Context: an optimization exercise on an open-source flow, tuned for small area, a short achievable clock period and few clock cycles per item. The choices shown serve that exercise and are no tape-out recipe.
Where RTL was checked, it was by simulation tests only, not by an equivalence proof against the original.
Not every run is shown, and edits may drop behaviour that the tests do not exercise.
Only the layout flow was run in runs 2, 11 to 14 and 17; the RTL was not checked for function there.

**Run 1: local utilization**

10 x 10 tiles, from dark blue (low) to red (high), 0 to 100% covered.
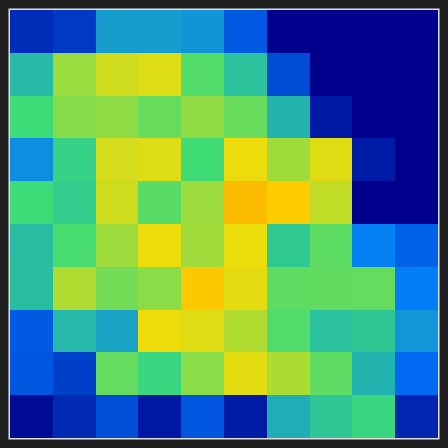
**Run 1: routed metal, one color a layer**

Only two layers are drawn.
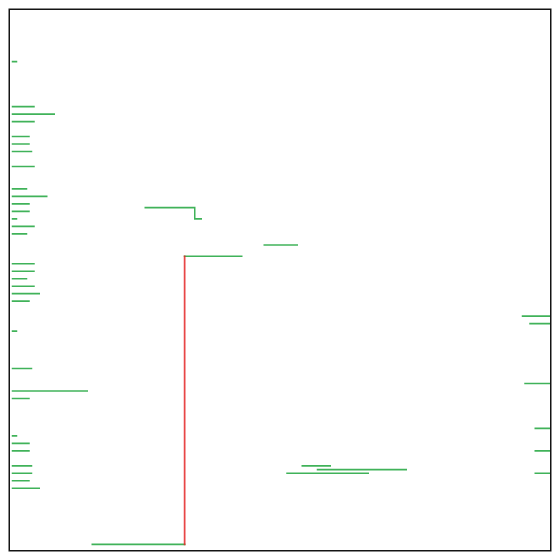
**Run 1: clock tree branches**

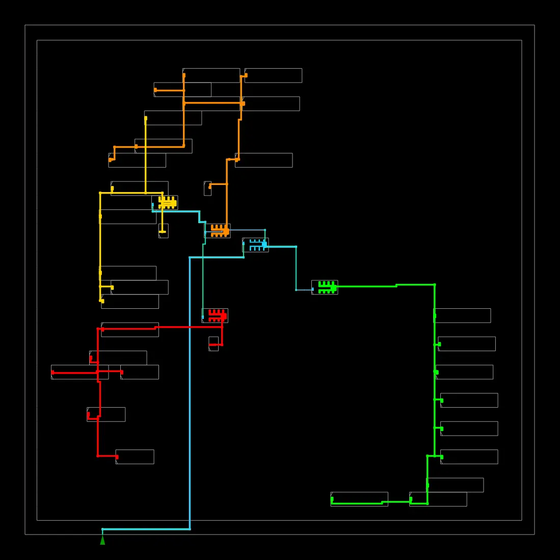
## flow/design.v

```verilog
`timescale 1 ns / 1 ps 
(* CORE_GENERATION_INFO="xillybus_wrapper,hls_ip_2014_4,{HLS_INPUT_TYPE=c,HLS_INPUT_FLOAT=0,HLS_INPUT_FIXED=0,HLS_INPUT_PART=xc7z020clg400-1,HLS_INPUT_CLOCK=10.000000,HLS_INPUT_ARCH=others,HLS_SYN_CLOCK=6.380000,HLS_SYN_LAT=2,HLS_SYN_TPT=none,HLS_SYN_MEM=0,HLS_SYN_DSP=1,HLS_SYN_FF=30,HLS_SYN_LUT=10}" *)
module xillybus_wrapper (
        ap_clk,
        ap_rst,
        in_r_dout,
        in_r_empty_n,
        in_r_read,
        out_r_din,
        out_r_full_n,
        out_r_write
);
parameter    ap_const_logic_1 = 1'b1;
parameter    ap_const_logic_0 = 1'b0;
parameter    ap_ST_st1_fsm_0 = 3'b1;
parameter    ap_ST_st2_fsm_1 = 3'b10;
parameter    ap_ST_st3_fsm_2 = 3'b100;
parameter    ap_const_lv32_0 = 32'b00000000000000000000000000000000;
parameter    ap_const_lv1_1 = 1'b1;
parameter    ap_const_lv32_1 = 32'b1;
parameter    ap_const_lv32_2 = 32'b10;
parameter    ap_const_lv32_10 = 32'b10000;
parameter    ap_const_lv32_17 = 32'b10111;
parameter    ap_const_lv32_8 = 32'b1000;
parameter    ap_const_lv32_F = 32'b1111;
parameter    ap_const_lv22_556 = 22'b10101010110;
parameter    ap_const_lv32_C = 32'b1100;
parameter    ap_const_lv32_15 = 32'b10101;
parameter    ap_true = 1'b1;
input   ap_clk;
input   ap_rst;
input  [31:0] in_r_dout;
input   in_r_empty_n;
output   in_r_read;
output  [31:0] out_r_din;
input   out_r_full_n;
output   out_r_write;
reg in_r_read;
reg out_r_write;
reg   [7:0] r_reg_130;
(* fsm_encoding = "none" *) reg   [2:0] ap_CS_fsm;
reg    ap_sig_cseq_ST_st1_fsm_0;
reg    ap_sig_bdd_26;
wire   [8:0] tmp1_fu_88_p2;
reg   [8:0] tmp1_reg_135;
reg   [9:0] y_reg_140;
reg    ap_sig_cseq_ST_st2_fsm_1;
reg    ap_sig_bdd_41;
reg    ap_sig_cseq_ST_st3_fsm_2;
reg    ap_sig_bdd_51;
wire   [7:0] g_fu_70_p4;
wire   [7:0] b_fu_56_p1;
wire   [8:0] b_cast_fu_84_p1;
wire   [8:0] g_cast_fu_80_p1;
wire   [9:0] tmp1_cast_fu_97_p1;
wire   [9:0] r_cast_fu_94_p1;
wire   [9:0] tmp_3_fu_100_p2;
wire   [9:0] mul_fu_110_p0;
wire   [21:0] mul_fu_110_p2;
reg   [2:0] ap_NS_fsm;
wire   [21:0] mul_fu_110_p00;
always @ (posedge ap_clk)
begin : ap_ret_ap_CS_fsm
    if (ap_rst == 1'b1) begin
        ap_CS_fsm <= ap_ST_st1_fsm_0;
    end else begin
        ap_CS_fsm <= ap_NS_fsm;
    end
end
always @(posedge ap_clk)
begin
    if (((ap_const_logic_1 == ap_sig_cseq_ST_st1_fsm_0) & ~(in_r_empty_n == ap_const_logic_0))) begin
        r_reg_130 <= {{in_r_dout[ap_const_lv32_17 : ap_const_lv32_10]}};
        tmp1_reg_135 <= tmp1_fu_88_p2;
    end
end
always @(posedge ap_clk)
begin
    if ((ap_const_logic_1 == ap_sig_cseq_ST_st2_fsm_1)) begin
        y_reg_140 <= {{mul_fu_110_p2[ap_const_lv32_15 : ap_const_lv32_C]}};
    end
end
always @ (ap_sig_bdd_26)
begin
    if (ap_sig_bdd_26) begin
        ap_sig_cseq_ST_st1_fsm_0 = ap_const_logic_1;
    end else begin
        ap_sig_cseq_ST_st1_fsm_0 = ap_const_logic_0;
    end
end
always @ (ap_sig_bdd_41)
begin
    if (ap_sig_bdd_41) begin
        ap_sig_cseq_ST_st2_fsm_1 = ap_const_logic_1;
    end else begin
        ap_sig_cseq_ST_st2_fsm_1 = ap_const_logic_0;
    end
end
always @ (ap_sig_bdd_51)
begin
    if (ap_sig_bdd_51) begin
        ap_sig_cseq_ST_st3_fsm_2 = ap_const_logic_1;
    end else begin
        ap_sig_cseq_ST_st3_fsm_2 = ap_const_logic_0;
    end
end
always @ (in_r_empty_n or ap_sig_cseq_ST_st1_fsm_0)
begin
    if (((ap_const_logic_1 == ap_sig_cseq_ST_st1_fsm_0) & ~(in_r_empty_n == ap_const_logic_0))) begin
        in_r_read = ap_const_logic_1;
    end else begin
        in_r_read = ap_const_logic_0;
    end
end
always @ (out_r_full_n or ap_sig_cseq_ST_st3_fsm_2)
begin
    if (((ap_const_logic_1 == ap_sig_cseq_ST_st3_fsm_2) & ~(out_r_full_n == ap_const_logic_0))) begin
        out_r_write = ap_const_logic_1;
    end else begin
        out_r_write = ap_const_logic_0;
    end
end
always @ (in_r_empty_n or out_r_full_n or ap_CS_fsm)
begin
    case (ap_CS_fsm)
        ap_ST_st1_fsm_0 : 
        begin
            if (~(in_r_empty_n == ap_const_logic_0)) begin
                ap_NS_fsm = ap_ST_st2_fsm_1;
            end else begin
                ap_NS_fsm = ap_ST_st1_fsm_0;
            end
        end
        ap_ST_st2_fsm_1 : 
        begin
            ap_NS_fsm = ap_ST_st3_fsm_2;
        end
        ap_ST_st3_fsm_2 : 
        begin
            if (~(out_r_full_n == ap_const_logic_0)) begin
                ap_NS_fsm = ap_ST_st1_fsm_0;
            end else begin
                ap_NS_fsm = ap_ST_st3_fsm_2;
            end
        end
        default : 
        begin
            ap_NS_fsm = 'bx;
        end
    endcase
end
always @ (ap_CS_fsm)
begin
    ap_sig_bdd_26 = (ap_CS_fsm[ap_const_lv32_0] == ap_const_lv1_1);
end
always @ (ap_CS_fsm)
begin
    ap_sig_bdd_41 = (ap_const_lv1_1 == ap_CS_fsm[ap_const_lv32_1]);
end
always @ (ap_CS_fsm)
begin
    ap_sig_bdd_51 = (ap_const_lv1_1 == ap_CS_fsm[ap_const_lv32_2]);
end
assign b_cast_fu_84_p1 = b_fu_56_p1;
assign b_fu_56_p1 = in_r_dout[7:0];
assign g_cast_fu_80_p1 = g_fu_70_p4;
assign g_fu_70_p4 = {{in_r_dout[ap_const_lv32_F : ap_const_lv32_8]}};
assign mul_fu_110_p0 = mul_fu_110_p00;
assign mul_fu_110_p00 = tmp_3_fu_100_p2;
assign mul_fu_110_p2 = (mul_fu_110_p0 * $signed('h556));
assign out_r_din = y_reg_140;
assign r_cast_fu_94_p1 = r_reg_130;
assign tmp1_cast_fu_97_p1 = tmp1_reg_135;
assign tmp1_fu_88_p2 = (b_cast_fu_84_p1 + g_cast_fu_80_p1);
assign tmp_3_fu_100_p2 = (tmp1_cast_fu_97_p1 + r_cast_fu_94_p1);
endmodule  
```

## flow/run.sh

```bash
#!/bin/bash
# synth_recipe.tcl (not shown) runs the flow's synth.tcl, then flattens the netlist and writes it again
# the make line also repeats each setting of config.mk as NAME=value (left out here)
make -C /OpenROAD-flow-scripts/flow DESIGN_CONFIG=/design/flow/config.mk WORK_HOME=/design/flow/orfs CLKGATE_MAP_FILE= SYNTH_SCRIPT=/design/flow/synth_recipe.tcl finish
```

## flow/config.mk

```make
export PLATFORM = sky130hd
export DESIGN_NAME = xillybus_wrapper
export DESIGN_NICKNAME = xillybus_wrapper
export VERILOG_FILES = /design/flow/design.v
export SDC_FILE = /design/flow/constraint.sdc
export NUM_CORES = 4
export LEC_CHECK = 0
export CAP_MARGIN = 20
export CORE_MARGIN = 2
export CORE_UTILIZATION = 40
export SLEW_MARGIN = 20
```

## flow/constraint.sdc

```tcl
create_clock -name core_clock -period 7.0 [get_ports {ap_clk}]
set_input_delay 1.4000 -clock core_clock [delete_from_list [all_inputs] [get_ports {ap_clk}]]
set_output_delay 1.4000 -clock core_clock [all_outputs]
set_load 0.01 [all_outputs]
```

==> impl_metrics.tcl, run 1 <==
set metrics [dict create \
    cts_hold_buf 0 \
    seq_share_pct 20.8 \
    worstSetupPathType "reg -> reg" \
    nClkBuffers 6 \
    cts_tree "yes" \
    die_area_um2 9630 \
    multi_input_area_um2 2430 \
    num-fill-cells 826 \
    synthArstFlopShare_pct 0 \
    timing.final.crit_share_pct 86.1 \
    synth-seq-cells 29 \
    fin_crit_ps 6030 \
    clk_latency_ps 270 \
    endpoint_kind "register" \
    syn_inst 344 \
    drtAntennaViolNets 0 \
    synth_top_area_share_pct 26.8 \
    synthTopCellsByArea "ha_1, edfxtp_1, fa_1" \
    num-nonclk-inverters 46 \
    mostFrequentLayoutCell "ha_1" \
    multi_input_area_share_pct 60.2 \
    worstMarginPinSlew_ps 783 \
    synth_edf_count 26 \
    antenna_found_initial 0 \
    seq_cell_count 29 \
    path_max_fanout 3 \
    drtIter0Drc 55 \
    hold_class "reg -> reg" \
    fin_nets 520 \
    finalHoldViolCount 0 \
    via_per_inst 4.80 \
    layout_common_cells "ha_1, inv_1, clkdlybuf4s50_1" \
    cp.required_ps 7030 \
    critPathLaunchType "register" \
    synth_ff_type "edfxtp_1" \
    n_all_buffers 38 \
    seq_area_frac_synth_pct 23.7 \
    synth_cell_types 42 \
    slew_violations 0 \
    grt_max_degree 19 \
    status "complete, no violations" \
    finClkSkew_ps 5.40 \
    post-place-ws_ps 972 \
    layout_setup_ws_ps 971 \
    firstDrtPassIters 4 \
    multi_input_cells 266 \
    pin_count 70 \
    chipHeight_um 98.1 \
]
Testbench counts for the RTL of run 1, summed over its fixed seeds: cycles 24,000, items 8,000.
## Picture notes: 'local utilization'
emptiest ninth of the die: north-east
tiles over 75% full: 3.0%
nearly empty tiles: 12%
fullest tile: 79%
mean over tiles: 41%
core area: 8640 um^2
initial cell density of the core: 41.0%
Finished Core Util: 46.8%

## Picture notes: 'routed metal, one color a layer'
[green] M3 | wire length: 217 um
[red] M4 | wire length: 52.4 um
final wirelength: 5940 um
per-cell routed wire length: 12.0 um

## Picture notes: 'clock tree branches'
CTS buffer count: 5
# clock sinks: 29

[run 1: through the flow]
stage                     hold slack, ps  std cells  cell area, um^2
after floorplan                      458        366             3630
after global placement               483        487             3960
after detailed placement             490        487             3960
after CTS                            499        495             4050
after global routing                 539        495             4050
final                                499        495             4050
[run 1: critical path: stages (launching register included)]
cell	delay (ps)
edfxtp_1	360
ha_1	240
fa_1	410
a21o_1	210
a21oi_2	170
nor2_1	60
o21a_1	200
o41ai_4	280
xnor2_1	200
ha_1	270
ha_1	330
fa_1	520
fa_1	530
inv_1	50
fa_1	490
inv_1	40
ha_1	310
a21oi_1	250
o211ai_1	170
o211ai_2	230
and4bb_1	240
nor3_2	50
xor2_1	140
[run 1: registers in the layout, summed over array words and instances (netlist names)]
name,cells
y_reg_140,9
ap_CS_fsm,3
r_reg_130,8
tmp1_reg_135,9
[run 1: logic make-up (layout without fill, tap and decap cells)]
kind of cell	after synthesis	count (layout)	share of synthesized area [%]
flip-flops	29	29	23.7
AO/OA/AOI/OAI	65	65	12.2
other	1	23	0.106
adder cells (fa/ha/maj)	98	98	39.3
buffers and inverters	71	92	9.95
AND/OR/NAND/NOR	50	50	7.10
XOR/XNOR	30	30	7.62
[run 1: worst paths after layout]
check                        from           end  slack, ps  cells past startpoint
hold reg to reg      ap_CS_fsm[0]  ap_CS_fsm[2]        500                      1
hold / removal       ap_CS_fsm[0]  ap_CS_fsm[2]        500                      1
setup reg to reg  tmp1_reg_135[0]  y_reg_140[7]        970                     22
setup / recovery  tmp1_reg_135[0]  y_reg_140[7]        970                     22
[run 1: cell usage after synthesis, types with 3 or more instances]
cell       n
ha_1      76
inv_1     46
edfxtp_1  26
buf_4     23
a21oi_1   22
fa_1      22
xnor2_1   15
o21ai_0   14
xor2_1    14
nand2_1   13
nor2_1    13
a21o_1     8
nor3_1     5
o211ai_1   4
and2_1     3
dfxtp_1    3
nand2b_1   3
nand4_1    3
o21a_1     3
[run 1: layer usage]
layer	global-route usage, %	vias to the layer above	share of wire (%)
li1	-	1232	-
met1	17.7	1091	46
met2	22.9	51	50
met3	2.58	2	3.6
met4	3.48	0	0.88
met5	0	-	0
==> inputs of run 2 (changes only) <==
==> flow/design.v (replaced) <==
module xillybus_wrapper (
    input         ap_clk,
    input         ap_rst,
    input  [31:0] in_r_dout,
    input         in_r_empty_n,
    output        in_r_read,
    output [31:0] out_r_din,
    input         out_r_full_n,
    output        out_r_write
);
    wire [9:0]  sum  = in_r_dout[23:16] + in_r_dout[15:8] + in_r_dout[7:0];
    wire [20:0] prod = sum * 11'd683;    
    reg        vld;
    reg  [7:0] y;
    wire ready = ~vld | out_r_full_n;
    assign in_r_read   = in_r_empty_n & ready;
    assign out_r_write = vld & out_r_full_n;
    assign out_r_din   = {24'd0, y};
    always @(posedge ap_clk) begin
        if (ap_rst) vld <= 1'b0;
        else if (ready) vld <= in_r_empty_n;
        if (ready) y <= prod[18:11];
    end
endmodule
==> impl_metrics.tcl, run 2 <==
set metrics [dict create \
    cp.required_ps 7090 \
    reg_top3 "y (8), vld (1)" \
    slew_violations 0 \
    synth_common_cells "ha_1, inv_1, fa_1" \
    synthTopCellsByArea "ha_1, fa_1, edfxtp_1" \
    num-fill-cells 530 \
    wl_per_cell_um 12.0 \
    worstSetupPathType "in -> reg" \
    layout_common_cells "buf_4, ha_1, inv_1" \
    crit_path_top_delay_cell "fa_1" \
    clockBufferDepth 2 \
    die_area_um2 7440 \
    grt_overflow 0 \
    synth-seq-cells 9 \
    drt_wl_total_um 5480 \
    synth_top_area_share_pct 30.0 \
    cts_hold_buf 0 \
    pin_count 70 \
    synth_ff_type "edfxtp_1" \
    drtAntennaViolNets 0 \
    largest_reg_flops 8 \
    seq_area_frac_synth_pct 9.61 \
    globalRouteMet2Util_pct 24.3 \
    stdcell_area_um2 3980 \
    chipHeight_um 86.3 \
    endpoint_kind "register" \
    synth_cell_types 40 \
    post-place-ws_ps -615 \
    drtIter0Drc 71 \
    cts_tree "yes" \
    busiest_layer "met2" \
    met3_usage_pct 0.857 \
    grtUsageMet1_pct 23.2 \
    clk_latency_ps 230 \
    synth.most_common_cell "ha_1" \
    timing.final.crit_share_pct 97.2 \
    via_per_inst 4.77 \
    synthArstFlopShare_pct 0 \
    largest-register "y" \
    path_cells "clkdlybuf4s50_1 > inv_1 > fa_1 > inv_2 > ha_4 > fa_2 > a21oi_4 > o21ai_2 > o21a_1 > nor2_4 > xnor2_2 > ha_4 > ha_4 > fa_1 > fa_1 > inv_1 > fa_1 > inv_2 > ha_4 > o21a_1 > o211ai_2 > o2bb2ai_2 > or4_1 > nand4_1" \
    layout_setup_ws_ps 196 \
    grt_max_degree 11 \
    finClkSkew_ps 1.23 \
    fin_nets 512 \
    dpl_cell_area_um2 3500 \
    mostFrequentLayoutCell "buf_4" \
    critPathLaunchType "input pin" \
    status "complete, no violations" \
]
## run 2: routing by layer
metal,routed length (um),up-vias
met1,2650,1019
met4,63,0
li1,-,1110
met3,133,6
met2,2620,43
met5,0,-
## run 2: kinds of logic (layout without fill, tap and decap cells)
| group | count (synthesis) | count (layout) | synth area share, % |
|---|---|---|---|
| buffers and inverters | 69 | 152 | 12.9 |
| adders and majority gates | 95 | 95 | 52.2 |
| other | 1 | 24 | 0.138 |
| and+or+nand+nor | 38 | 38 | 7.72 |
| DFF | 9 | 9 | 9.61 |
| xor gates and xnor gates | 18 | 18 | 5.82 |
| AOI/OAI and AO/OA | 44 | 44 | 11.6 |
## run 2: worst paths after layout
path | startpoint | to | slack (ps) | cells past startpoint
hold / removal | vld | vld | 770 | 2
setup reg to reg | vld | y[0] | 6040 | 1
hold reg to reg | vld | vld | 770 | 2
setup / recovery | in_r_dout[1] | y[4] | 200 | 24
## run 2: cell type report
type                       instances  area (um^2)  share of cell area [%]
tap                               77         96.3                    2.42
sequential                         9          260                    6.54
clock buffer                       4         45.0                    1.13
timing repair buffer             103          871                    21.9
inverter                          45          169                    4.25
multi-input combinational        219         2540                    63.8
## run 2: what timing repair did
action                     4_1_cts  5_1_grt
setup endpoints to repair        8        8
setup buffers                    7        4
pin swaps                       38       34
resized for setup               36       21
## run 2: worst max-delay path, delay by kind of cell
| family | cells | cell delay (ps) |
|---|---|---|
| buffers and inverters | 5 | 650 |
| AO/OA/AOI/OAI | 6 | 800 |
| adder cells (fa/ha/maj) | 9 | 3240 |
| XOR/XNOR | 1 | 140 |
| AND/OR/NAND/NOR | 3 | 690 |
## run 2: per-stage QoR
step,utilization (%),setup TNS (ps),instances,hold WS (ps)
global placement,54.1,-3740,442,778
floorplan,-,0,297,684
detailed placement,54.1,-3920,442,786
finish,61.6,0,457,775
global route,61.6,-105,457,870
CTS,58.8,0,453,794
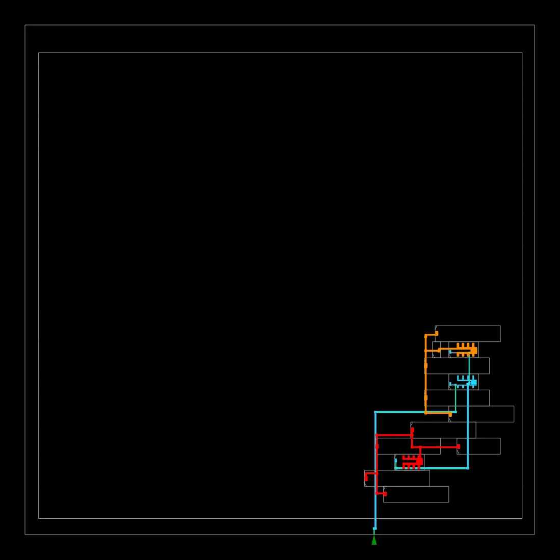
**Above:** run 2 (clock tree branches).
H-tree depth: 1
# clock sinks: 9
CTS buffer count: 3
sequential cells: 9
CTS Root Cell: clkbuf_8

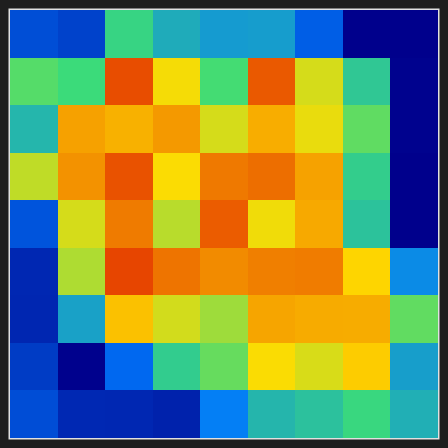
**Above:** run 2 (local utilization).
9 x 9 tiles, from dark blue (low) to red (high), 0 to 100% covered.
densest ninth of the die: center
nearly empty tiles: 8.6%
mean over tiles: 52%
emptiest ninth of the die: south-west
tiles over 75% full: 31%
fullest tile: 92%
initial cell density of the core: 41.9%
Finished Core Util: 61.6%
core area: 6460 um^2

**Run 2: cell sizes after repair**

Scale bar: 20 um.
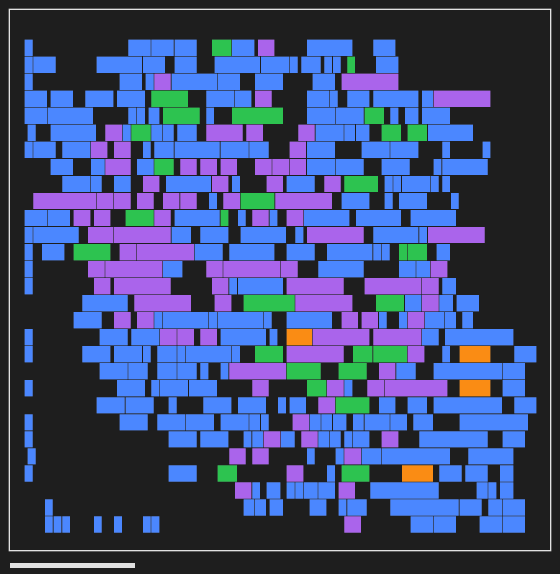

==> inputs of run 3 (changes only) <==
==> flow/design.v (replaced) <==
module xillybus_wrapper (
    input         ap_clk,
    input         ap_rst,
    input  [31:0] in_r_dout,
    input         in_r_empty_n,
    output        in_r_read,
    output [31:0] out_r_din,
    input         out_r_full_n,
    output        out_r_write
);
    function [1:0] step3(input [1:0] m, input b);
        case ({m, b})
            3'b000: step3 = 2'd0;
            3'b001: step3 = 2'd1;
            3'b010: step3 = 2'd2;
            3'b011: step3 = 2'd0;
            3'b100: step3 = 2'd1;
            3'b101: step3 = 2'd2;
            default: step3 = 2'bxx;
        endcase
    endfunction
    wire [7:0] R = in_r_dout[23:16];
    wire [7:0] G = in_r_dout[15:8];
    wire [7:0] B = in_r_dout[7:0];
    reg        vld;
    reg  [9:0] s;
    wire ready = ~vld | out_r_full_n;
    assign in_r_read   = in_r_empty_n & ready;
    assign out_r_write = vld & out_r_full_n;
    always @(posedge ap_clk) begin
        if (ap_rst) vld <= 1'b0;
        else if (ready) vld <= in_r_empty_n;
        if (ready) s <= R + G + B;
    end
    reg [1:0] m [0:10];
    reg [7:0] q;
    integer i;
    always @* begin
        m[10] = 2'd0;
        for (i = 9; i >= 0; i = i - 1) m[i] = step3(m[i+1], s[i]);
        for (i = 0; i < 8; i = i + 1) q[i] = m[i+1][1] | (m[i+1][0] & s[i]);
    end
    assign out_r_din = {24'd0, q};
endmodule
--- a/flow/config.mk
+++ b/flow/config.mk
@@ -5,7 +5,9 @@
 export SDC_FILE = /design/flow/constraint.sdc
 export NUM_CORES = 4
 export LEC_CHECK = 0
+export ABC_CLOCK_PERIOD_IN_PS = 3400
 export CAP_MARGIN = 20
 export CORE_MARGIN = 2
 export CORE_UTILIZATION = 40
+export SETUP_SLACK_MARGIN = 3.6
 export SLEW_MARGIN = 20
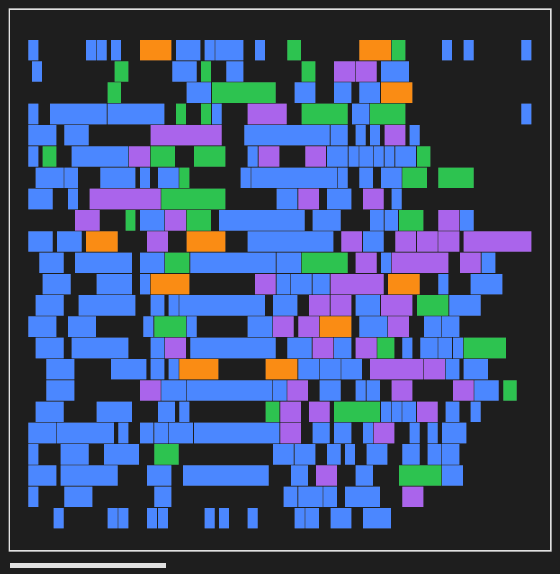
**Above:** run 3 (cell sizes after repair).
Scale bar: 20 um.
[orange] x6 and larger | cells: 10 | share: 3.7%
[blue] x1 and smaller | cells: 183 | share: 67%
[purple] x3 and x4 | cells: 47 | share: 17%
[green] x2 | cells: 33 | share: 12%
worst setup margin: 3130 ps
final instance area: 2460 um^2
Non-clk bufs: 80

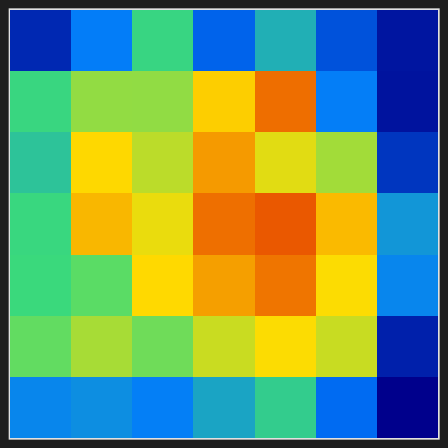
**Above:** run 3 (local utilization).
7 x 7 tiles, from dark blue (low) to red (high), 0 to 100% covered.
mean over tiles: 50%
nearly empty tiles: 2.0%
tiles over 75% full: 22%
emptiest ninth of the die: north-east
core area: 4030 um^2
initial cell density of the core: 42.0%
Finished Core Util: 61.1%

==> impl_metrics.tcl, run 3 <==
set metrics [dict create \
    r2r-start "vld" \
    dpl_cell_area_um2 1970 \
    htree_levels 1 \
    firstDrtPassIters 4 \
    synth.most_common_cell "buf_4" \
    wl_per_cell_um 13.1 \
    grt_max_degree 12 \
    rrSetupSlack_ps 6070 \
    chipHeight_um 69.1 \
    synth_top_area_share_pct 17.7 \
    yosys.area_share.adder_pct 15.8 \
    clockBufferDepth 2 \
    path_max_fanout 5 \
    yosys.area_share.simple_pct 17.7 \
    die_area_um2 4770 \
    reg_top3 "s (10), vld (1)" \
    critPathLaunchType "register" \
    timing.final.crit_share_pct 55.2 \
    root_buffer "clkbuf_8" \
    drtIter0Drc 141 \
    clk_latency_ps 230 \
    synthXorXnorAreaFrac_pct 4.66 \
    holdWs_ps 745 \
    synth_edf_count 10 \
    antenna_found_initial 0 \
    synth-seq-cells 11 \
    cts_hold_buf 0 \
    synth_cell_types 49 \
    worstSetupPathType "reg -> out" \
    tns_ps 0 \
    finClkSkew_ps 8.04 \
    min_from "vld" \
    synth_ff_type "edfxtp_1" \
    hold_class "reg -> reg" \
    mostFrequentLayoutCell "buf_4" \
    clock_sinks 11 \
    slew_violations 0 \
    finalHoldViolCount 0 \
    num-fill-cells 373 \
    cp.required_ps 5600 \
    grt_overflow 0 \
    drtAntennaViolNets 0 \
    synth_compound_gate_area_share_pct 23.9 \
    via_per_inst 5.15 \
    fin_nets 326 \
    status "complete, no violations" \
    layout_common_cells "buf_4, conb_1, clkdlybuf4s50_1" \
    largest-register "s" \
    synthTopCellsByArea "edfxtp_1, buf_4, fa_1" \
    pin_count 70 \
    syn_inst 202 \
    synth_top_family_by_area "compound AO/OA/AOI/OAI gates" \
    muxShareOfSynthArea_pct 0 \
    fin_crit_ps 3870 \
    min_path_cells 3 \
]
Testbench counts for the RTL of run 3, summed over its fixed seeds: cycles 8,008, items 8,000.
## run 3: cell count changes after synthesis, moves of 5 or more
cell / delta
inv_1: -27
fa_1: -21
ha_1: -58
nor2b_1: +7
clkbuf_1: +5
xnor2_1: -7
nor2_1: +5
## run 3: worst paths after layout
kind                                      to
worst min-delay path                     vld
worst max register to register          s[9]
worst min register to register           vld
worst max-delay path            out_r_din[0]
## run 3: cell families (layout without fill, tap and decap cells)
group | count (synthesis) | in the layout
DFF | 11 | 11
adders and majority gates | 16 | 16
other | 1 | 24
and+or+nand+nor | 52 | 52
xor gates and xnor gates | 9 | 9
AOI/OAI and AO/OA | 59 | 59
buffers and inverters | 54 | 102
## run 3: layer usage
metal	track usage (%)	part of all wire, %	vias to the layer above
met5	0	0	-
met4	5.88	1.3	0
met3	1.02	4.6	6
met2	29.4	53	69
met1	21.4	41	790
li1	-	-	799
## run 3: worst max-delay path, stage by stage, from the launching register on
cell,delay (ps)
edfxtp_1,390
buf_6,150
nor3b_4,150
or3_1,360
a32oi_2,240
nand2_2,130
buf_6,140
a211o_1,240
o211a_1,140
a32oi_2,150
buf_2,150
## run 3: final cells by class
type                       instances  area, um^2  share of cell area [%]
inverter                          18        71.3                    2.90
tap                               50        62.6                    2.54
multi-input combinational        160        1300                    52.7
timing repair buffer              80         664                    27.0
sequential                        11         320                    13.0
clock buffer                       4        45.0                    1.83
## run 3: metrics by stage
stage / setup WS (ps) / util (%) / cells
floorplan: 3600 / - / 225
global placement: 2540 / 48.9 / 276
detailed placement: 2530 / 48.9 / 276
CTS: 3170 / 58.6 / 317
global route: 3020 / 61.1 / 323
finish: 3130 / 61.1 / 323
## run 3: what timing repair did
item / CTS / global route
cloned: 0 / 0
resized for setup: 79 / 26
setup buffers: 37 / 6
hold endpoints to repair: 0 / 0
endpoints found under the setup margin: 14 / 13
pin swaps: 21 / 20
==> inputs of run 4 (changes only) <==
==> flow/flow/run.sh (new file) <==
#!/bin/bash
# Standard ORFS layout with two changes: every port buffer starts as a
# sky130_fd_sc_hd__buf_1 (the resizer may still resize it), and the constant
# outputs share the one tie cell synthesis made instead of one tie cell each.
set -euo pipefail
bash standard.sh SKIP_REPAIR_TIE_FANOUT=1 \
  "BUFFER_PORTS_ARGS=-buffer_cell sky130_fd_sc_hd__buf_1" finish > standard_flow.log 2>&1
==> flow/standard.sh (new file) <==
#!/bin/bash
# synth_recipe.tcl (not shown) runs the flow's synth.tcl, then flattens the netlist and writes it again
# the make line also repeats each setting of config.mk as NAME=value (left out here)
make -C /OpenROAD-flow-scripts/flow DESIGN_CONFIG=/design/flow/config.mk WORK_HOME=/design/flow/orfs CLKGATE_MAP_FILE= SYNTH_SCRIPT=/design/flow/synth_recipe.tcl "${@:-finish}"
--- a/flow/config.mk
+++ b/flow/config.mk
@@ -5,9 +5,8 @@
 export SDC_FILE = /design/flow/constraint.sdc
 export NUM_CORES = 4
 export LEC_CHECK = 0
-export ABC_CLOCK_PERIOD_IN_PS = 3400
 export CAP_MARGIN = 20
 export CORE_MARGIN = 2
-export CORE_UTILIZATION = 40
+export CORE_UTILIZATION = 60
 export SETUP_SLACK_MARGIN = 3.6
 export SLEW_MARGIN = 20
removed: flow/run.sh
==> impl_metrics.tcl, run 4 <==
set metrics [dict create \
    status "complete, no violations" \
    synth_top_area_share_pct 17.7 \
    pin_count 70 \
    wl_per_cell_um 15.3 \
    via_per_inst 5.94 \
    synth_ff_type "edfxtp_1" \
    drtAntennaViolNets 0 \
    grt_overflow 0 \
    synth_cell_types 49 \
    mostFrequentLayoutCell "buf_1" \
    cts_made_buffers 3 \
    antenna_found_initial 0 \
    hold_class "reg -> reg" \
    finalHoldViolCount 0 \
    firstDrtPassIters 5 \
    finClkSkew_ps 0.672 \
    path_max_fanout 7 \
    drtIter0Drc 219 \
    syn_inst 202 \
    start_util_pct 62.5 \
    cts_tree "yes" \
    fin_nets 290 \
    chipHeight_um 57.1 \
    min_from "vld" \
    core_um2 2710 \
    timing.final.crit_share_pct 56.3 \
    drt_wl_total_um 4100 \
    rrSetupSlack_ps 6130 \
    critPathLaunchType "register" \
    num-fill-cells 202 \
    r2r-end "s[9]" \
    slew_violations 0 \
    reg2regPathDepth 2 \
    fin_util_pct 74.0 \
    r2r-start "vld" \
    clockBufferDepth 2 \
    whs_endpoint "vld" \
]
## run 4: worst max-delay path by stage
stage / end / slack [ps] / cells past startpoint
after floorplan: out_r_din[0] / 3600 / 8
after global placement: out_r_din[0] / 3020 / 8
after detailed placement: out_r_din[0] / 2840 / 8
final: out_r_din[1] / 3060 / 9
after global routing: out_r_din[1] / 2960 / 9
after CTS: out_r_din[0] / 3150 / 9
## run 4: what timing repair did
action | in CTS | in global routing
setup buffers | 26 | 3
cloned | 1 | 0
endpoints found under the setup margin | 7 | 9
resized for setup | 18 | 18
pin swaps | 10 | 5
## run 4: layer usage
metal	wire [um]	share of wire, %	track usage (%)
met2	2200	54	48.1
met1	1540	38	26.8
met5	0	0	0
met4	73	1.8	15.0
met3	286	7.0	3.63
## run 4: per-stage QoR
step	instance area (um^2)	std cells	hold WS, ps
2_1_floorplan	1700	202	734
3_3_place_gp	1630	234	839
3_5_place_dp	1630	234	839
4_1_cts	1920	265	705
5_1_grt	2000	268	758
6_report	2000	268	705
## run 4: layout make-up
class                   instances  area (um^2)  share of cell area, %
well taps                      31         38.8                   1.94
clock buffers                   4         26.3                   1.31
inverters                      18         71.3                   3.56
repair buffers                 66          370                   18.5
multi-input cells             138         1180                   58.7
flip-flops and latches         11          320                   16.0
## run 4: logic make-up (layout without fill, tap and decap cells)
logic type / after synthesis / after routing / share of synthesized area, %
AO/OA/AOI/OAI: 59 / 60 / 23.9
AND/OR/NAND/NOR: 52 / 52 / 17.7
buffers and inverters: 54 / 88 / 18.8
adder cells (fa/ha/maj): 16 / 16 / 15.8
flip-flops: 11 / 11 / 18.9
XOR/XNOR: 9 / 9 / 4.66
other: 1 / 1 / 0.222
## run 4: worst max-delay path, cell delays in order, from the launching register on
cell      delay (ps)
edfxtp_1         510
and3b_1          270
or3_1            320
a32oi_2          280
nand2_2          170
buf_6            160
nor2_2            70
o31ai_1           60
a221o_1          290
buf_2            140
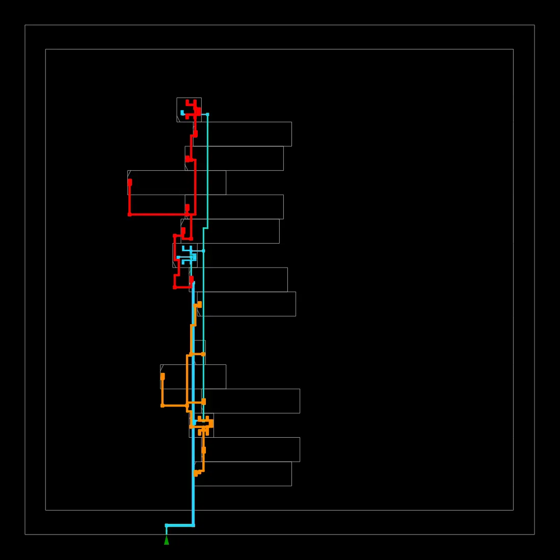
**Above:** run 4 (clock tree branches).
CTS Root Cell: clkbuf_4
sequential cells: 11
# clock sinks: 11

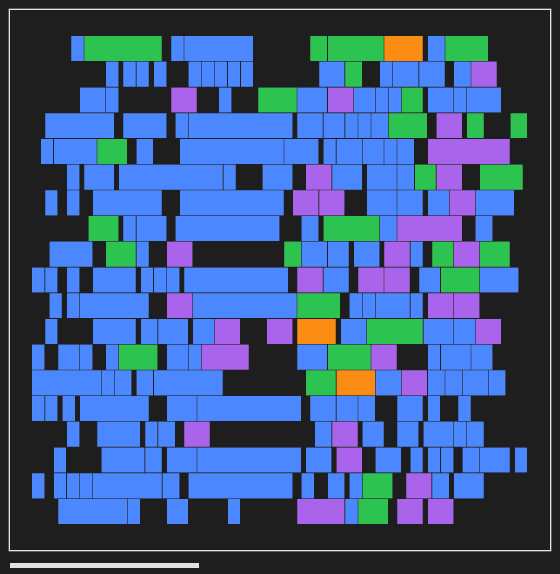
**Above:** run 4 (cell sizes after repair).
Scale bar: 20 um.
[purple] x3 and x4 | cells: 33 | share: 14%
[blue] x1 and smaller | cells: 174 | share: 73%
[orange] x6 and larger | cells: 3 | share: 1.3%
[green] x2 | cells: 27 | share: 11%
Non-clk bufs: 66
worst setup margin: 3060 ps
final instance area: 2000 um^2
Area Overhead vs Synth: 18.4%

==> inputs of run 5 (changes only) <==
--- a/flow/config.mk
+++ b/flow/config.mk
@@ -5,8 +5,9 @@
 export SDC_FILE = /design/flow/constraint.sdc
 export NUM_CORES = 4
 export LEC_CHECK = 0
+export ABC_AREA = 1
 export CAP_MARGIN = 20
 export CORE_MARGIN = 2
 export CORE_UTILIZATION = 60
-export SETUP_SLACK_MARGIN = 3.6
+export SETUP_SLACK_MARGIN = 3.7
 export SLEW_MARGIN = 20
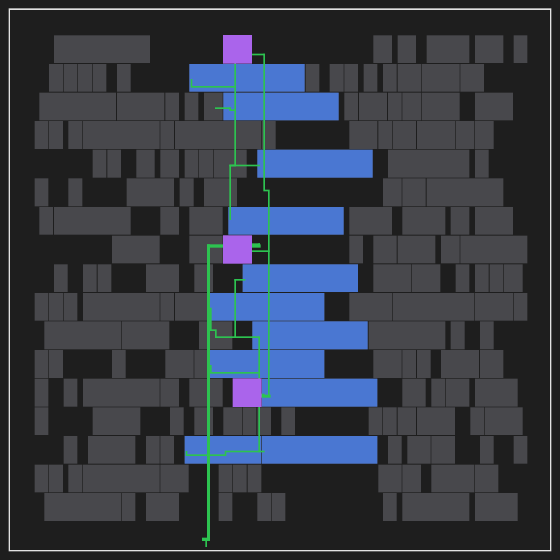
**Above:** run 5 (clock network drawn from the DEF).
[purple] clock-net drivers | count: 3
[blue] flip-flops | count: 11
[green] clock wires | length: 144 um
routed clock nets: 4
Clock Skew: 5.32 ps
Clock Latency Late Sink: 270 ps

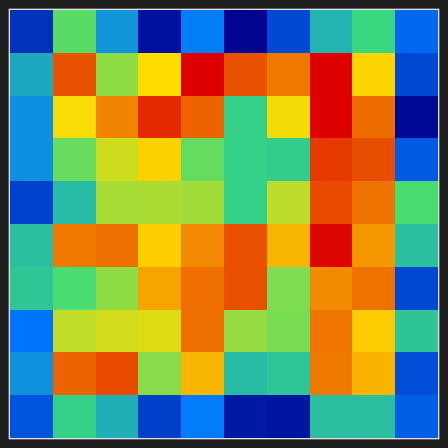
**Above:** run 5 (local utilization).
10 x 10 tiles, from dark blue (low) to red (high), 0 to 100% covered.
nearly empty tiles: 2.0%
tiles over 75% full: 37%
fullest tile: 100%
Finished Core Util: 72.0%
core area: 2170 um^2
initial cell density of the core: 61.9%

==> impl_metrics.tcl, run 5 <==
set metrics [dict create \
    status "complete, no violations" \
    drt_wl_total_um 2140 \
    synth_ff_type "edfxtp_1" \
    fin_crit_ps 3550 \
    num-fill-cells 171 \
    firstDrtPassIters 4 \
    tns_ps 0 \
    cp.required_ps 5600 \
    worst_path_largest_cell_delay_ps 420 \
    htree_levels 1 \
    r2r-start "vld" \
    syn_inst 158 \
    finalHoldViolCount 0 \
    via_per_inst 5.07 \
    cts_made_buffers 3 \
    crit_path_top_delay_cell "edfxtp_1" \
    drtAntennaViolNets 0 \
    largest_reg_flops 10 \
    worstSetupPathType "reg -> out" \
    numPlacedInstances 199 \
    mostFrequentLayoutCell "buf_1" \
    synth_common_cells "inv_1, buf_4, nand2_1" \
    timing.final.crit_share_pct 50.7 \
    root_buffer "clkbuf_4" \
    layout_common_cells "buf_1, inv_1, nand2_1" \
    synthArstFlopShare_pct 0 \
    path_common_cell "nand2_4" \
    seq_area_frac_synth_pct 23.8 \
    syn_to_final_growth_pct 16.2 \
    crit_start "s[9]" \
    reg2regPathDepth 1 \
    path_cells "inv_1 > nand2_2 > nand2_2 > nand3_4 > nand2_4 > nand2_8 > nand2_4 > nand2_4 > nand2_4 > nand3b_4 > nand2_2 > nand2_4 > buf_4 > nand4_1 > nand2_1 > buf_2" \
    rrSetupSlack_ps 6010 \
    pin_count 70 \
    slew_violations 0 \
    drtIter0Drc 16 \
    largest-register "s" \
    reg_top3 "s (10), vld (1)" \
    final_cells 207 \
    synth_edf_count 10 \
    chipHeight_um 51.3 \
    fin_nets 232 \
    synth_top_area_share_pct 22.3 \
    synthTopCellsByArea "edfxtp_1, fa_1, buf_4" \
    holdWs_ps 797 \
    endpoint_kind "primary output" \
    grt_overflow 0 \
    synth.most_common_cell "inv_1" \
    grt_max_degree 25 \
    wl_per_cell_um 10.3 \
    crit_end "out_r_din[0]" \
    r2r-end "s[1]" \
]
[run 5: changes by cell type after synthesis, moves of 5 or more]
cell / change
inv_1: +8
a21oi_1: -7
nor2_1: -11
nand3_1: +18
nand2b_1: -6
clkbuf_1: -5
nor2b_1: -7
o21ai_0: -9
nand2_1: +16
nand2_2: +6
[run 5: logic make-up after synthesis]
family	after synthesis	synth area share, %
adders and majority gates	16	19.9
AOI/OAI and AO/OA	13	5.40
xor gates and xnor gates	6	3.91
DFF	11	23.8
other	1	0.279
buffers and inverters	50	20.7
and+or+nand+nor	61	26.0
[run 5: repair_timing]
item                       4_1_cts  5_1_grt
pin swaps                        5       10
setup endpoints to repair        3        6
resized for setup               27        9
buffers inserted                 1        3
[run 5: critical path, delay by kind of cell (launching register included)]
kind	cells	cell delay, ps
buffers and inverters	3	360
and+or+nand+nor	13	1090
DFF	1	420
[run 5: worst min-delay path by stage]
| stage | startpoint | to | slack, ps | cells after the start |
|---|---|---|---|---|
| finish | vld | vld | 800 | 2 |
| global route | vld | vld | 840 | 2 |
| CTS | vld | vld | 810 | 2 |
| detailed placement | vld | vld | 800 | 2 |
| global placement | vld | vld | 780 | 2 |
| floorplan | vld | vld | 710 | 2 |
[run 5: layout make-up]
| type | instances | area [um^2] | area share [%] |
|---|---|---|---|
| multi-input cells | 97 | 908 | 58.2 |
| flip-flops and latches | 11 | 320 | 20.5 |
| repair buffers | 41 | 173 | 11.1 |
| inverters | 26 | 97.6 | 6.25 |
| well taps | 28 | 35.0 | 2.24 |
| clock buffers | 3 | 22.5 | 1.44 |
| clock inverters | 1 | 5.00 | 0.321 |
[run 5: through the flow]
step           area, um^2  worst slack (ps)
2_1_floorplan        1360              3700
3_3_place_gp         1360              3460
3_5_place_dp         1360              3440
4_1_cts              1510              3460
5_1_grt              1560              3290
6_report             1560              3450
[run 5: layer usage]
metal,GRT usage (%),wire [um]
met1,19.2,946
met2,31.8,1060
met3,0.877,108
met4,10.5,27
met5,0,0
==> inputs of run 6 (changes only) <==
--- a/flow/config.mk
+++ b/flow/config.mk
@@ -7,7 +7,7 @@
 export LEC_CHECK = 0
 export ABC_AREA = 1
 export CAP_MARGIN = 20
-export CORE_MARGIN = 2
-export CORE_UTILIZATION = 60
-export SETUP_SLACK_MARGIN = 3.7
+export CORE_AREA = 2.3 2.72 61.64 61.2
+export DIE_AREA = 0 0 64 64
+export SETUP_SLACK_MARGIN = 3.4
 export SLEW_MARGIN = 20
==> impl_metrics.tcl, run 6 <==
set metrics [dict create \
    status "complete, no violations" \
    cts_tree "yes" \
    start_util_pct 39.6 \
    endpoint_kind "primary output" \
    synthArstFlopShare_pct 0 \
    synth_top_area_share_pct 22.3 \
    tns_ps 0 \
    synth_cell_types 22 \
    wl_met1_um 827 \
    path_max_fanout 5 \
    fin_crit_ps 3520 \
    largest-register "s" \
    synth-seq-cells 11 \
    ff_latch_area_um2 320 \
    fin_util_pct 46.0 \
    via_per_inst 4.46 \
    pin_count 70 \
    worstSetupPathType "reg -> out" \
    clock_sinks 11 \
    slew_violations 0 \
    dr_wl_met3_um 100 \
    fin_nets 231 \
    finalHoldViolCount 0 \
    mostFrequentLayoutCell "buf_1" \
    synth_edf_count 10 \
    firstDrtPassIters 4 \
    drt_wl_total_um 1990 \
    drtAntennaViolNets 0 \
    reg_top3 "s (10), vld (1)" \
    synth_ff_type "edfxtp_1" \
    grt_overflow 0 \
    multi_input_area_um2 892 \
    syn_to_final_growth_pct 15.9 \
    critPathLaunchType "register" \
    layout_common_cells "buf_1, inv_1, nand2_1" \
    clockBufferDepth 2 \
    synth_common_cells "inv_1, buf_4, nand2_1" \
    cp.required_ps 5600 \
    root_buffer "clkbuf_4" \
    timing.final.crit_share_pct 50.3 \
    num-fill-cells 323 \
    synth.most_common_cell "inv_1" \
    syn_inst 158 \
]
[run 6: cell counts after synthesis]
Identical to the previous run, type by type.
[run 6: layout make-up]
class / count / share of cell area [%]
repair buffers: 40 / 10.4
multi-input cells: 97 / 57.3
clock buffers: 3 / 1.45
well taps: 46 / 3.69
flip-flops and latches: 11 / 20.6
inverters: 26 / 6.27
clock inverters: 1 / 0.321
[run 6: worst paths after layout]
check,end,slack [ps],cells past startpoint,start
setup / recovery,out_r_din[0],3480,18,s[9]
hold / removal,vld,780,2,vld
setup reg to reg,s[4],6030,1,vld
hold reg to reg,vld,780,2,vld
[run 6: worst max-delay path: stages (launching register included)]
cell and delay (ps):
edfxtp_1 420, inv_1 90, nand2_2 70, nand2_2 110
nand3_4 130, nand2_4 120, nand2_8 70, nand2_4 70
nand2_4 80, nand2_4 80, nand3b_4 90, nand2_2 80
nand2_4 70, nand2_2 70, nand2_2 50, nand2_2 70
nand2_2 40, nand2_1 40, buf_2 120
[run 6: cells by family (layout without fill, tap and decap cells)]
logic type                 Yosys count  in the layout  synth area share, %
buffers and inverters               50             70                 20.7
and+or+nand+nor                     61             61                 26.0
xor gates and xnor gates             6              6                 3.91
adders and majority gates           16             16                 19.9
DFF                                 11             11                 23.8
AOI/OAI and AO/OA                   13             13                 5.40
other                                1              1                0.279
[run 6: repair_timing]
item	in CTS	in global routing
setup buffers	0	3
endpoints found under the setup margin	0	3
gates resized for setup	0	35
[run 6: through the flow]
step                      hold WS (ps)  worst slack (ps)  std cells  cell area, um^2
after floorplan                    708              3610        158             1340
after global placement             795              3350        217             1360
after detailed placement           791              3330        217             1360
after CTS                          800              3450        221             1390
after global routing               882              3260        224             1560
final                              780              3480        224             1560
[run 6: per-layer routing]
metal	GRT usage, %	vias up
met5	0	-
met4	5.71	0
met1	11.5	442
met3	1.06	4
met2	17.4	24
li1	-	529
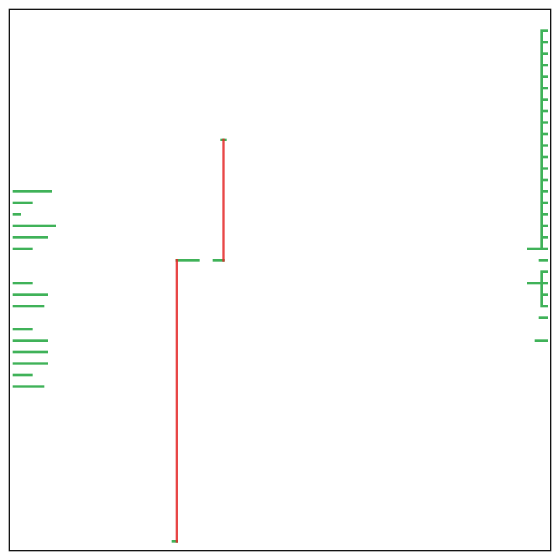
**Above:** run 6 (routed metal, one color a layer).
Only two layers are drawn.
[green] M3 | wire length: 101 um
[red] M4 | wire length: 47.6 um
per-cell routed wire length: 8.88 um
Via Count: 999
gr usage total: 9.87%

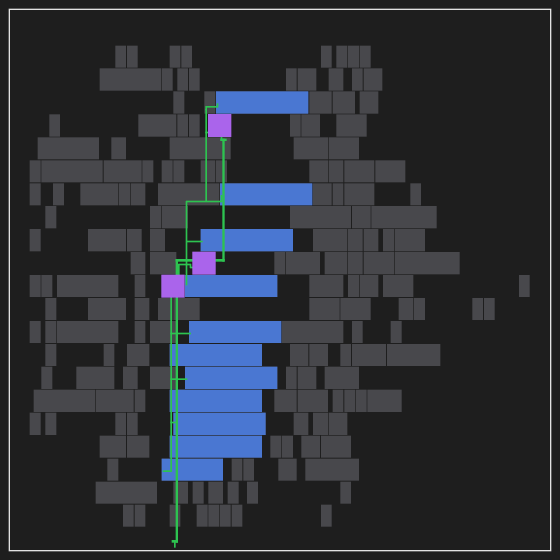
**Above:** run 6 (clock network drawn from the DEF).
[green] clock wires | length: 123 um
[purple] clock-net drivers | count: 3
[blue] flip-flops | count: 11
routed clock nets: 4
Clock Latency Late Sink: 260 ps
Clock Skew: 2.51 ps

==> inputs of run 7 (changes only) <==
--- a/flow/config.mk
+++ b/flow/config.mk
@@ -9,5 +9,5 @@
 export CAP_MARGIN = 20
 export CORE_AREA = 2.3 2.72 61.64 61.2
 export DIE_AREA = 0 0 64 64
-export SETUP_SLACK_MARGIN = 3.4
+export SETUP_SLACK_MARGIN = 3.0
 export SLEW_MARGIN = 20
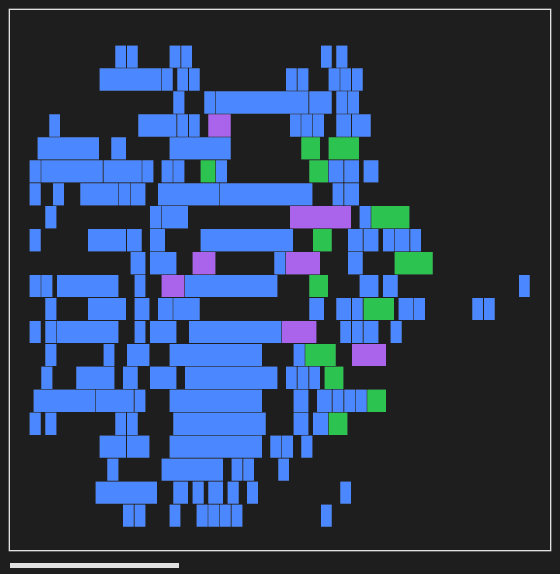
**Above:** run 7 (cell sizes after repair).
Scale bar: 20 um.
[blue] x1 and smaller | cells: 155 | share: 89%
[purple] x3 and x4 | cells: 7 | share: 4.0%
[green] x2 | cells: 13 | share: 7.4%
final instance area: 1390 um^2
Area Overhead vs Synth: 3.26%

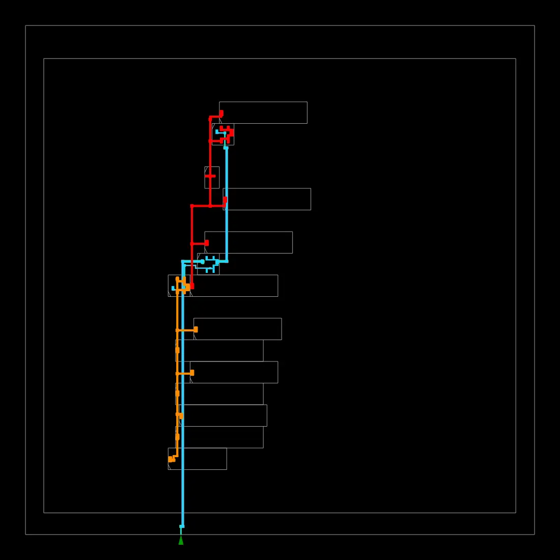
**Above:** run 7 (clock tree branches).

==> impl_metrics.tcl, run 7 <==
set metrics [dict create \
    grt_overflow 0 \
    finalHoldViolCount 0 \
    crit_family "simple AND/OR/NAND/NOR gates" \
    pin_count 70 \
    cts_made_buffers 3 \
    fin_nets 228 \
    clk_latency_ps 260 \
    drtAntennaViolNets 0 \
    synth_ff_type "edfxtp_1" \
    start_util_pct 39.6 \
    endpoint_kind "primary output" \
    timing.final.crit_share_pct 50.4 \
    drt_wl_total_um 1820 \
    min_path_cells 2 \
    status "complete, no violations" \
    drtIter0Drc 11 \
    cts_setup_buffers 0 \
    fin_crit_ps 3530 \
    path_max_fanout 5 \
    root_buffer "clkbuf_4" \
    path_cells "inv_1 > nand2_1 > nand2_1 > nand3_2 > nand2_4 > nand2_4 > nand2_2 > nand2_4 > nand2_2 > nand3b_4 > nand2_2 > nand2_2 > nand2_1 > nand2_1 > nand2_1 > nand2_1 > nand2_1 > buf_1" \
    cts_resized 0 \
    finClkSkew_ps 2.47 \
    synthTopCellsByArea "edfxtp_1, fa_1, buf_4" \
    tns_ps 0 \
    antenna_found_initial 0 \
    cp.depth 18 \
    clock_sinks 11 \
    critPathLaunchType "register" \
    chipHeight_um 64 \
    core_um2 3390 \
    die_area_um2 4100 \
    crit_path_top_delay_cell "edfxtp_1" \
    dpl_cell_area_um2 1360 \
    synthArstFlopShare_pct 0 \
    slew_violations 0 \
    synth_common_cells "inv_1, buf_4, nand2_1" \
    htree_levels 1 \
    mostFrequentLayoutCell "buf_1" \
    seq_area_frac_synth_pct 23.8 \
    layout_common_cells "buf_1, inv_1, nand2_1" \
    path_common_cell "nand2_1" \
]
run 7: cell counts after synthesis:
Identical to the previous run, type by type.
run 7: cells by family (layout without fill, tap and decap cells):
family                     count (synthesis)  after routing  share of synthesized area (%)
and+or+nand+nor                           61             61                           26.0
buffers and inverters                     50             67                           20.7
adders and majority gates                 16             16                           19.9
AOI/OAI and AO/OA                         13             13                           5.40
DFF                                       11             11                           23.8
xor gates and xnor gates                   6              6                           3.91
other                                      1              1                          0.279
run 7: layer usage:
layer	track usage [%]	vias to the layer above	part of all wire [%]
met5	0	-	0
met4	5.71	0	2.6
met3	1.06	4	5.5
met2	17.4	24	48
met1	11.5	415	43
li1	-	521	-
run 7: final timing paths:
path,slack [ps],end,startpoint
hold reg to reg,780,vld,vld
setup reg to reg,6030,s[4],vld
setup / recovery,3470,out_r_din[0],s[8]
hold / removal,780,vld,vld
run 7: final cells by class:
type	count	area, um^2
clock inverters	1	5.00
fillers	342	2000
inverters	26	97.6
multi-input cells	97	746
flip-flops and latches	11	320
well taps	46	57.6
clock buffers	3	22.5
repair buffers	37	139
run 7: metrics by stage:
stage / cells / utilization, % / worst slack (ps) / hold WS, ps
final: 221 / 40.9 / 3470 / 780
after global routing: 221 / 40.9 / 3180 / 882
after CTS: 221 / 40.9 / 3450 / 800
after detailed placement: 217 / 40.1 / 3330 / 791
after global placement: 217 / 40.1 / 3350 / 795
after floorplan: 158 / - / 3610 / 708
**Run 7: local utilization**

6 x 6 tiles, from dark blue (low) to red (high), 0 to 100% covered.
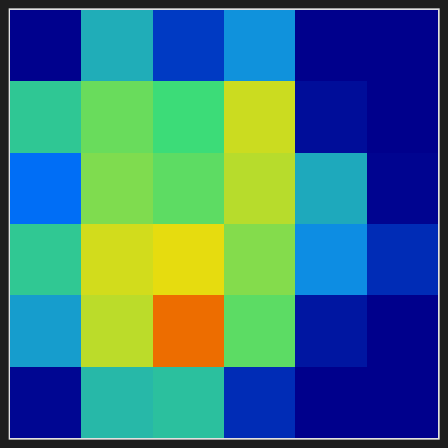

==> inputs of run 8 (changes only) <==
--- a/flow/config.mk
+++ b/flow/config.mk
@@ -9,5 +9,5 @@
 export CAP_MARGIN = 20
 export CORE_AREA = 2.3 2.72 61.64 61.2
 export DIE_AREA = 0 0 64 64
-export SETUP_SLACK_MARGIN = 3.0
+export SETUP_SLACK_MARGIN = 3.6
 export SLEW_MARGIN = 20
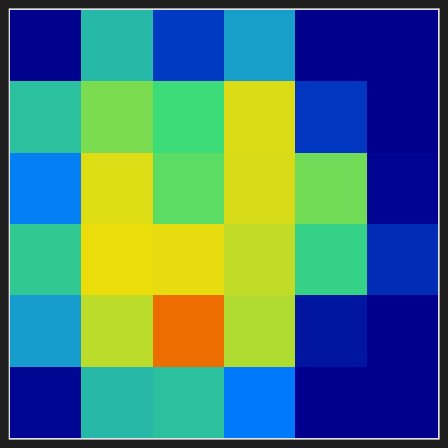
**Above:** run 8 (local utilization).
6 x 6 tiles, from dark blue (low) to red (high), 0 to 100% covered.
mean over tiles: 36%
fullest tile: 88%
nearly empty tiles: 25%
core area: 3390 um^2
Finished Core Util: 44.7%

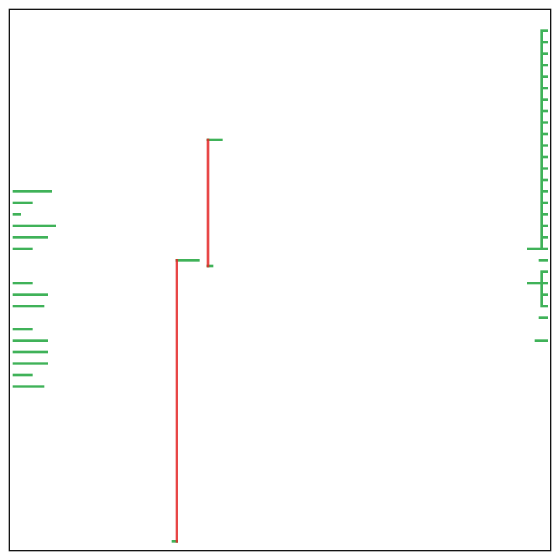
**Above:** run 8 (routed metal, one color a layer).
Only two layers are drawn.
[red] M4 | wire length: 48.3 um
[green] M3 | wire length: 101 um
per-cell routed wire length: 9.04 um
gr usage total: 10.5%
final wirelength: 2020 um
Via Count: 1,006

==> impl_metrics.tcl, run 8 <==
set metrics [dict create \
    status "complete, no violations" \
    hold_class "reg -> reg" \
    met3_usage_pct 1.06 \
    synth_top_area_share_pct 22.3 \
    synth_ff_type "edfxtp_1" \
    antenna_found_initial 0 \
    endpoint_kind "primary output" \
    cp.required_ps 5600 \
    post-place-ws_ps 3330 \
    synth_common_cells "inv_1, buf_4, nand2_1" \
    mostFrequentLayoutCell "buf_1" \
    crit_path_top_delay_cell "edfxtp_1" \
    path_cells "inv_2 > nand2_2 > nand2_2 > nand3_4 > nand2_4 > nand2_4 > nand2_2 > nand2_4 > nand2_4 > nand3b_4 > nand2_2 > nand2_2 > nand2_1 > nand2_1 > nand2_1 > nand2_1 > nand2_1 > buf_2" \
    finClkSkew_ps 1.30 \
    layout_common_cells "buf_1, inv_1, nand2_1" \
    cts_hold_buf 0 \
    numPlacedInstances 217 \
    syn_to_final_growth_pct 12.8 \
    slew_violations 0 \
    dpl_cell_area_um2 1360 \
    clock_sinks 11 \
    syn_inst 158 \
    die_area_um2 4100 \
    synth.most_common_cell "inv_1" \
    synthArstFlopShare_pct 0 \
    tns_ps 0 \
    drtAntennaViolNets 0 \
    pin_count 70 \
    start_util_pct 39.6 \
    clockBufferDepth 2 \
    stdcell_area_um2 1520 \
    critPathLaunchType "register" \
    grt_max_degree 25 \
    cts_made_buffers 3 \
    final_cells 223 \
    chipHeight_um 64 \
    largest-register "s" \
    fin_crit_ps 3500 \
    synthTopCellsByArea "edfxtp_1, fa_1, buf_4" \
    root_buffer "clkbuf_4" \
    synth_edf_count 10 \
    cts_tree "yes" \
    largest_reg_flops 10 \
    globalRouteMet2Util_pct 18.8 \
    worstSetupPathType "reg -> out" \
    via_per_inst 4.51 \
    htree_levels 1 \
    firstDrtPassIters 2 \
    busiest_layer "met2" \
    grt_overflow 0 \
    finalHoldViolCount 0 \
]
[run 8: cell counts after synthesis]
Identical to the previous run, type by type.
[run 8: logic make-up after synthesis]
group                      after synthesis  share of synthesized area, %
and+or+nand+nor                         61                          26.0
AOI/OAI and AO/OA                       13                          5.40
buffers and inverters                   50                          20.7
xor gates and xnor gates                 6                          3.91
adders and majority gates               16                          19.9
other                                    1                         0.279
DFF                                     11                          23.8
[run 8: metal layers]
layer	wire length [um]	share of wire, %
met2	1040	52
met5	0	0
met3	101	5.0
met4	48	2.4
met1	824	41
[run 8: path summary, 6_finish.rpt]
| path | cells after the start | endpoint | start | slack (ps) |
|---|---|---|---|---|
| min | 2 | vld | vld | 780 |
| min reg2reg | 2 | vld | vld | 780 |
| max | 18 | out_r_din[0] | s[8] | 3500 |
| max reg2reg | 1 | s[4] | vld | 6030 |
[run 8: layout make-up]
class | count | area [um^2]
Clock inverter | 1 | 5.00
Inverter | 26 | 97.6
Fill cell | 333 | 1870
Timing Repair Buffer | 39 | 158
Multi-Input combinational cell | 97 | 855
Sequential cell | 11 | 320
Tap cell | 46 | 57.6
Clock buffer | 3 | 22.5
[run 8: worst max-delay path, delay by kind of cell (launching register included)]
| family | cells | cell delay [ps] |
|---|---|---|
| flip-flops | 1 | 410 |
| buffers and inverters | 2 | 200 |
| AND/OR/NAND/NOR | 16 | 1210 |
[run 8: repair_timing]
item / in CTS / in global routing
gates resized for setup: 18 / 11
pin swaps: 10 / 6
buffers inserted: 2 / 0
endpoints found under the setup margin: 2 / 6
==> inputs of run 9 (changes only) <==
--- a/flow/config.mk
+++ b/flow/config.mk
@@ -8,6 +8,8 @@
 export ABC_AREA = 1
 export CAP_MARGIN = 20
 export CORE_AREA = 2.3 2.72 61.64 61.2
+export CTS_CLUSTER_DIAMETER = 100
+export CTS_CLUSTER_SIZE = 30
 export DIE_AREA = 0 0 64 64
 export SETUP_SLACK_MARGIN = 3.6
 export SLEW_MARGIN = 20
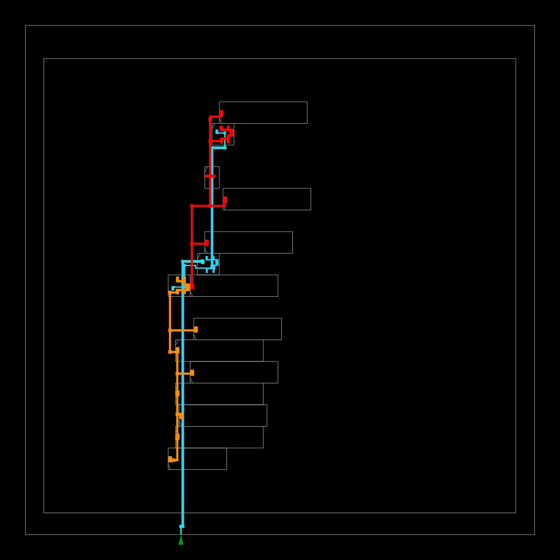
**Above:** run 9 (clock tree branches).

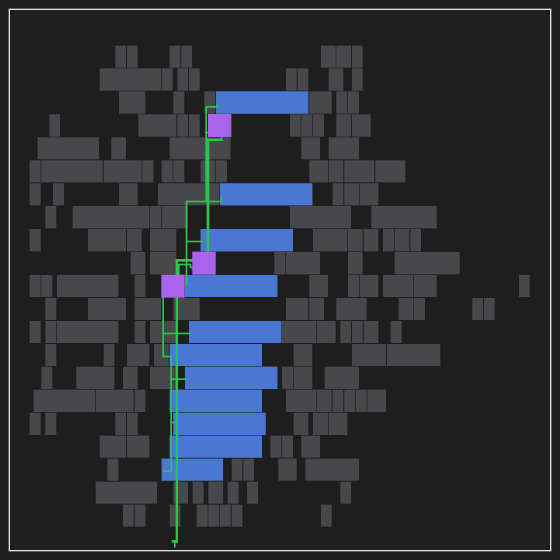
**Above:** run 9 (clock network drawn from the DEF).
[purple] clock-net drivers | count: 3
[blue] flip-flops | count: 11
[green] clock wires | length: 125 um
routed clock nets: 4
Clock Skew: 1.30 ps

==> impl_metrics.tcl, run 9 <==
set metrics [dict create \
    mostFrequentLayoutCell "buf_1" \
    htree_levels 1 \
    layout_common_cells "buf_1, inv_1, nand2_1" \
    firstDrtPassIters 2 \
    syn_inst 158 \
    slew_violations 0 \
    grt_overflow 0 \
    via_per_inst 4.51 \
    path_max_fanout 5 \
    endpoint_kind "primary output" \
    wl_met2_um 1040 \
    clock_sinks 11 \
    fin_nets 230 \
    clockBufferDepth 2 \
    core_um2 3390 \
    grt_util_all_layers_pct 10.5 \
    largest_reg_flops 10 \
    antenna_found_initial 0 \
    synthArstFlopShare_pct 0 \
    highest_layer "met4" \
    wl_met1_um 824 \
    cts_resized 18 \
    fin_crit_ps 3500 \
    pin_count 70 \
    die_area_um2 4100 \
    synth_ff_type "edfxtp_1" \
    cts_tree "yes" \
    drtIter0Drc 14 \
    seq_area_frac_synth_pct 23.8 \
    die_w_um 64 \
    cts_setup_buffers 2 \
    status "complete, no violations" \
    cp.required_ps 5600 \
    drt_wl_total_um 2020 \
    hold_class "reg -> reg" \
    wl_per_cell_um 9.04 \
    grt_max_degree 25 \
    synth_common_cells "inv_1, buf_4, nand2_1" \
    clk_latency_ps 260 \
    synth_edf_count 10 \
    largest-register "s" \
    synth_top_area_share_pct 22.3 \
    root_buffer "clkbuf_4" \
    synth_cell_types 22 \
    holdWs_ps 780 \
    synthTopCellsByArea "edfxtp_1, fa_1, buf_4" \
    num-fill-cells 333 \
    timing.final.crit_share_pct 50.0 \
    critPathLaunchType "register" \
    finalHoldViolCount 0 \
    synth-seq-cells 11 \
    chipHeight_um 64 \
    cts_hold_buf 0 \
    vias 1006 \
]
## run 9: cell counts in the layout (fill, tap and decap cells not counted)
No cell type changed its count.
## run 9: worst paths after layout
path	start	end	slack (ps)	cells past startpoint
min reg2reg	vld	vld	780	2
max reg2reg	vld	s[4]	6030	1
max	s[8]	out_r_din[0]	3500	18
min	vld	vld	780	2
## run 9: logic make-up (layout without fill, tap and decap cells)
logic type	after synthesis	count (layout)	synth area share, %
and+or+nand+nor	61	61	26.0
xor gates and xnor gates	6	6	3.91
DFF	11	11	23.8
buffers and inverters	50	69	20.7
other	1	1	0.279
adders and majority gates	16	16	19.9
AOI/OAI and AO/OA	13	13	5.40
## run 9: worst max-delay path, stage by stage, from the launching register on
cell      delay [ps]
edfxtp_1         410
inv_2             80
nand2_2           70
nand2_2          110
nand3_4          130
nand2_4          100
nand2_4           70
nand2_2           80
nand2_4           70
nand2_4           70
nand3b_4          80
nand2_2           70
nand2_2           70
nand2_1           80
nand2_1           50
nand2_1           60
nand2_1           50
nand2_1           50
buf_2            120
## run 9: layout make-up
class	instances	area [um^2]	area share, %
multi-input cells	97	855	56.4
flip-flops and latches	11	320	21.1
repair buffers	39	158	10.4
inverters	26	97.6	6.44
well taps	46	57.6	3.80
clock buffers	3	22.5	1.49
clock inverters	1	5.00	0.330
## run 9: metal layers
layer | track usage [%] | up-vias
li1 | - | 523
met1 | 12.1 | 455
met2 | 18.8 | 24
met3 | 1.06 | 4
met4 | 5.71 | 0
met5 | 0 | -
## run 9: through the flow
| step | cell area [um^2] | util, % | instances | setup WS (ps) |
|---|---|---|---|---|
| after floorplan | 1340 | - | 158 | 3610 |
| after global placement | 1360 | 40.1 | 217 | 3350 |
| after detailed placement | 1360 | 40.1 | 217 | 3330 |
| after CTS | 1480 | 43.7 | 223 | 3500 |
| after global routing | 1520 | 44.7 | 223 | 3290 |
| final | 1520 | 44.7 | 223 | 3500 |
**Run 9: cell sizes after repair**

Scale bar: 20 um.
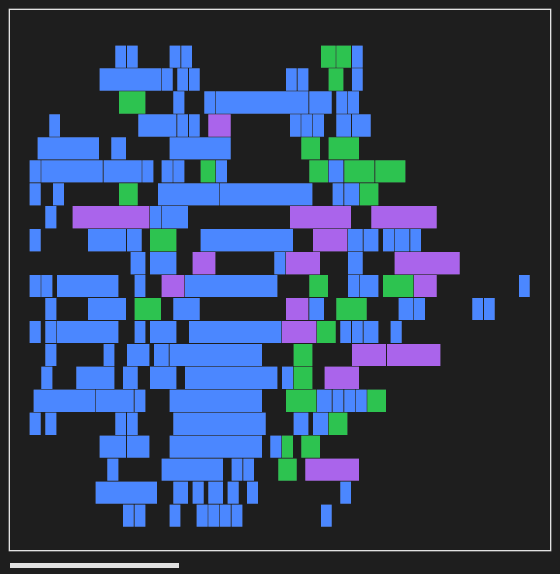

==> inputs of run 10 (changes only) <==
==> flow/config.mk (replaced) <==
export PLATFORM = sky130hd
export DESIGN_NAME = xillybus_wrapper
export DESIGN_NICKNAME = xillybus_wrapper
export VERILOG_FILES = /design/flow/design.v
export SDC_FILE = /design/flow/constraint.sdc
export NUM_CORES = 4
export LEC_CHECK = 0
export ABC_AREA = 1
export CAP_MARGIN = 20
export CORE_AREA = 2.3 2.72 58.42 59.84
export DIE_AREA = 0 0 60.5 62.2
export SETUP_SLACK_MARGIN = 3.3
export SLEW_MARGIN = 20
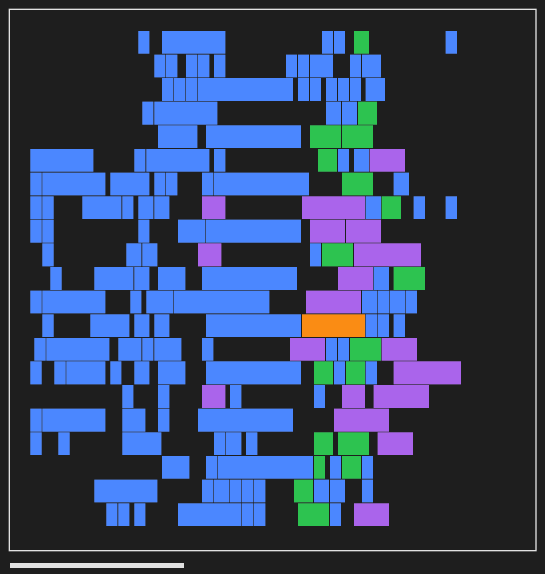
**Above:** run 10 (cell sizes after repair).
Scale bar: 20 um.
[orange] x6 and larger | cells: 1 | share: 0.57%
[blue] x1 and smaller | cells: 139 | share: 79%
[purple] x3 and x4 | cells: 18 | share: 10%
[green] x2 | cells: 18 | share: 10%
final instance area: 1530 um^2
worst setup margin: 3450 ps
Non-clk bufs: 38
Area Overhead vs Synth: 14.0%

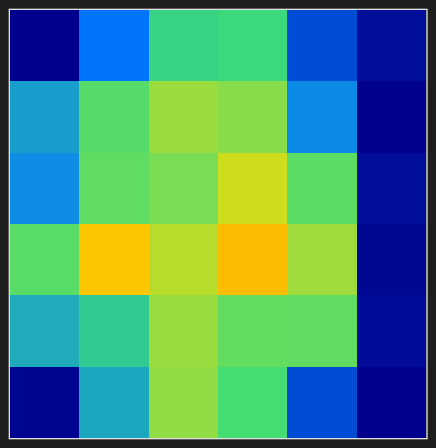
**Above:** run 10 (local utilization).
6 x 6 tiles, from dark blue (low) to red (high), 0 to 100% covered.
fullest tile: 79%
tiles over 75% full: 5.6%
densest ninth of the die: center
mean over tiles: 39%
initial cell density of the core: 41.9%
Finished Core Util: 47.8%
core area: 3210 um^2

==> impl_metrics.tcl, run 10 <==
set metrics [dict create \
    status "complete, no violations" \
    clockBufferDepth 2 \
    reg_top3 "s (10), vld (1)" \
    antenna_found_initial 0 \
    reg2regPathDepth 1 \
    synth_common_cells "inv_1, buf_4, nand2_1" \
    root_buffer "clkbuf_4" \
    drtIter0Drc 26 \
    drt_wl_total_um 2200 \
    grt_util_all_layers_pct 12.1 \
    slew_violations 0 \
    r2r-start "vld" \
    synth.most_common_cell "inv_1" \
    pin_count 70 \
    worstSetupPathType "reg -> out" \
    num-fill-cells 324 \
    fin_crit_ps 3550 \
    cts_made_buffers 3 \
    synth_edf_count 10 \
    wl_per_cell_um 9.92 \
    whs_endpoint "vld" \
    timing.final.crit_share_pct 50.8 \
    mostFrequentLayoutCell "buf_1" \
    r2r-end "s[6]" \
    synthArstFlopShare_pct 0 \
    min_path_cells 2 \
    path_max_fanout 3 \
    synth_cell_types 22 \
]
## run 10: cell counts after synthesis
No cell type changed its count.
## run 10: worst max-delay path by stage
stage / from / slack [ps] / cells after the start / end
floorplan: in_r_dout[3] / 3610 / 11 / s[8]
global placement: in_r_dout[1] / 3350 / 10 / s[9]
detailed placement: in_r_dout[1] / 3330 / 10 / s[9]
CTS: s[9] / 3410 / 16 / out_r_din[0]
global route: s[7] / 3270 / 18 / out_r_din[0]
finish: s[7] / 3450 / 16 / out_r_din[0]
## run 10: cell families after synthesis
logic type,after synthesis,synth area share (%)
simple gates,61,26.0
buf+inv,50,20.7
fa+ha+maj,16,19.9
compound gates,13,5.40
flops,11,23.8
xor+xnor,6,3.91
other cells,1,0.279
## run 10: routing by layer
layer | vias up | part of all wire (%) | global-route usage (%)
met2 | 37 | 56 | 23.8
met3 | 4 | 5.3 | 0.208
met5 | - | 0 | 0
met1 | 464 | 37 | 12.5
met4 | 0 | 2.0 | 5.71
li1 | 519 | - | -
## run 10: layout make-up
| cell class | instances | area share [%] |
|---|---|---|
| inverters | 26 | 6.37 |
| flip-flops and latches | 11 | 20.9 |
| repair buffers | 38 | 9.64 |
| clock buffers | 4 | 1.72 |
| multi-input cells | 97 | 57.6 |
| well taps | 46 | 3.76 |
## run 10: repair_timing
item / in CTS / in global routing
setup endpoints to repair: 0 / 2
resized for setup: 0 / 29
buffers inserted: 0 / 1
## run 10: through the flow
step                utilization, %  instance area, um^2
finish                        47.8                 1530
global route                  47.8                 1530
CTS                           43.2                 1390
detailed placement            42.4                 1360
global placement              42.4                 1360
floorplan                        -                 1340
## run 10: critical path, cell delays in order, from the launching register on
cell      delay, ps
edfxtp_1        380
inv_1           140
nand3_1         140
nand3_2         120
nand2_4          80
nand2_1          70
nand2_1         100
nand3_2         120
nand3_1         120
nand2_2         120
nand3_2         100
nand3_2          90
nand2_1          50
inv_1            50
nand2_1          40
nand2_1          50
clkbuf_2        120
==> inputs of run 11 (changes only) <==
--- a/flow/design.v
+++ b/flow/design.v
@@ -22,16 +22,13 @@
     wire [7:0] R = in_r_dout[23:16];
     wire [7:0] G = in_r_dout[15:8];
     wire [7:0] B = in_r_dout[7:0];
-    reg        vld;
+    reg        vld1, vld2;
     reg  [9:0] s;
-    wire ready = ~vld | out_r_full_n;
+    reg  [7:0] y;
+    wire ready = ~vld2 | out_r_full_n;
     assign in_r_read   = in_r_empty_n & ready;
-    assign out_r_write = vld & out_r_full_n;
-    always @(posedge ap_clk) begin
-        if (ap_rst) vld <= 1'b0;
-        else if (ready) vld <= in_r_empty_n;
-        if (ready) s <= R + G + B;
-    end
+    assign out_r_write = vld2 & out_r_full_n;
+    assign out_r_din   = {24'd0, y};
     reg [1:0] m [0:10];
     reg [7:0] q;
     integer i;
@@ -40,5 +37,17 @@
         for (i = 9; i >= 0; i = i - 1) m[i] = step3(m[i+1], s[i]);
         for (i = 0; i < 8; i = i + 1) q[i] = m[i+1][1] | (m[i+1][0] & s[i]);
     end
-    assign out_r_din = {24'd0, q};
+    always @(posedge ap_clk) begin
+        if (ap_rst) begin
+            vld1 <= 1'b0;
+            vld2 <= 1'b0;
+        end else if (ready) begin
+            vld1 <= in_r_empty_n;
+            vld2 <= vld1;
+        end
+        if (ready) begin
+            s <= R + G + B;
+            y <= q;
+        end
+    end
 endmodule
--- a/flow/config.mk
+++ b/flow/config.mk
@@ -7,7 +7,7 @@
 export LEC_CHECK = 0
 export ABC_AREA = 1
 export CAP_MARGIN = 20
-export CORE_AREA = 2.3 2.72 58.42 59.84
-export DIE_AREA = 0 0 60.5 62.2
-export SETUP_SLACK_MARGIN = 3.3
+export CORE_MARGIN = 2
+export CORE_UTILIZATION = 60
+export SETUP_SLACK_MARGIN = 3.7
 export SLEW_MARGIN = 20
==> impl_metrics.tcl, run 11 <==
set metrics [dict create \
    status "complete, no violations" \
    mostFrequentLayoutCell "buf_1" \
    cts_hold_buf 0 \
    multi_input_area_um2 791 \
    synth-seq-cells 20 \
    crit_path_top_delay_cell "nor2_4" \
    grt_max_degree 25 \
    finalHoldViolCount 0 \
    core_um2 2520 \
    grt_overflow 0 \
    cts_tree "yes" \
    crit_start "out_r_full_n" \
    root_buffer "clkbuf_4" \
    worst_path_largest_cell_delay_ps 170 \
    synth_edf_count 18 \
    chipHeight_um 55.9 \
    endpoint_kind "primary output" \
    die_area_um2 3130 \
    path_common_cell "buf_6" \
    grt_util_all_layers_pct 17.5 \
    largest_reg_flops 10 \
    num-fill-cells 203 \
    synthArstFlopShare_pct 0 \
    tns_ps 0 \
    pin_count 70 \
    synth_top_area_share_pct 33.4 \
    seq_area_frac_synth_pct 35.9 \
    synth.most_common_cell "inv_1" \
    synth_ff_type "edfxtp_1" \
    htree_levels 1 \
    wl_per_cell_um 11.5 \
    layout_common_cells "buf_1, inv_1, nand2_1" \
    r2r-start "s[8]" \
    cts_made_buffers 3 \
    drtIter0Drc 14 \
    syn_inst 171 \
    cp.required_ps 5600 \
    antenna_found_initial 0 \
    min_from "vld1" \
]
-- run 11: critical path: cells and delay by family --
kind | cells | cell delay (ps)
buffers and inverters | 4 | 280
AND/OR/NAND/NOR | 2 | 220
-- run 11: routing by layer --
metal,global-route usage (%),vias to the layer above,wire length (um)
met3,3.26,4,156
met5,0,-,0
met2,34.7,39,1340
met1,17.6,522,1000
li1,-,569,-
met4,7.14,0,29
-- run 11: worst max path at each step --
stage	end	slack [ps]	cells after the start
final	in_r_read	3700	6
after global routing	in_r_read	3670	6
after CTS	in_r_read	3700	6
after detailed placement	in_r_read	3330	6
after global placement	in_r_read	3410	6
after floorplan	s[8]	3700	11
-- run 11: kinds of logic after synthesis --
family | synth area share [%]
AOI/OAI and AO/OA | 4.18
xor gates and xnor gates | 3.25
adders and majority gates | 16.6
buffers and inverters | 17.4
DFF | 35.9
other | 0.232
and+or+nand+nor | 22.5
-- run 11: through the flow --
step                      area (um^2)  worst slack [ps]  hold WS (ps)  cells  util [%]
after CTS                        1730              3700           480    220      68.7
final                            1740              3700           485    220      68.9
after global placement           1640              3410           449    214      64.9
after floorplan                  1640              3700           438    171         -
after global routing             1740              3670           531    220      68.9
after detailed placement         1640              3330           464    214      64.9
-- run 11: cell type report --
type                            instances  share of cell area [%]
Multi-Input combinational cell        100                    45.5
Tap cell                               30                    2.16
Clock inverter                          1                    1.73
Sequential cell                        20                    33.4
Clock buffer                            3                    1.29
Timing Repair Buffer                   39                    9.71
Inverter                               27                    6.26
-- run 11: repair_timing --
action,in CTS,in global routing
buffers inserted,2,0
resized for setup,9,3
setup endpoints to repair,1,2
pin swaps,1,1
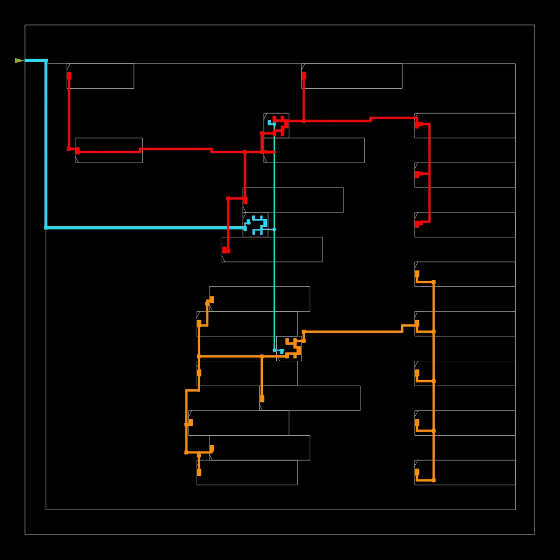
**Above:** run 11 (clock tree branches).
# clock sinks: 20
sequential cells: 20

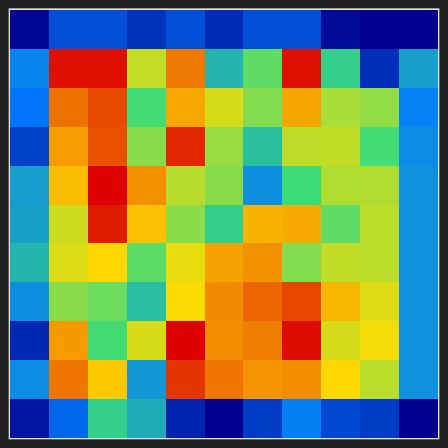
**Above:** run 11 (local utilization).
11 x 11 tiles, from dark blue (low) to red (high), 0 to 100% covered.
tiles over 75% full: 31%
nearly empty tiles: 4.1%
emptiest ninth of the die: north-east
fullest tile: 100%
mean over tiles: 54%
initial cell density of the core: 64.1%
Finished Core Util: 68.9%

==> inputs of run 12 (changes only) <==
==> flow/design.v (replaced) <==
module xillybus_wrapper (
    input         ap_clk,
    input         ap_rst,
    input  [31:0] in_r_dout,
    input         in_r_empty_n,
    output        in_r_read,
    output [31:0] out_r_din,
    input         out_r_full_n,
    output        out_r_write
);
    localparam K = 7;
    function [1:0] step3(input [1:0] m, input b);
        case ({m, b})
            3'b000: step3 = 2'd0;
            3'b001: step3 = 2'd1;
            3'b010: step3 = 2'd2;
            3'b011: step3 = 2'd0;
            3'b100: step3 = 2'd1;
            3'b101: step3 = 2'd2;
            default: step3 = 2'bxx;
        endcase
    endfunction
    wire [7:0] R = in_r_dout[23:16];
    wire [7:0] G = in_r_dout[15:8];
    wire [7:0] B = in_r_dout[7:0];
    wire [9:0] sum = R + G + B;
    reg [1:0] mt [K:10];
    reg [7:K] qt;
    integer i;
    always @* begin
        mt[10] = 2'd0;
        for (i = 9; i >= K; i = i - 1) mt[i] = step3(mt[i+1], sum[i]);
        for (i = K; i < 8; i = i + 1) qt[i] = mt[i+1][1] | (mt[i+1][0] & sum[i]);
    end
    reg          vld;
    reg  [7:K]   qh;      
    reg  [1:0]   mh;      
    reg  [K-1:0] sl;      
    wire ready = ~vld | out_r_full_n;
    assign in_r_read   = in_r_empty_n & ready;
    assign out_r_write = vld & out_r_full_n;
    always @(posedge ap_clk) begin
        if (ap_rst) vld <= 1'b0;
        else if (ready) vld <= in_r_empty_n;
        if (ready) begin
            qh <= qt;
            mh <= mt[K];
            sl <= sum[K-1:0];
        end
    end
    reg [1:0] m [0:K];
    reg [K-1:0] ql;
    always @* begin
        m[K] = mh;
        for (i = K - 1; i >= 0; i = i - 1) m[i] = step3(m[i+1], sl[i]);
        for (i = 0; i < K; i = i + 1) ql[i] = m[i+1][1] | (m[i+1][0] & sl[i]);
    end
    assign out_r_din = {24'd0, qh, ql};
endmodule
--- a/flow/config.mk
+++ b/flow/config.mk
@@ -7,7 +7,7 @@
 export LEC_CHECK = 0
 export ABC_AREA = 1
 export CAP_MARGIN = 20
-export CORE_MARGIN = 2
-export CORE_UTILIZATION = 60
-export SETUP_SLACK_MARGIN = 3.7
+export CORE_AREA = 2.3 2.72 61.64 61.2
+export DIE_AREA = 0 0 64 64
+export SETUP_SLACK_MARGIN = 3.6
 export SLEW_MARGIN = 20
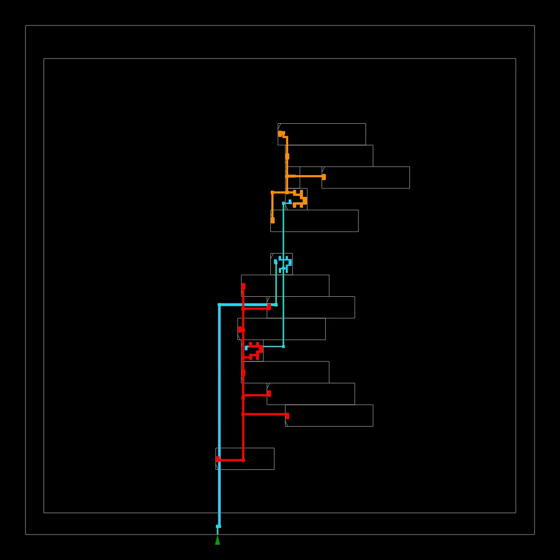
**Above:** run 12 (clock tree branches).
# clock sinks: 11
sequential cells: 11

==> impl_metrics.tcl, run 12 <==
set metrics [dict create \
    status "complete, no violations" \
    tns_ps 0 \
    holdWs_ps 797 \
    chipHeight_um 64 \
    cp.depth 13 \
    reg2regPathDepth 1 \
    finClkSkew_ps 4.60 \
    r2r-start "vld" \
    crit_start "in_r_dout[1]" \
    crit_buf_inv 3 \
    pin_count 70 \
    path_cells "buf_6 > fa_1 > ha_2 > inv_2 > fa_2 > o21ai_2 > a21oi_1 > o21bai_1 > buf_4 > xnor2_4 > nor2_2 > nand2_1 > nand2_1" \
    worstSetupPathType "in -> reg" \
    antenna_found_initial 0 \
    via_per_inst 4.41 \
    worst_path_largest_cell_delay_ps 530 \
    fin_crit_ps 3440 \
    fin_util_pct 46.0 \
    vias 1027 \
    seq_area_frac_synth_pct 24.0 \
    start_util_pct 39.4 \
    drt_wl_total_um 2050 \
    clockBufferDepth 2 \
    grt_overflow 0 \
    grt_max_degree 25 \
    crit_end "mh[0]" \
    layout_common_cells "buf_1, inv_1, nand2_1" \
    synthArstFlopShare_pct 0 \
    dpl_cell_area_um2 1350 \
    synth.most_common_cell "nand2_1" \
    die_area_um2 4100 \
    endpoint_kind "register" \
    cp.required_ps 7020 \
    wl_per_cell_um 8.81 \
    grt_util_all_layers_pct 9.76 \
    final_cells 233 \
    syn_inst 163 \
    hold_class "reg -> reg" \
    synth_cell_types 25 \
    numPlacedInstances 221 \
    mostFrequentLayoutCell "buf_1" \
    path_max_fanout 4 \
    cts_hold_buf 0 \
    firstDrtPassIters 4 \
    cts_tree "yes" \
    synth_top_area_share_pct 22.5 \
    root_buffer "clkbuf_4" \
]
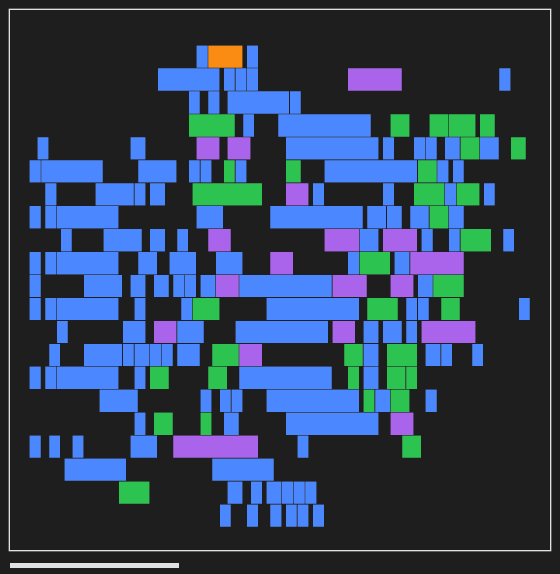
**Above:** run 12 (cell sizes after repair).
Scale bar: 20 um.
[orange] x6 and larger | cells: 1 | share: 0.53%
[green] x2 | cells: 34 | share: 18%
[purple] x3 and x4 | cells: 18 | share: 9.6%
[blue] x1 and smaller | cells: 134 | share: 72%
Non-clk bufs: 45
Area Overhead vs Synth: 16.7%
final instance area: 1560 um^2
worst setup margin: 3560 ps

## run 12: cell types whose count changed after synthesis, moves of 2 or more
cell	change
edfxtp_1	-8
a21oi_1	+5
nand3_1	-4
nand2_4	-3
nand4_1	+3
inv_1	-2
nand2_2	-2
nand4_2	-2
## run 12: layer usage
layer | global-route usage [%] | part of all wire (%)
met5 | 0 | 0
met2 | 14.5 | 47
met3 | 0.704 | 5.7
met4 | 5.98 | 1.3
met1 | 13.8 | 46
## run 12: cell families (layout without fill, tap and decap cells)
| kind of cell | count (synthesis) | after routing | share of synthesized area (%) |
|---|---|---|---|
| AOI/OAI and AO/OA | 17 | 17 | 7.02 |
| xor gates and xnor gates | 6 | 6 | 3.93 |
| adders and majority gates | 16 | 16 | 20.0 |
| buffers and inverters | 51 | 75 | 21.3 |
| DFF | 11 | 11 | 24.0 |
| other | 1 | 1 | 0.281 |
| and+or+nand+nor | 61 | 61 | 23.4 |
## run 12: how the worst min path moves through the flow
stage / start / endpoint / slack, ps / depth (start not counted)
after floorplan: vld / vld / 710 / 2
after detailed placement: vld / vld / 800 / 2
after global routing: vld / vld / 900 / 2
after global placement: vld / vld / 800 / 2
after CTS: vld / vld / 810 / 2
final: vld / vld / 800 / 2
## run 12: cell type report
cell class	instances	area, um^2	share of cell area, %
clock buffer	3	22.5	1.44
clock inverter	1	5.00	0.321
inverter	26	97.6	6.26
multi-input combinational	101	847	54.3
sequential	11	320	20.5
tap	46	57.6	3.69
timing repair buffer	45	209	13.4
## run 12: repair_timing
action | in CTS | in global routing
gates cloned | 0 | 0
buffers inserted | 3 | 5
gates resized for setup | 5 | 31
setup endpoints to repair | 3 | 6
pin swaps | 5 | 13
## run 12: worst min-delay path, stage by stage, from the launching register on
cell     delay, ps
dfxtp_1        320
nand2_1        330
a21oi_1        110
**Run 12: local utilization**

6 x 6 tiles, from dark blue (low) to red (high), 0 to 100% covered.
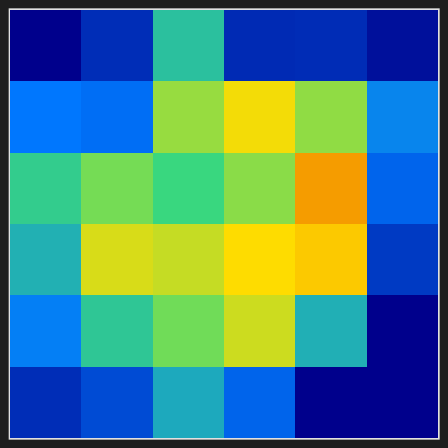

==> inputs of run 13 (changes only) <==
--- a/flow/config.mk
+++ b/flow/config.mk
@@ -9,5 +9,5 @@
 export CAP_MARGIN = 20
 export CORE_AREA = 2.3 2.72 61.64 61.2
 export DIE_AREA = 0 0 64 64
-export SETUP_SLACK_MARGIN = 3.6
+export SETUP_SLACK_MARGIN = 3.3
 export SLEW_MARGIN = 20
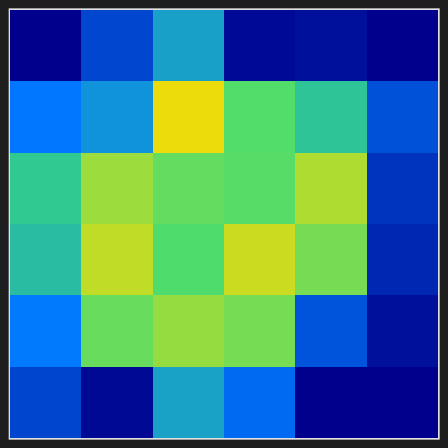
**Above:** run 13 (local utilization).
6 x 6 tiles, from dark blue (low) to red (high), 0 to 100% covered.
nearly empty tiles: 17%
fullest tile: 73%
mean over tiles: 33%
initial cell density of the core: 39.4%
Finished Core Util: 41.3%
core area: 3390 um^2

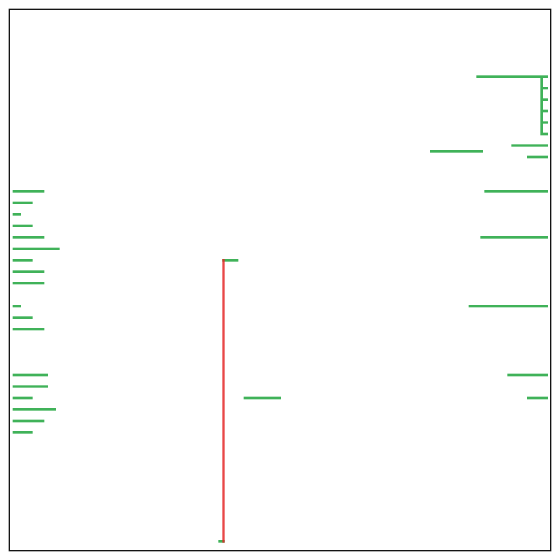
**Above:** run 13 (routed metal, one color a layer).
Only two layers are drawn.
[green] M3 | wire length: 119 um
[red] M4 | wire length: 33.3 um
final wirelength: 1840 um
per-cell routed wire length: 8.12 um
Via Count: 996

==> impl_metrics.tcl, run 13 <==
set metrics [dict create \
    fin_nets 233 \
    hold_class "reg -> reg" \
    slew_violations 0 \
    htree_levels 1 \
    rrSetupSlack_ps 6010 \
    grt_util_all_layers_pct 9.72 \
    die_w_um 64 \
    dpl_cell_area_um2 1350 \
    drtIter0Drc 39 \
    syn_to_final_growth_pct 4.68 \
    r2r-start "vld" \
    synth_edf_count 10 \
    largest_reg_flops 7 \
    endpoint_kind "register" \
    synth_top_area_share_pct 22.5 \
    clk_latency_ps 260 \
    pin_count 70 \
    fin_crit_ps 3490 \
    multi_input_area_um2 751 \
    die_area_um2 4100 \
    cts_made_buffers 3 \
    synth_cell_types 25 \
    status "complete, no violations" \
    firstDrtPassIters 4 \
    synth-seq-cells 11 \
    finClkSkew_ps 2.04 \
    synthTopCellsByArea "edfxtp_1, buf_4, fa_1" \
    holdWs_ps 792 \
    clock_sinks 11 \
    min_from "vld" \
]
==> run 13: critical path: stages <==
cell and delay (ps):
buf_1 90, fa_1 540, ha_2 170, inv_1 50, fa_2 360, o21ai_2 170, a21oi_2 80, o21bai_2 170
nand2_1 80, nand2_2 80, nand3_2 60, inv_1 80, nor2_1 50, nand2_1 60, nand2_1 50
==> run 13: what timing repair did <==
item	CTS	global route
hold buffers	0	0
setup buffers	0	1
gates resized for setup	0	6
endpoints found under the setup margin	0	2
==> run 13: path summary, 6_finish.rpt <==
path,to,cells past startpoint
min,vld,2
max reg2reg,sl[5],1
max,mh[0],15
min reg2reg,vld,2
==> run 13: layout make-up <==
| cell class | instances | area share [%] |
|---|---|---|
| multi-input combinational | 101 | 53.7 |
| sequential | 11 | 22.9 |
| timing repair buffer | 38 | 10.5 |
| inverter | 26 | 6.98 |
| tap | 46 | 4.11 |
| clock buffer | 4 | 1.88 |
==> run 13: cells by family (layout without fill, tap and decap cells) <==
| kind of cell | Yosys count | count (layout) | share of synthesized area [%] |
|---|---|---|---|
| compound gates | 17 | 17 | 7.02 |
| xor+xnor | 6 | 6 | 3.93 |
| fa+ha+maj | 16 | 16 | 20.0 |
| buf+inv | 51 | 68 | 21.3 |
| flops | 11 | 11 | 24.0 |
| other cells | 1 | 1 | 0.281 |
| simple gates | 61 | 61 | 23.4 |
==> run 13: metal layers <==
layer  routed length [um]  track usage (%)  part of all wire (%)
met1                  927             13.8                    51
met2                  755             13.7                    41
met4                   33             6.52                   1.8
met3                  119             1.23                   6.5
met5                    0                0                     0
==> run 13: metrics by stage <==
stage	utilization, %	std cells	setup slack (ps)
floorplan	-	163	3380
global placement	39.7	221	3150
detailed placement	39.7	221	3130
CTS	40.5	225	3410
global route	41.3	226	3380
finish	41.3	226	3510
==> inputs of run 14 (changes only) <==
--- a/flow/config.mk
+++ b/flow/config.mk
@@ -9,5 +9,5 @@
 export CAP_MARGIN = 20
 export CORE_AREA = 2.3 2.72 61.64 61.2
 export DIE_AREA = 0 0 64 64
-export SETUP_SLACK_MARGIN = 3.3
+export SETUP_SLACK_MARGIN = 2.5
 export SLEW_MARGIN = 20
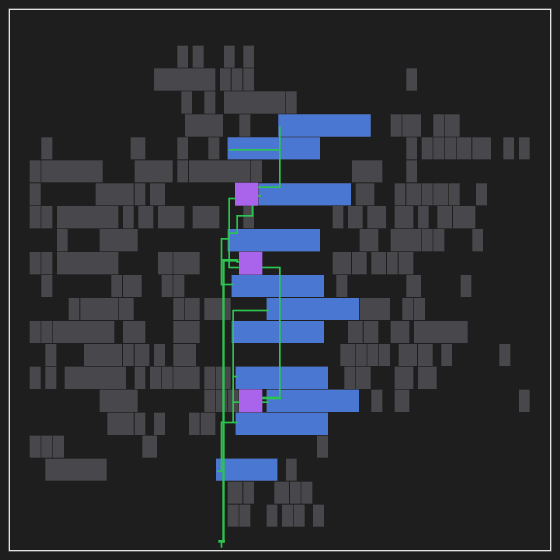
**Above:** run 14 (clock network drawn from the DEF).
[blue] flip-flops | count: 11
[green] clock wires | length: 135 um
[purple] clock-net drivers | count: 3
routed clock nets: 4
Clock Skew: 2.45 ps

==> impl_metrics.tcl, run 14 <==
set metrics [dict create \
    clk_latency_ps 260 \
    seq_area_frac_synth_pct 24.0 \
    path_common_cell "nand2_1" \
    pin_count 70 \
    crit_start "in_r_dout[1]" \
    synthTopCellsByArea "edfxtp_1, buf_4, fa_1" \
    synth-seq-cells 11 \
    cts_setup_buffers 0 \
    grt_overflow 0 \
    tns_ps 0 \
    grt_max_degree 25 \
    die_area_um2 4100 \
    synth_edf_count 10 \
    clockBufferDepth 2 \
    critPathLaunchType "input pin" \
    stdcell_area_um2 1370 \
    htree_levels 1 \
    slew_violations 0 \
    fin_util_pct 40.5 \
    wl_per_cell_um 7.97 \
    crit_family "adder cells" \
    finalHoldViolCount 0 \
    grt_util_all_layers_pct 9.72 \
    timing.final.crit_share_pct 51.0 \
    min_from "vld" \
    cts_resized 0 \
    cp.required_ps 7020 \
    synth_ff_type "edfxtp_1" \
    core_um2 3390 \
    cts_tree "yes" \
    reg_top3 "sl (7), mh (2)" \
    fin_nets 232 \
    chipHeight_um 64 \
    dpl_cell_area_um2 1350 \
    r2r-start "vld" \
    cts_made_buffers 3 \
    status "complete, no violations" \
    synth_common_cells "nand2_1, buf_4, inv_1" \
    largest_reg_flops 7 \
    num-fill-cells 357 \
    firstDrtPassIters 4 \
    synth_cell_types 25 \
    synth_top_area_share_pct 22.5 \
    layout_common_cells "buf_1, nand2_1, inv_1" \
    largest-register "sl" \
    syn_to_final_growth_pct 2.62 \
    antenna_found_initial 0 \
    hold_class "reg -> reg" \
    drtIter0Drc 42 \
    die_w_um 64 \
    path_cells "buf_1 > fa_1 > ha_1 > inv_1 > fa_1 > o21ai_2 > a21oi_1 > o21bai_1 > nand2_1 > nand2_1 > nand3_1 > inv_1 > nor2_1 > nand2_1 > nand2_1" \
    drt_wl_total_um 1790 \
]
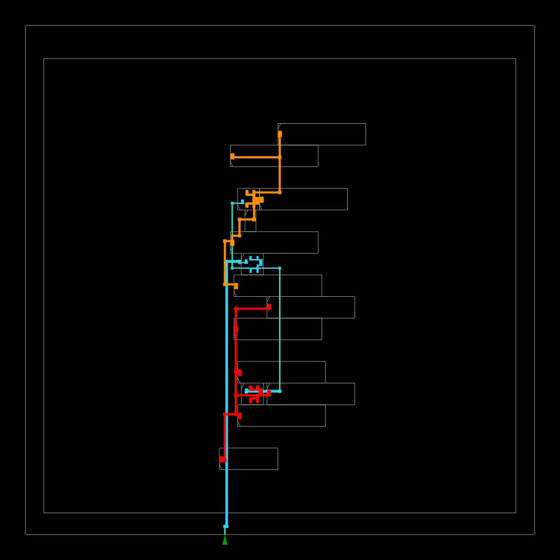
**Above:** run 14 (clock tree branches).

==> run 14: layout make-up <==
cell class	instances	area, um^2	area share [%]
Clock buffer	4	26.3	1.92
Inverter	26	97.6	7.12
Multi-Input combinational cell	101	731	53.3
Sequential cell	11	320	23.4
Tap cell	46	57.6	4.20
Timing Repair Buffer	37	139	10.1
==> run 14: worst paths after layout <==
check,end,depth (start not counted),slack (ps)
setup / recovery,mh[0],15,3430
hold reg to reg,vld,2,790
hold / removal,vld,2,790
setup reg to reg,sl[5],1,6010
==> run 14: stage by stage <==
stage          setup WS [ps]  instances
3_3_place_gp            3150        221
2_1_floorplan           3380        163
6_report                3430        225
4_1_cts                 3410        225
3_5_place_dp            3130        221
5_1_grt                 3210        225
==> run 14: cell families (layout without fill, tap and decap cells) <==
family | Yosys count | after routing | synth area share, %
simple gates | 61 | 61 | 23.4
flops | 11 | 11 | 24.0
other cells | 1 | 1 | 0.281
xor+xnor | 6 | 6 | 3.93
compound gates | 17 | 17 | 7.02
buf+inv | 51 | 67 | 21.3
fa+ha+maj | 16 | 16 | 20.0
==> run 14: per-layer routing <==
layer / share of wire [%] / wire length (um) / vias up / GRT usage (%)
li1: - / - / 534 / -
met1: 51 / 917 / 419 / 13.8
met2: 41 / 730 / 30 / 13.7
met3: 6.3 / 113 / 2 / 1.23
met4: 1.8 / 33 / 0 / 6.52
met5: 0 / 0 / - / 0
==> inputs of run 15 (changes only) <==
--- a/flow/design.v
+++ b/flow/design.v
@@ -8,7 +8,7 @@
     input         out_r_full_n,
     output        out_r_write
 );
-    localparam K = 7;
+    localparam K = 6;
     function [1:0] step3(input [1:0] m, input b);
         case ({m, b})
             3'b000: step3 = 2'd0;
--- a/flow/config.mk
+++ b/flow/config.mk
@@ -9,5 +9,5 @@
 export CAP_MARGIN = 20
 export CORE_AREA = 2.3 2.72 61.64 61.2
 export DIE_AREA = 0 0 64 64
-export SETUP_SLACK_MARGIN = 2.5
+export SETUP_SLACK_MARGIN = 3.0
 export SLEW_MARGIN = 20
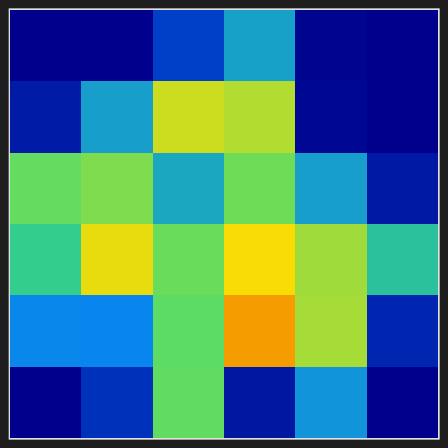
**Above:** run 15 (local utilization).
6 x 6 tiles, from dark blue (low) to red (high), 0 to 100% covered.
mean over tiles: 33%
nearly empty tiles: 22%
tiles over 75% full: 2.8%
emptiest ninth of the die: north-east
fullest tile: 82%
initial cell density of the core: 40.5%
Finished Core Util: 41.7%

==> impl_metrics.tcl, run 15 <==
set metrics [dict create \
    syn_inst 178 \
    r2r-end "sl[2]" \
    r2r-start "vld" \
    crit_path_top_delay_cell "fa_1" \
    min_from "vld" \
    seq_area_frac_synth_pct 23.4 \
    finalHoldViolCount 0 \
    cts_hold_buf 0 \
    crit_buf_inv 3 \
    crit_family "adder cells" \
    core_um2 3390 \
    endpoint_kind "register" \
    synth.most_common_cell "nand2_1" \
    pin_count 70 \
    status "complete, no violations" \
    worstSetupPathType "in -> reg" \
    worst_path_largest_cell_delay_ps 490 \
    layout_common_cells "nand2_1, buf_1, inv_1" \
    clockBufferDepth 2 \
    die_w_um 64 \
    cp.required_ps 7020 \
    grt_util_all_layers_pct 10.4 \
    final_cells 241 \
    hold_class "reg -> reg" \
    synthArstFlopShare_pct 0 \
]
Testbench counts for the RTL of run 15, summed over its fixed seeds: cycles 8,008, items 8,000.
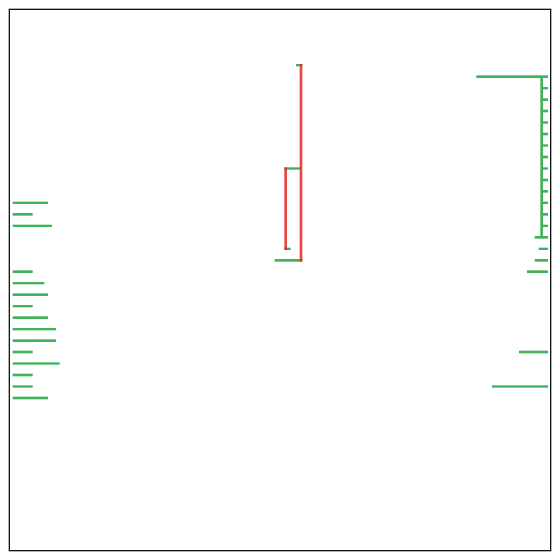
**Above:** run 15 (routed metal, one color a layer).
Only two layers are drawn.
[red] M4 | wire length: 32.6 um
[green] M3 | wire length: 106 um
per-cell routed wire length: 7.92 um
final wirelength: 1910 um
Via Count: 1,062

run 15: stage by stage:
stage	setup WS (ps)	hold slack, ps	cell area (um^2)
4_1_cts	3520	818	1410
3_5_place_dp	3250	808	1390
5_1_grt	3330	890	1410
3_3_place_gp	3280	804	1390
2_1_floorplan	3520	709	1370
6_report	3540	797	1410
run 15: how the worst max path moves through the flow:
| stage | from | to | slack (ps) | depth (start not counted) |
|---|---|---|---|---|
| after floorplan | in_r_dout[1] | mh[0] | 3520 | 15 |
| after global placement | in_r_dout[1] | mh[0] | 3280 | 16 |
| after detailed placement | in_r_dout[1] | mh[0] | 3250 | 16 |
| after CTS | in_r_dout[1] | mh[0] | 3520 | 16 |
| after global routing | in_r_dout[1] | mh[0] | 3330 | 14 |
| final | in_r_dout[1] | mh[0] | 3540 | 16 |
run 15: logic make-up after synthesis:
| kind of cell | synth area share (%) |
|---|---|
| simple gates | 28.6 |
| flops | 23.4 |
| fa+ha+maj | 19.5 |
| compound gates | 4.56 |
| other cells | 0.273 |
| xor+xnor | 2.55 |
| buf+inv | 21.1 |
run 15: layer usage:
metal | global-route usage (%) | wire [um] | up-vias | share of wire (%)
met1 | 12.7 | 859 | 451 | 45
met5 | 0 | 0 | - | 0
met2 | 17.3 | 911 | 26 | 48
met3 | 1.23 | 105 | 4 | 5.5
met4 | 6.52 | 32 | 0 | 1.7
li1 | - | - | 581 | -
run 15: layout make-up:
class / count / area (um^2)
well taps: 46 / 57.6
multi-input cells: 114 / 762
repair buffers: 37 / 139
clock buffers: 4 / 26.3
fillers: 362 / 1980
inverters: 29 / 109
flip-flops and latches: 11 / 320
==> inputs of run 16 (changes only) <==
--- a/flow/config.mk
+++ b/flow/config.mk
@@ -9,5 +9,5 @@
 export CAP_MARGIN = 20
 export CORE_AREA = 2.3 2.72 61.64 61.2
 export DIE_AREA = 0 0 64 64
-export SETUP_SLACK_MARGIN = 3.0
+export SETUP_SLACK_MARGIN = 3.3
 export SLEW_MARGIN = 20
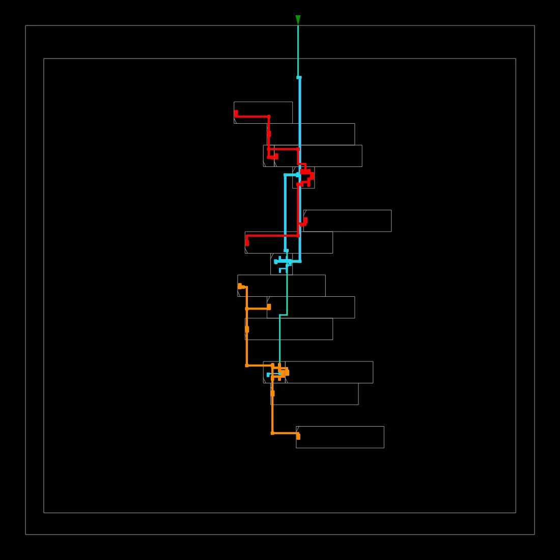
**Above:** run 16 (clock tree branches).

==> impl_metrics.tcl, run 16 <==
set metrics [dict create \
    status "complete, no violations" \
    drt_wl_total_um 1910 \
    drtIter0Drc 49 \
    seq_area_frac_synth_pct 23.4 \
    final_cells 241 \
    whs_endpoint "vld" \
    syn_inst 178 \
    chipHeight_um 64 \
    pin_count 70 \
    min_from "vld" \
    die_area_um2 4100 \
    layout_common_cells "nand2_1, buf_1, inv_1" \
    critPathLaunchType "input pin" \
    synth_edf_count 10 \
    clock_sinks 11 \
    min_path_cells 2 \
    via_per_inst 4.41 \
    synthArstFlopShare_pct 0 \
    synth_top_area_share_pct 21.9 \
    finClkSkew_ps 2.66 \
    fin_crit_ps 3460 \
    hold_class "reg -> reg" \
    largest_reg_flops 6 \
    wl_per_cell_um 7.92 \
    synth_common_cells "nand2_1, inv_1, buf_4" \
    synth.most_common_cell "nand2_1" \
    vias 1062 \
    antenna_found_initial 0 \
    crit_start "in_r_dout[1]" \
    cts_setup_buffers 0 \
    clk_latency_ps 260 \
    rrSetupSlack_ps 6010 \
    drtAntennaViolNets 0 \
    core_um2 3390 \
    path_max_fanout 3 \
    reg2regPathDepth 1 \
    grt_util_all_layers_pct 10.4 \
    r2r-start "vld" \
    synth_ff_type "edfxtp_1" \
    finalHoldViolCount 0 \
    firstDrtPassIters 4 \
    numPlacedInstances 237 \
    clockBufferDepth 2 \
]
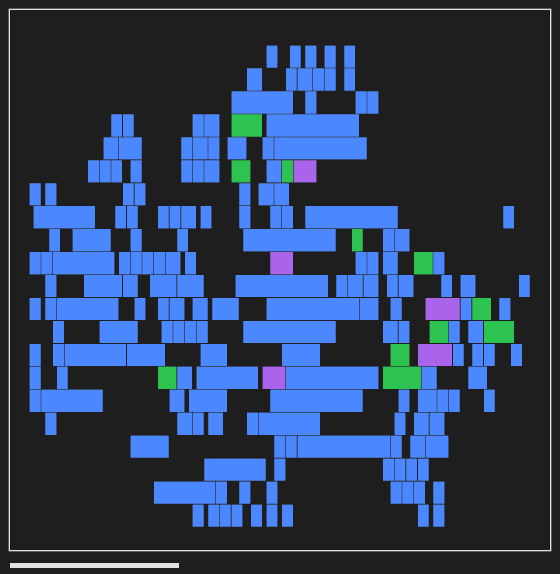
**Above:** run 16 (cell sizes after repair).
Scale bar: 20 um.
[blue] x1 and smaller | cells: 179 | share: 92%
[green] x2 | cells: 11 | share: 5.6%
[purple] x3 and x4 | cells: 5 | share: 2.6%
Non-clk bufs: 37
Area Overhead vs Synth: 3.10%
worst setup margin: 3540 ps
final instance area: 1410 um^2

## run 16: worst max path at each step
stage	end	slack, ps	cells past startpoint
2_1_floorplan	mh[0]	3520	15
3_3_place_gp	mh[0]	3280	16
4_1_cts	mh[0]	3520	16
6_report	mh[0]	3540	16
3_5_place_dp	mh[0]	3250	16
5_1_grt	mh[0]	3330	14
## run 16: kinds of logic (layout without fill, tap and decap cells)
kind of cell,after synthesis,after routing,synth area share [%]
AND/OR/NAND/NOR,81,81,28.6
flip-flops,11,11,23.4
adder cells (fa/ha/maj),16,16,19.5
buffers and inverters,53,70,21.1
other,1,1,0.273
XOR/XNOR,4,4,2.55
AO/OA/AOI/OAI,12,12,4.56
## run 16: critical path: stages
cell and delay, ps:
buf_1 90, fa_1 490, ha_1 250, fa_1 400, nand3_1 110, nand2_2 80, nand2_1 80, nand2_1 50
nand2_1 60, nand2_1 60, inv_1 80, nand3_1 90, nand2_2 90, inv_2 40, nand3_1 50, nand2_1 50
## run 16: routing by layer
layer	track usage (%)	part of all wire, %
met1	12.7	45
met2	17.3	48
met3	1.23	5.5
met4	6.52	1.7
met5	0	0
## run 16: metrics by stage
step	setup WS [ps]	cell area, um^2	util [%]	hold slack [ps]
after floorplan	3520	1370	-	709
after global placement	3280	1390	40.9	804
after detailed placement	3250	1390	40.9	808
after CTS	3520	1410	41.7	818
after global routing	3330	1410	41.7	890
final	3540	1410	41.7	797
## run 16: cell type report
class	instances	area share, %
tap	46	4.07
clock buffer	4	1.86
inverter	29	7.70
sequential	11	22.7
timing repair buffer	37	9.82
multi-input combinational	114	53.9
==> inputs of run 17 (changes only) <==
--- a/flow/design.v
+++ b/flow/design.v
@@ -8,7 +8,7 @@
     input         out_r_full_n,
     output        out_r_write
 );
-    localparam K = 6;
+    localparam K = 7;
     function [1:0] step3(input [1:0] m, input b);
         case ({m, b})
             3'b000: step3 = 2'd0;
--- a/flow/config.mk
+++ b/flow/config.mk
@@ -9,5 +9,5 @@
 export CAP_MARGIN = 20
 export CORE_AREA = 2.3 2.72 61.64 61.2
 export DIE_AREA = 0 0 64 64
-export SETUP_SLACK_MARGIN = 3.3
+export SETUP_SLACK_MARGIN = 3.0
 export SLEW_MARGIN = 20
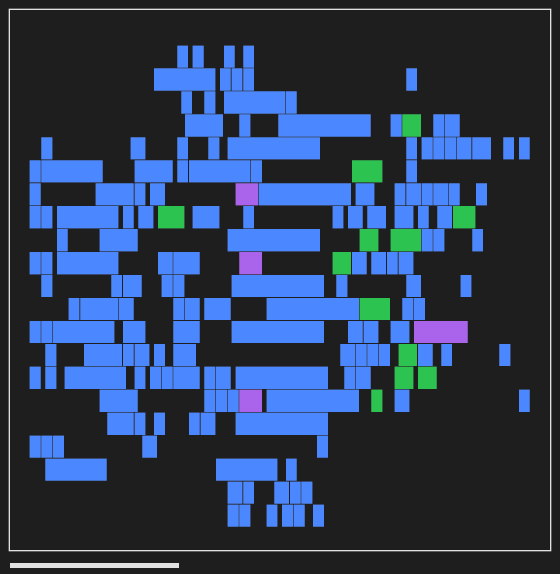
**Above:** run 17 (cell sizes after repair).
Scale bar: 20 um.
[purple] x3 and x4 | cells: 4 | share: 2.2%
[blue] x1 and smaller | cells: 163 | share: 91%
[green] x2 | cells: 12 | share: 6.7%
worst setup margin: 3430 ps
Area Overhead vs Synth: 2.62%
final instance area: 1370 um^2

==> impl_metrics.tcl, run 17 <==
set metrics [dict create \
    status "complete, no violations" \
    clockBufferDepth 2 \
    synth_ff_type "edfxtp_1" \
    path_common_cell "nand2_1" \
    yosys.area_share.simple_pct 23.4 \
    cts_setup_buffers 0 \
    path_cells "buf_1 > fa_1 > ha_1 > inv_1 > fa_1 > o21ai_2 > a21oi_1 > o21bai_1 > nand2_1 > nand2_1 > nand3_1 > inv_1 > nor2_1 > nand2_1 > nand2_1" \
    drtAntennaViolNets 0 \
    synth_edf_count 10 \
    cp.required_ps 7020 \
    die_area_um2 4100 \
    synth_cell_types 25 \
    grt_max_degree 25 \
    synth_common_cells "nand2_1, buf_4, inv_1" \
    synth_top_family_by_area "simple AND/OR/NAND/NOR gates" \
    wl_per_cell_um 7.97 \
    synthXorXnorAreaFrac_pct 3.93 \
    endpoint_kind "register" \
    cts_made_buffers 3 \
    cts_tree "yes" \
    cts_hold_buf 0 \
    via_per_inst 4.38 \
    mostFrequentLayoutCell "buf_1" \
    muxShareOfSynthArea_pct 0 \
    largest-register "sl" \
    worst_path_largest_cell_delay_ps 530 \
    globalRouteMet2Util_pct 13.7 \
    layout_common_cells "buf_1, nand2_1, inv_1" \
    clock_sinks 11 \
    hold_class "reg -> reg" \
    vias 985 \
    seq_area_frac_synth_pct 24.0 \
    tns_ps 0 \
    num-fill-cells 357 \
    synthArstFlopShare_pct 0 \
    busiest_layer "met1" \
    clk_latency_ps 260 \
]
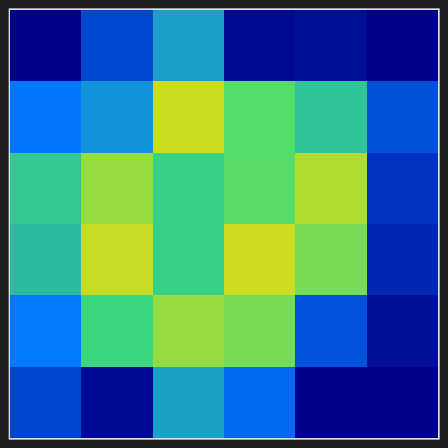
**Above:** run 17 (local utilization).
6 x 6 tiles, from dark blue (low) to red (high), 0 to 100% covered.
mean over tiles: 32%
fullest tile: 68%
emptiest ninth of the die: south-east
nearly empty tiles: 17%
Finished Core Util: 40.5%
initial cell density of the core: 39.4%

run 17: cells by family after synthesis:
group | Yosys count
flops | 11
xor+xnor | 6
simple gates | 61
compound gates | 17
fa+ha+maj | 16
buf+inv | 51
other cells | 1
run 17: final timing paths:
check	cells past startpoint	slack, ps	end	startpoint
worst max-delay path	15	3430	mh[0]	in_r_dout[1]
worst min-delay path	2	790	vld	vld
worst max register to register	1	6010	sl[5]	vld
worst min register to register	2	790	vld	vld
run 17: metal layers:
metal	vias to the layer above	share of wire (%)	routed length, um
met3	2	6.3	113
met2	30	41	730
met1	419	51	917
li1	534	-	-
met4	0	1.8	33
met5	-	0	0
run 17: critical path, delay by kind of cell:
family | cells | cell delay, ps
AOI/OAI and AO/OA | 3 | 460
and+or+nand+nor | 6 | 400
adders and majority gates | 3 | 1100
buffers and inverters | 3 | 230
run 17: cell type report:
type,instances,share of cell area (%)
tap,46,4.20
sequential,11,23.4
timing repair buffer,37,10.1
multi-input combinational,101,53.3
clock buffer,4,1.92
inverter,26,7.12
run 17: stage by stage:
stage	instance area [um^2]	instances	setup slack, ps	utilization, %	hold WS (ps)
after floorplan	1340	163	3380	-	708
after global placement	1350	221	3150	39.7	797
after detailed placement	1350	221	3130	39.7	803
after CTS	1370	225	3410	40.5	811
after global routing	1370	225	3210	40.5	874
final	1370	225	3430	40.5	792
==> inputs of run 18 (changes only) <==
--- a/flow/design.v
+++ b/flow/design.v
@@ -8,7 +8,7 @@
     input         out_r_full_n,
     output        out_r_write
 );
-    localparam K = 7;
+    localparam K = 6;
     function [1:0] step3(input [1:0] m, input b);
         case ({m, b})
             3'b000: step3 = 2'd0;
--- a/flow/config.mk
+++ b/flow/config.mk
@@ -5,9 +5,9 @@
 export SDC_FILE = /design/flow/constraint.sdc
 export NUM_CORES = 4
 export LEC_CHECK = 0
-export ABC_AREA = 1
+export ABC_AREA = 0
 export CAP_MARGIN = 20
 export CORE_AREA = 2.3 2.72 61.64 61.2
 export DIE_AREA = 0 0 64 64
-export SETUP_SLACK_MARGIN = 3.0
+export SETUP_SLACK_MARGIN = 2.5
 export SLEW_MARGIN = 20
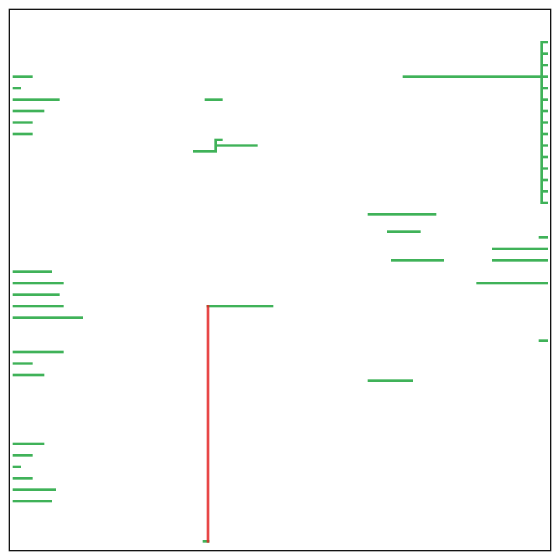
**Above:** run 18 (routed metal, one color a layer).
Only two layers are drawn.
[green] M3 | wire length: 182 um
[red] M4 | wire length: 27.9 um
gr usage total: 16.6%
per-cell routed wire length: 12.3 um
final wirelength: 3110 um

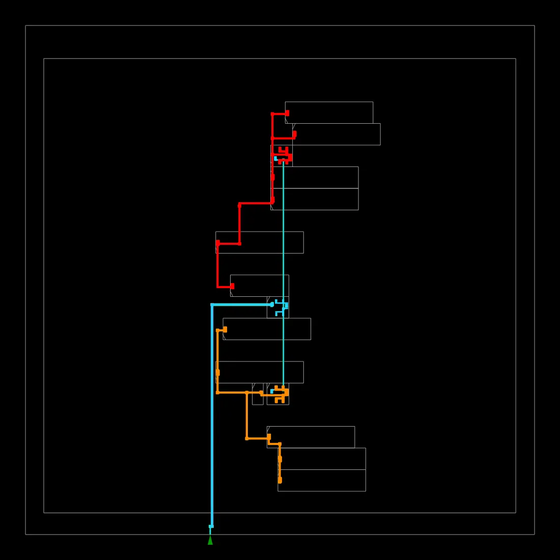
**Above:** run 18 (clock tree branches).

==> impl_metrics.tcl, run 18 <==
set metrics [dict create \
    clock_sinks 11 \
    cts_hold_buf 0 \
    pin_count 70 \
    die_w_um 64 \
    reg_top3 "sl (6), mh (2), qh (2)" \
    chipHeight_um 64 \
    synth_top_area_share_pct 16.9 \
    synthArstFlopShare_pct 0 \
    synth_ff_type "edfxtp_1" \
    clockBufferDepth 2 \
    relSlewSlack_pct 62.8 \
    cts_tree "yes" \
    hold_class "reg -> reg" \
    critPathLaunchType "input pin" \
    path_max_fanout 3 \
    synth_edf_count 10 \
    fin_crit_ps 3950 \
    grt_max_degree 25 \
    finalHoldViolCount 0 \
    largest_reg_flops 6 \
    mostFrequentLayoutCell "buf_1" \
    fin_nets 259 \
    syn_inst 200 \
    synth_common_cells "buf_4, inv_1, nand2_1" \
    htree_levels 1 \
    endpoint_kind "register" \
    firstDrtPassIters 5 \
    dpl_cell_area_um2 1720 \
    antenna_found_initial 0 \
    synthTopCellsByArea "edfxtp_1, buf_4, fa_1" \
    synth_cell_types 62 \
    die_area_um2 4100 \
    grt_overflow 0 \
    start_util_pct 52.4 \
    synth-seq-cells 11 \
    clk_latency_ps 260 \
    ff_latch_area_um2 320 \
    multi_input_area_um2 1150 \
    cts_made_buffers 3 \
    synth.most_common_cell "buf_4" \
    tns_ps 0 \
    slew_violations 0 \
    syn_to_final_growth_pct -1.90 \
    vias 1388 \
    worstSetupPathType "in -> reg" \
    n_antenna_cell 0 \
    layout_common_cells "buf_1, inv_1, nand2_1" \
    status "complete, no violations" \
    drtAntennaViolNets 0 \
    via_per_inst 5.51 \
]
Testbench counts for the RTL of run 18, summed over its fixed seeds: cycles 8,008, items 8,000.
-- run 18: cell types whose count changed after synthesis, sizes merged, moves of 7 or more --
cell   before  now
buf        25   33
xnor2       2    9
inv        26   13
nand3      18    4
nor3        0    7
nand2      31   13
-- run 18: cell families after synthesis --
| family | count (synthesis) | share of synthesized area [%] |
|---|---|---|
| buf+inv | 49 | 17.4 |
| other cells | 1 | 0.211 |
| simple gates | 46 | 13.1 |
| compound gates | 61 | 26.8 |
| mux | 3 | 1.76 |
| fa+ha+maj | 17 | 15.7 |
| xor+xnor | 12 | 6.98 |
| flops | 11 | 18.0 |
-- run 18: routing by layer --
layer / track usage, % / routed length (um) / share of wire, % / vias to the layer above
li1: - / - / - / 705
met1: 20.2 / 1310 / 42 / 640
met2: 29.7 / 1580 / 51 / 41
met3: 1.23 / 181 / 5.8 / 2
met4: 7.61 / 27 / 0.87 / 0
met5: 0 / 0 / 0 / -
-- run 18: worst paths after layout --
check	start	to	slack, ps	cells past startpoint
setup reg to reg	vld	sl[2]	5980	1
hold / removal	vld	vld	830	2
setup / recovery	in_r_dout[1]	mh[0]	3050	10
hold reg to reg	vld	vld	830	2
-- run 18: through the flow --
stage	cells	worst slack [ps]	util (%)	hold slack (ps)
2_1_floorplan	200	2990	-	734
3_3_place_gp	248	2790	50.6	837
3_5_place_dp	248	2760	50.6	847
4_1_cts	252	3040	51.4	857
5_1_grt	252	2890	51.4	909
6_report	252	3050	51.4	829
-- run 18: critical path: stages --
cell	delay, ps
buf_1	90
fa_1	470
ha_1	260
fa_1	430
a211o_1	350
a21o_1	220
a21oi_4	200
xor2_1	160
o22ai_1	100
a221o_1	300
-- run 18: final cells by class --
| type | instances | area share [%] |
|---|---|---|
| Clock buffer | 4 | 1.51 |
| Inverter | 14 | 3.02 |
| Multi-Input combinational cell | 140 | 65.8 |
| Sequential cell | 11 | 18.4 |
| Tap cell | 46 | 3.30 |
| Timing Repair Buffer | 37 | 7.97 |

==> what the ideal ports hide <==
The flow's constraints put no driver on any port. The routed layouts listed below were extracted and timed again, unchanged, in two steps. Step 1 (the two cells are an assumption about what drives the block):
set clk [get_ports {ap_clk}]
set_driving_cell -lib_cell sky130_fd_sc_hd__clkbuf_16 $clk
set_driving_cell -lib_cell sky130_fd_sc_hd__buf_2 [delete_from_list [all_inputs] $clk]
Step 2 moves the port delays by t, midway between the first and last clock arrival at a register: inputs arrive t later, outputs are due t later. That takes back most of the time a late clock gives input paths. a / b / c = ideal ports / drivers / drivers and shift; a / b = the first two.
run | t (ns) | setup WS [ns] | hold WS [ns]
run 1 | 0.299 | 0.971 / 0.971 / 0.971 | 0.499 / 0.499 / 0.499
run 2 | 0.251 | 0.196 / 0.190 / -0.060 | 0.775 / 0.775 / 0.775
run 3 | 0.254 | 3.134 / 3.110 / 3.364 | 0.745 / 0.745 / 0.745
run 4 | 0.283 | 3.060 / 3.039 / 3.323 | 0.705 / 0.705 / 0.705
run 5 | 0.286 | 3.452 / 3.431 / 3.443 | 0.797 / 0.797 / 0.797
run 6 | 0.280 | 3.481 / 3.460 / 3.376 | 0.780 / 0.780 / 0.780
run 7 | 0.280 | 3.471 / 3.450 / 3.340 | 0.780 / 0.780 / 0.780
run 8 | 0.281 | 3.503 / 3.483 / 3.477 | 0.780 / 0.780 / 0.780
run 9 | 0.281 | 3.503 / 3.483 / 3.477 | 0.780 / 0.780 / 0.780
run 10 | 0.274 | 3.445 / 3.425 / 3.336 | 0.785 / 0.785 / 0.785
run 11 | 0.317 | 3.698 / 3.667 / 3.483 | 0.485 / 0.485 / 0.485
run 12 | 0.277 | 3.560 / 3.550 / 3.274 | 0.797 / 0.797 / 0.797
run 13 | 0.279 | 3.510 / 3.505 / 3.227 | 0.792 / 0.792 / 0.792
run 14 | 0.279 | 3.429 / 3.424 / 3.146 | 0.792 / 0.792 / 0.792
run 15 | 0.277 | 3.541 / 3.541 / 3.264 | 0.797 / 0.797 / 0.797
run 16 | 0.277 | 3.541 / 3.541 / 3.264 | 0.797 / 0.797 / 0.797
run 17 | 0.279 | 3.429 / 3.424 / 3.146 | 0.792 / 0.792 / 0.792
run 18 | 0.277 | 3.046 / 3.046 / 2.769 | 0.829 / 0.829 / 0.829
Met with ideal ports but missed after step 2: setup timing in run 2. For run 12, which loses most, drivers alone change the setup slack by -0.010 ns; drivers and shift together by -0.286 ns.
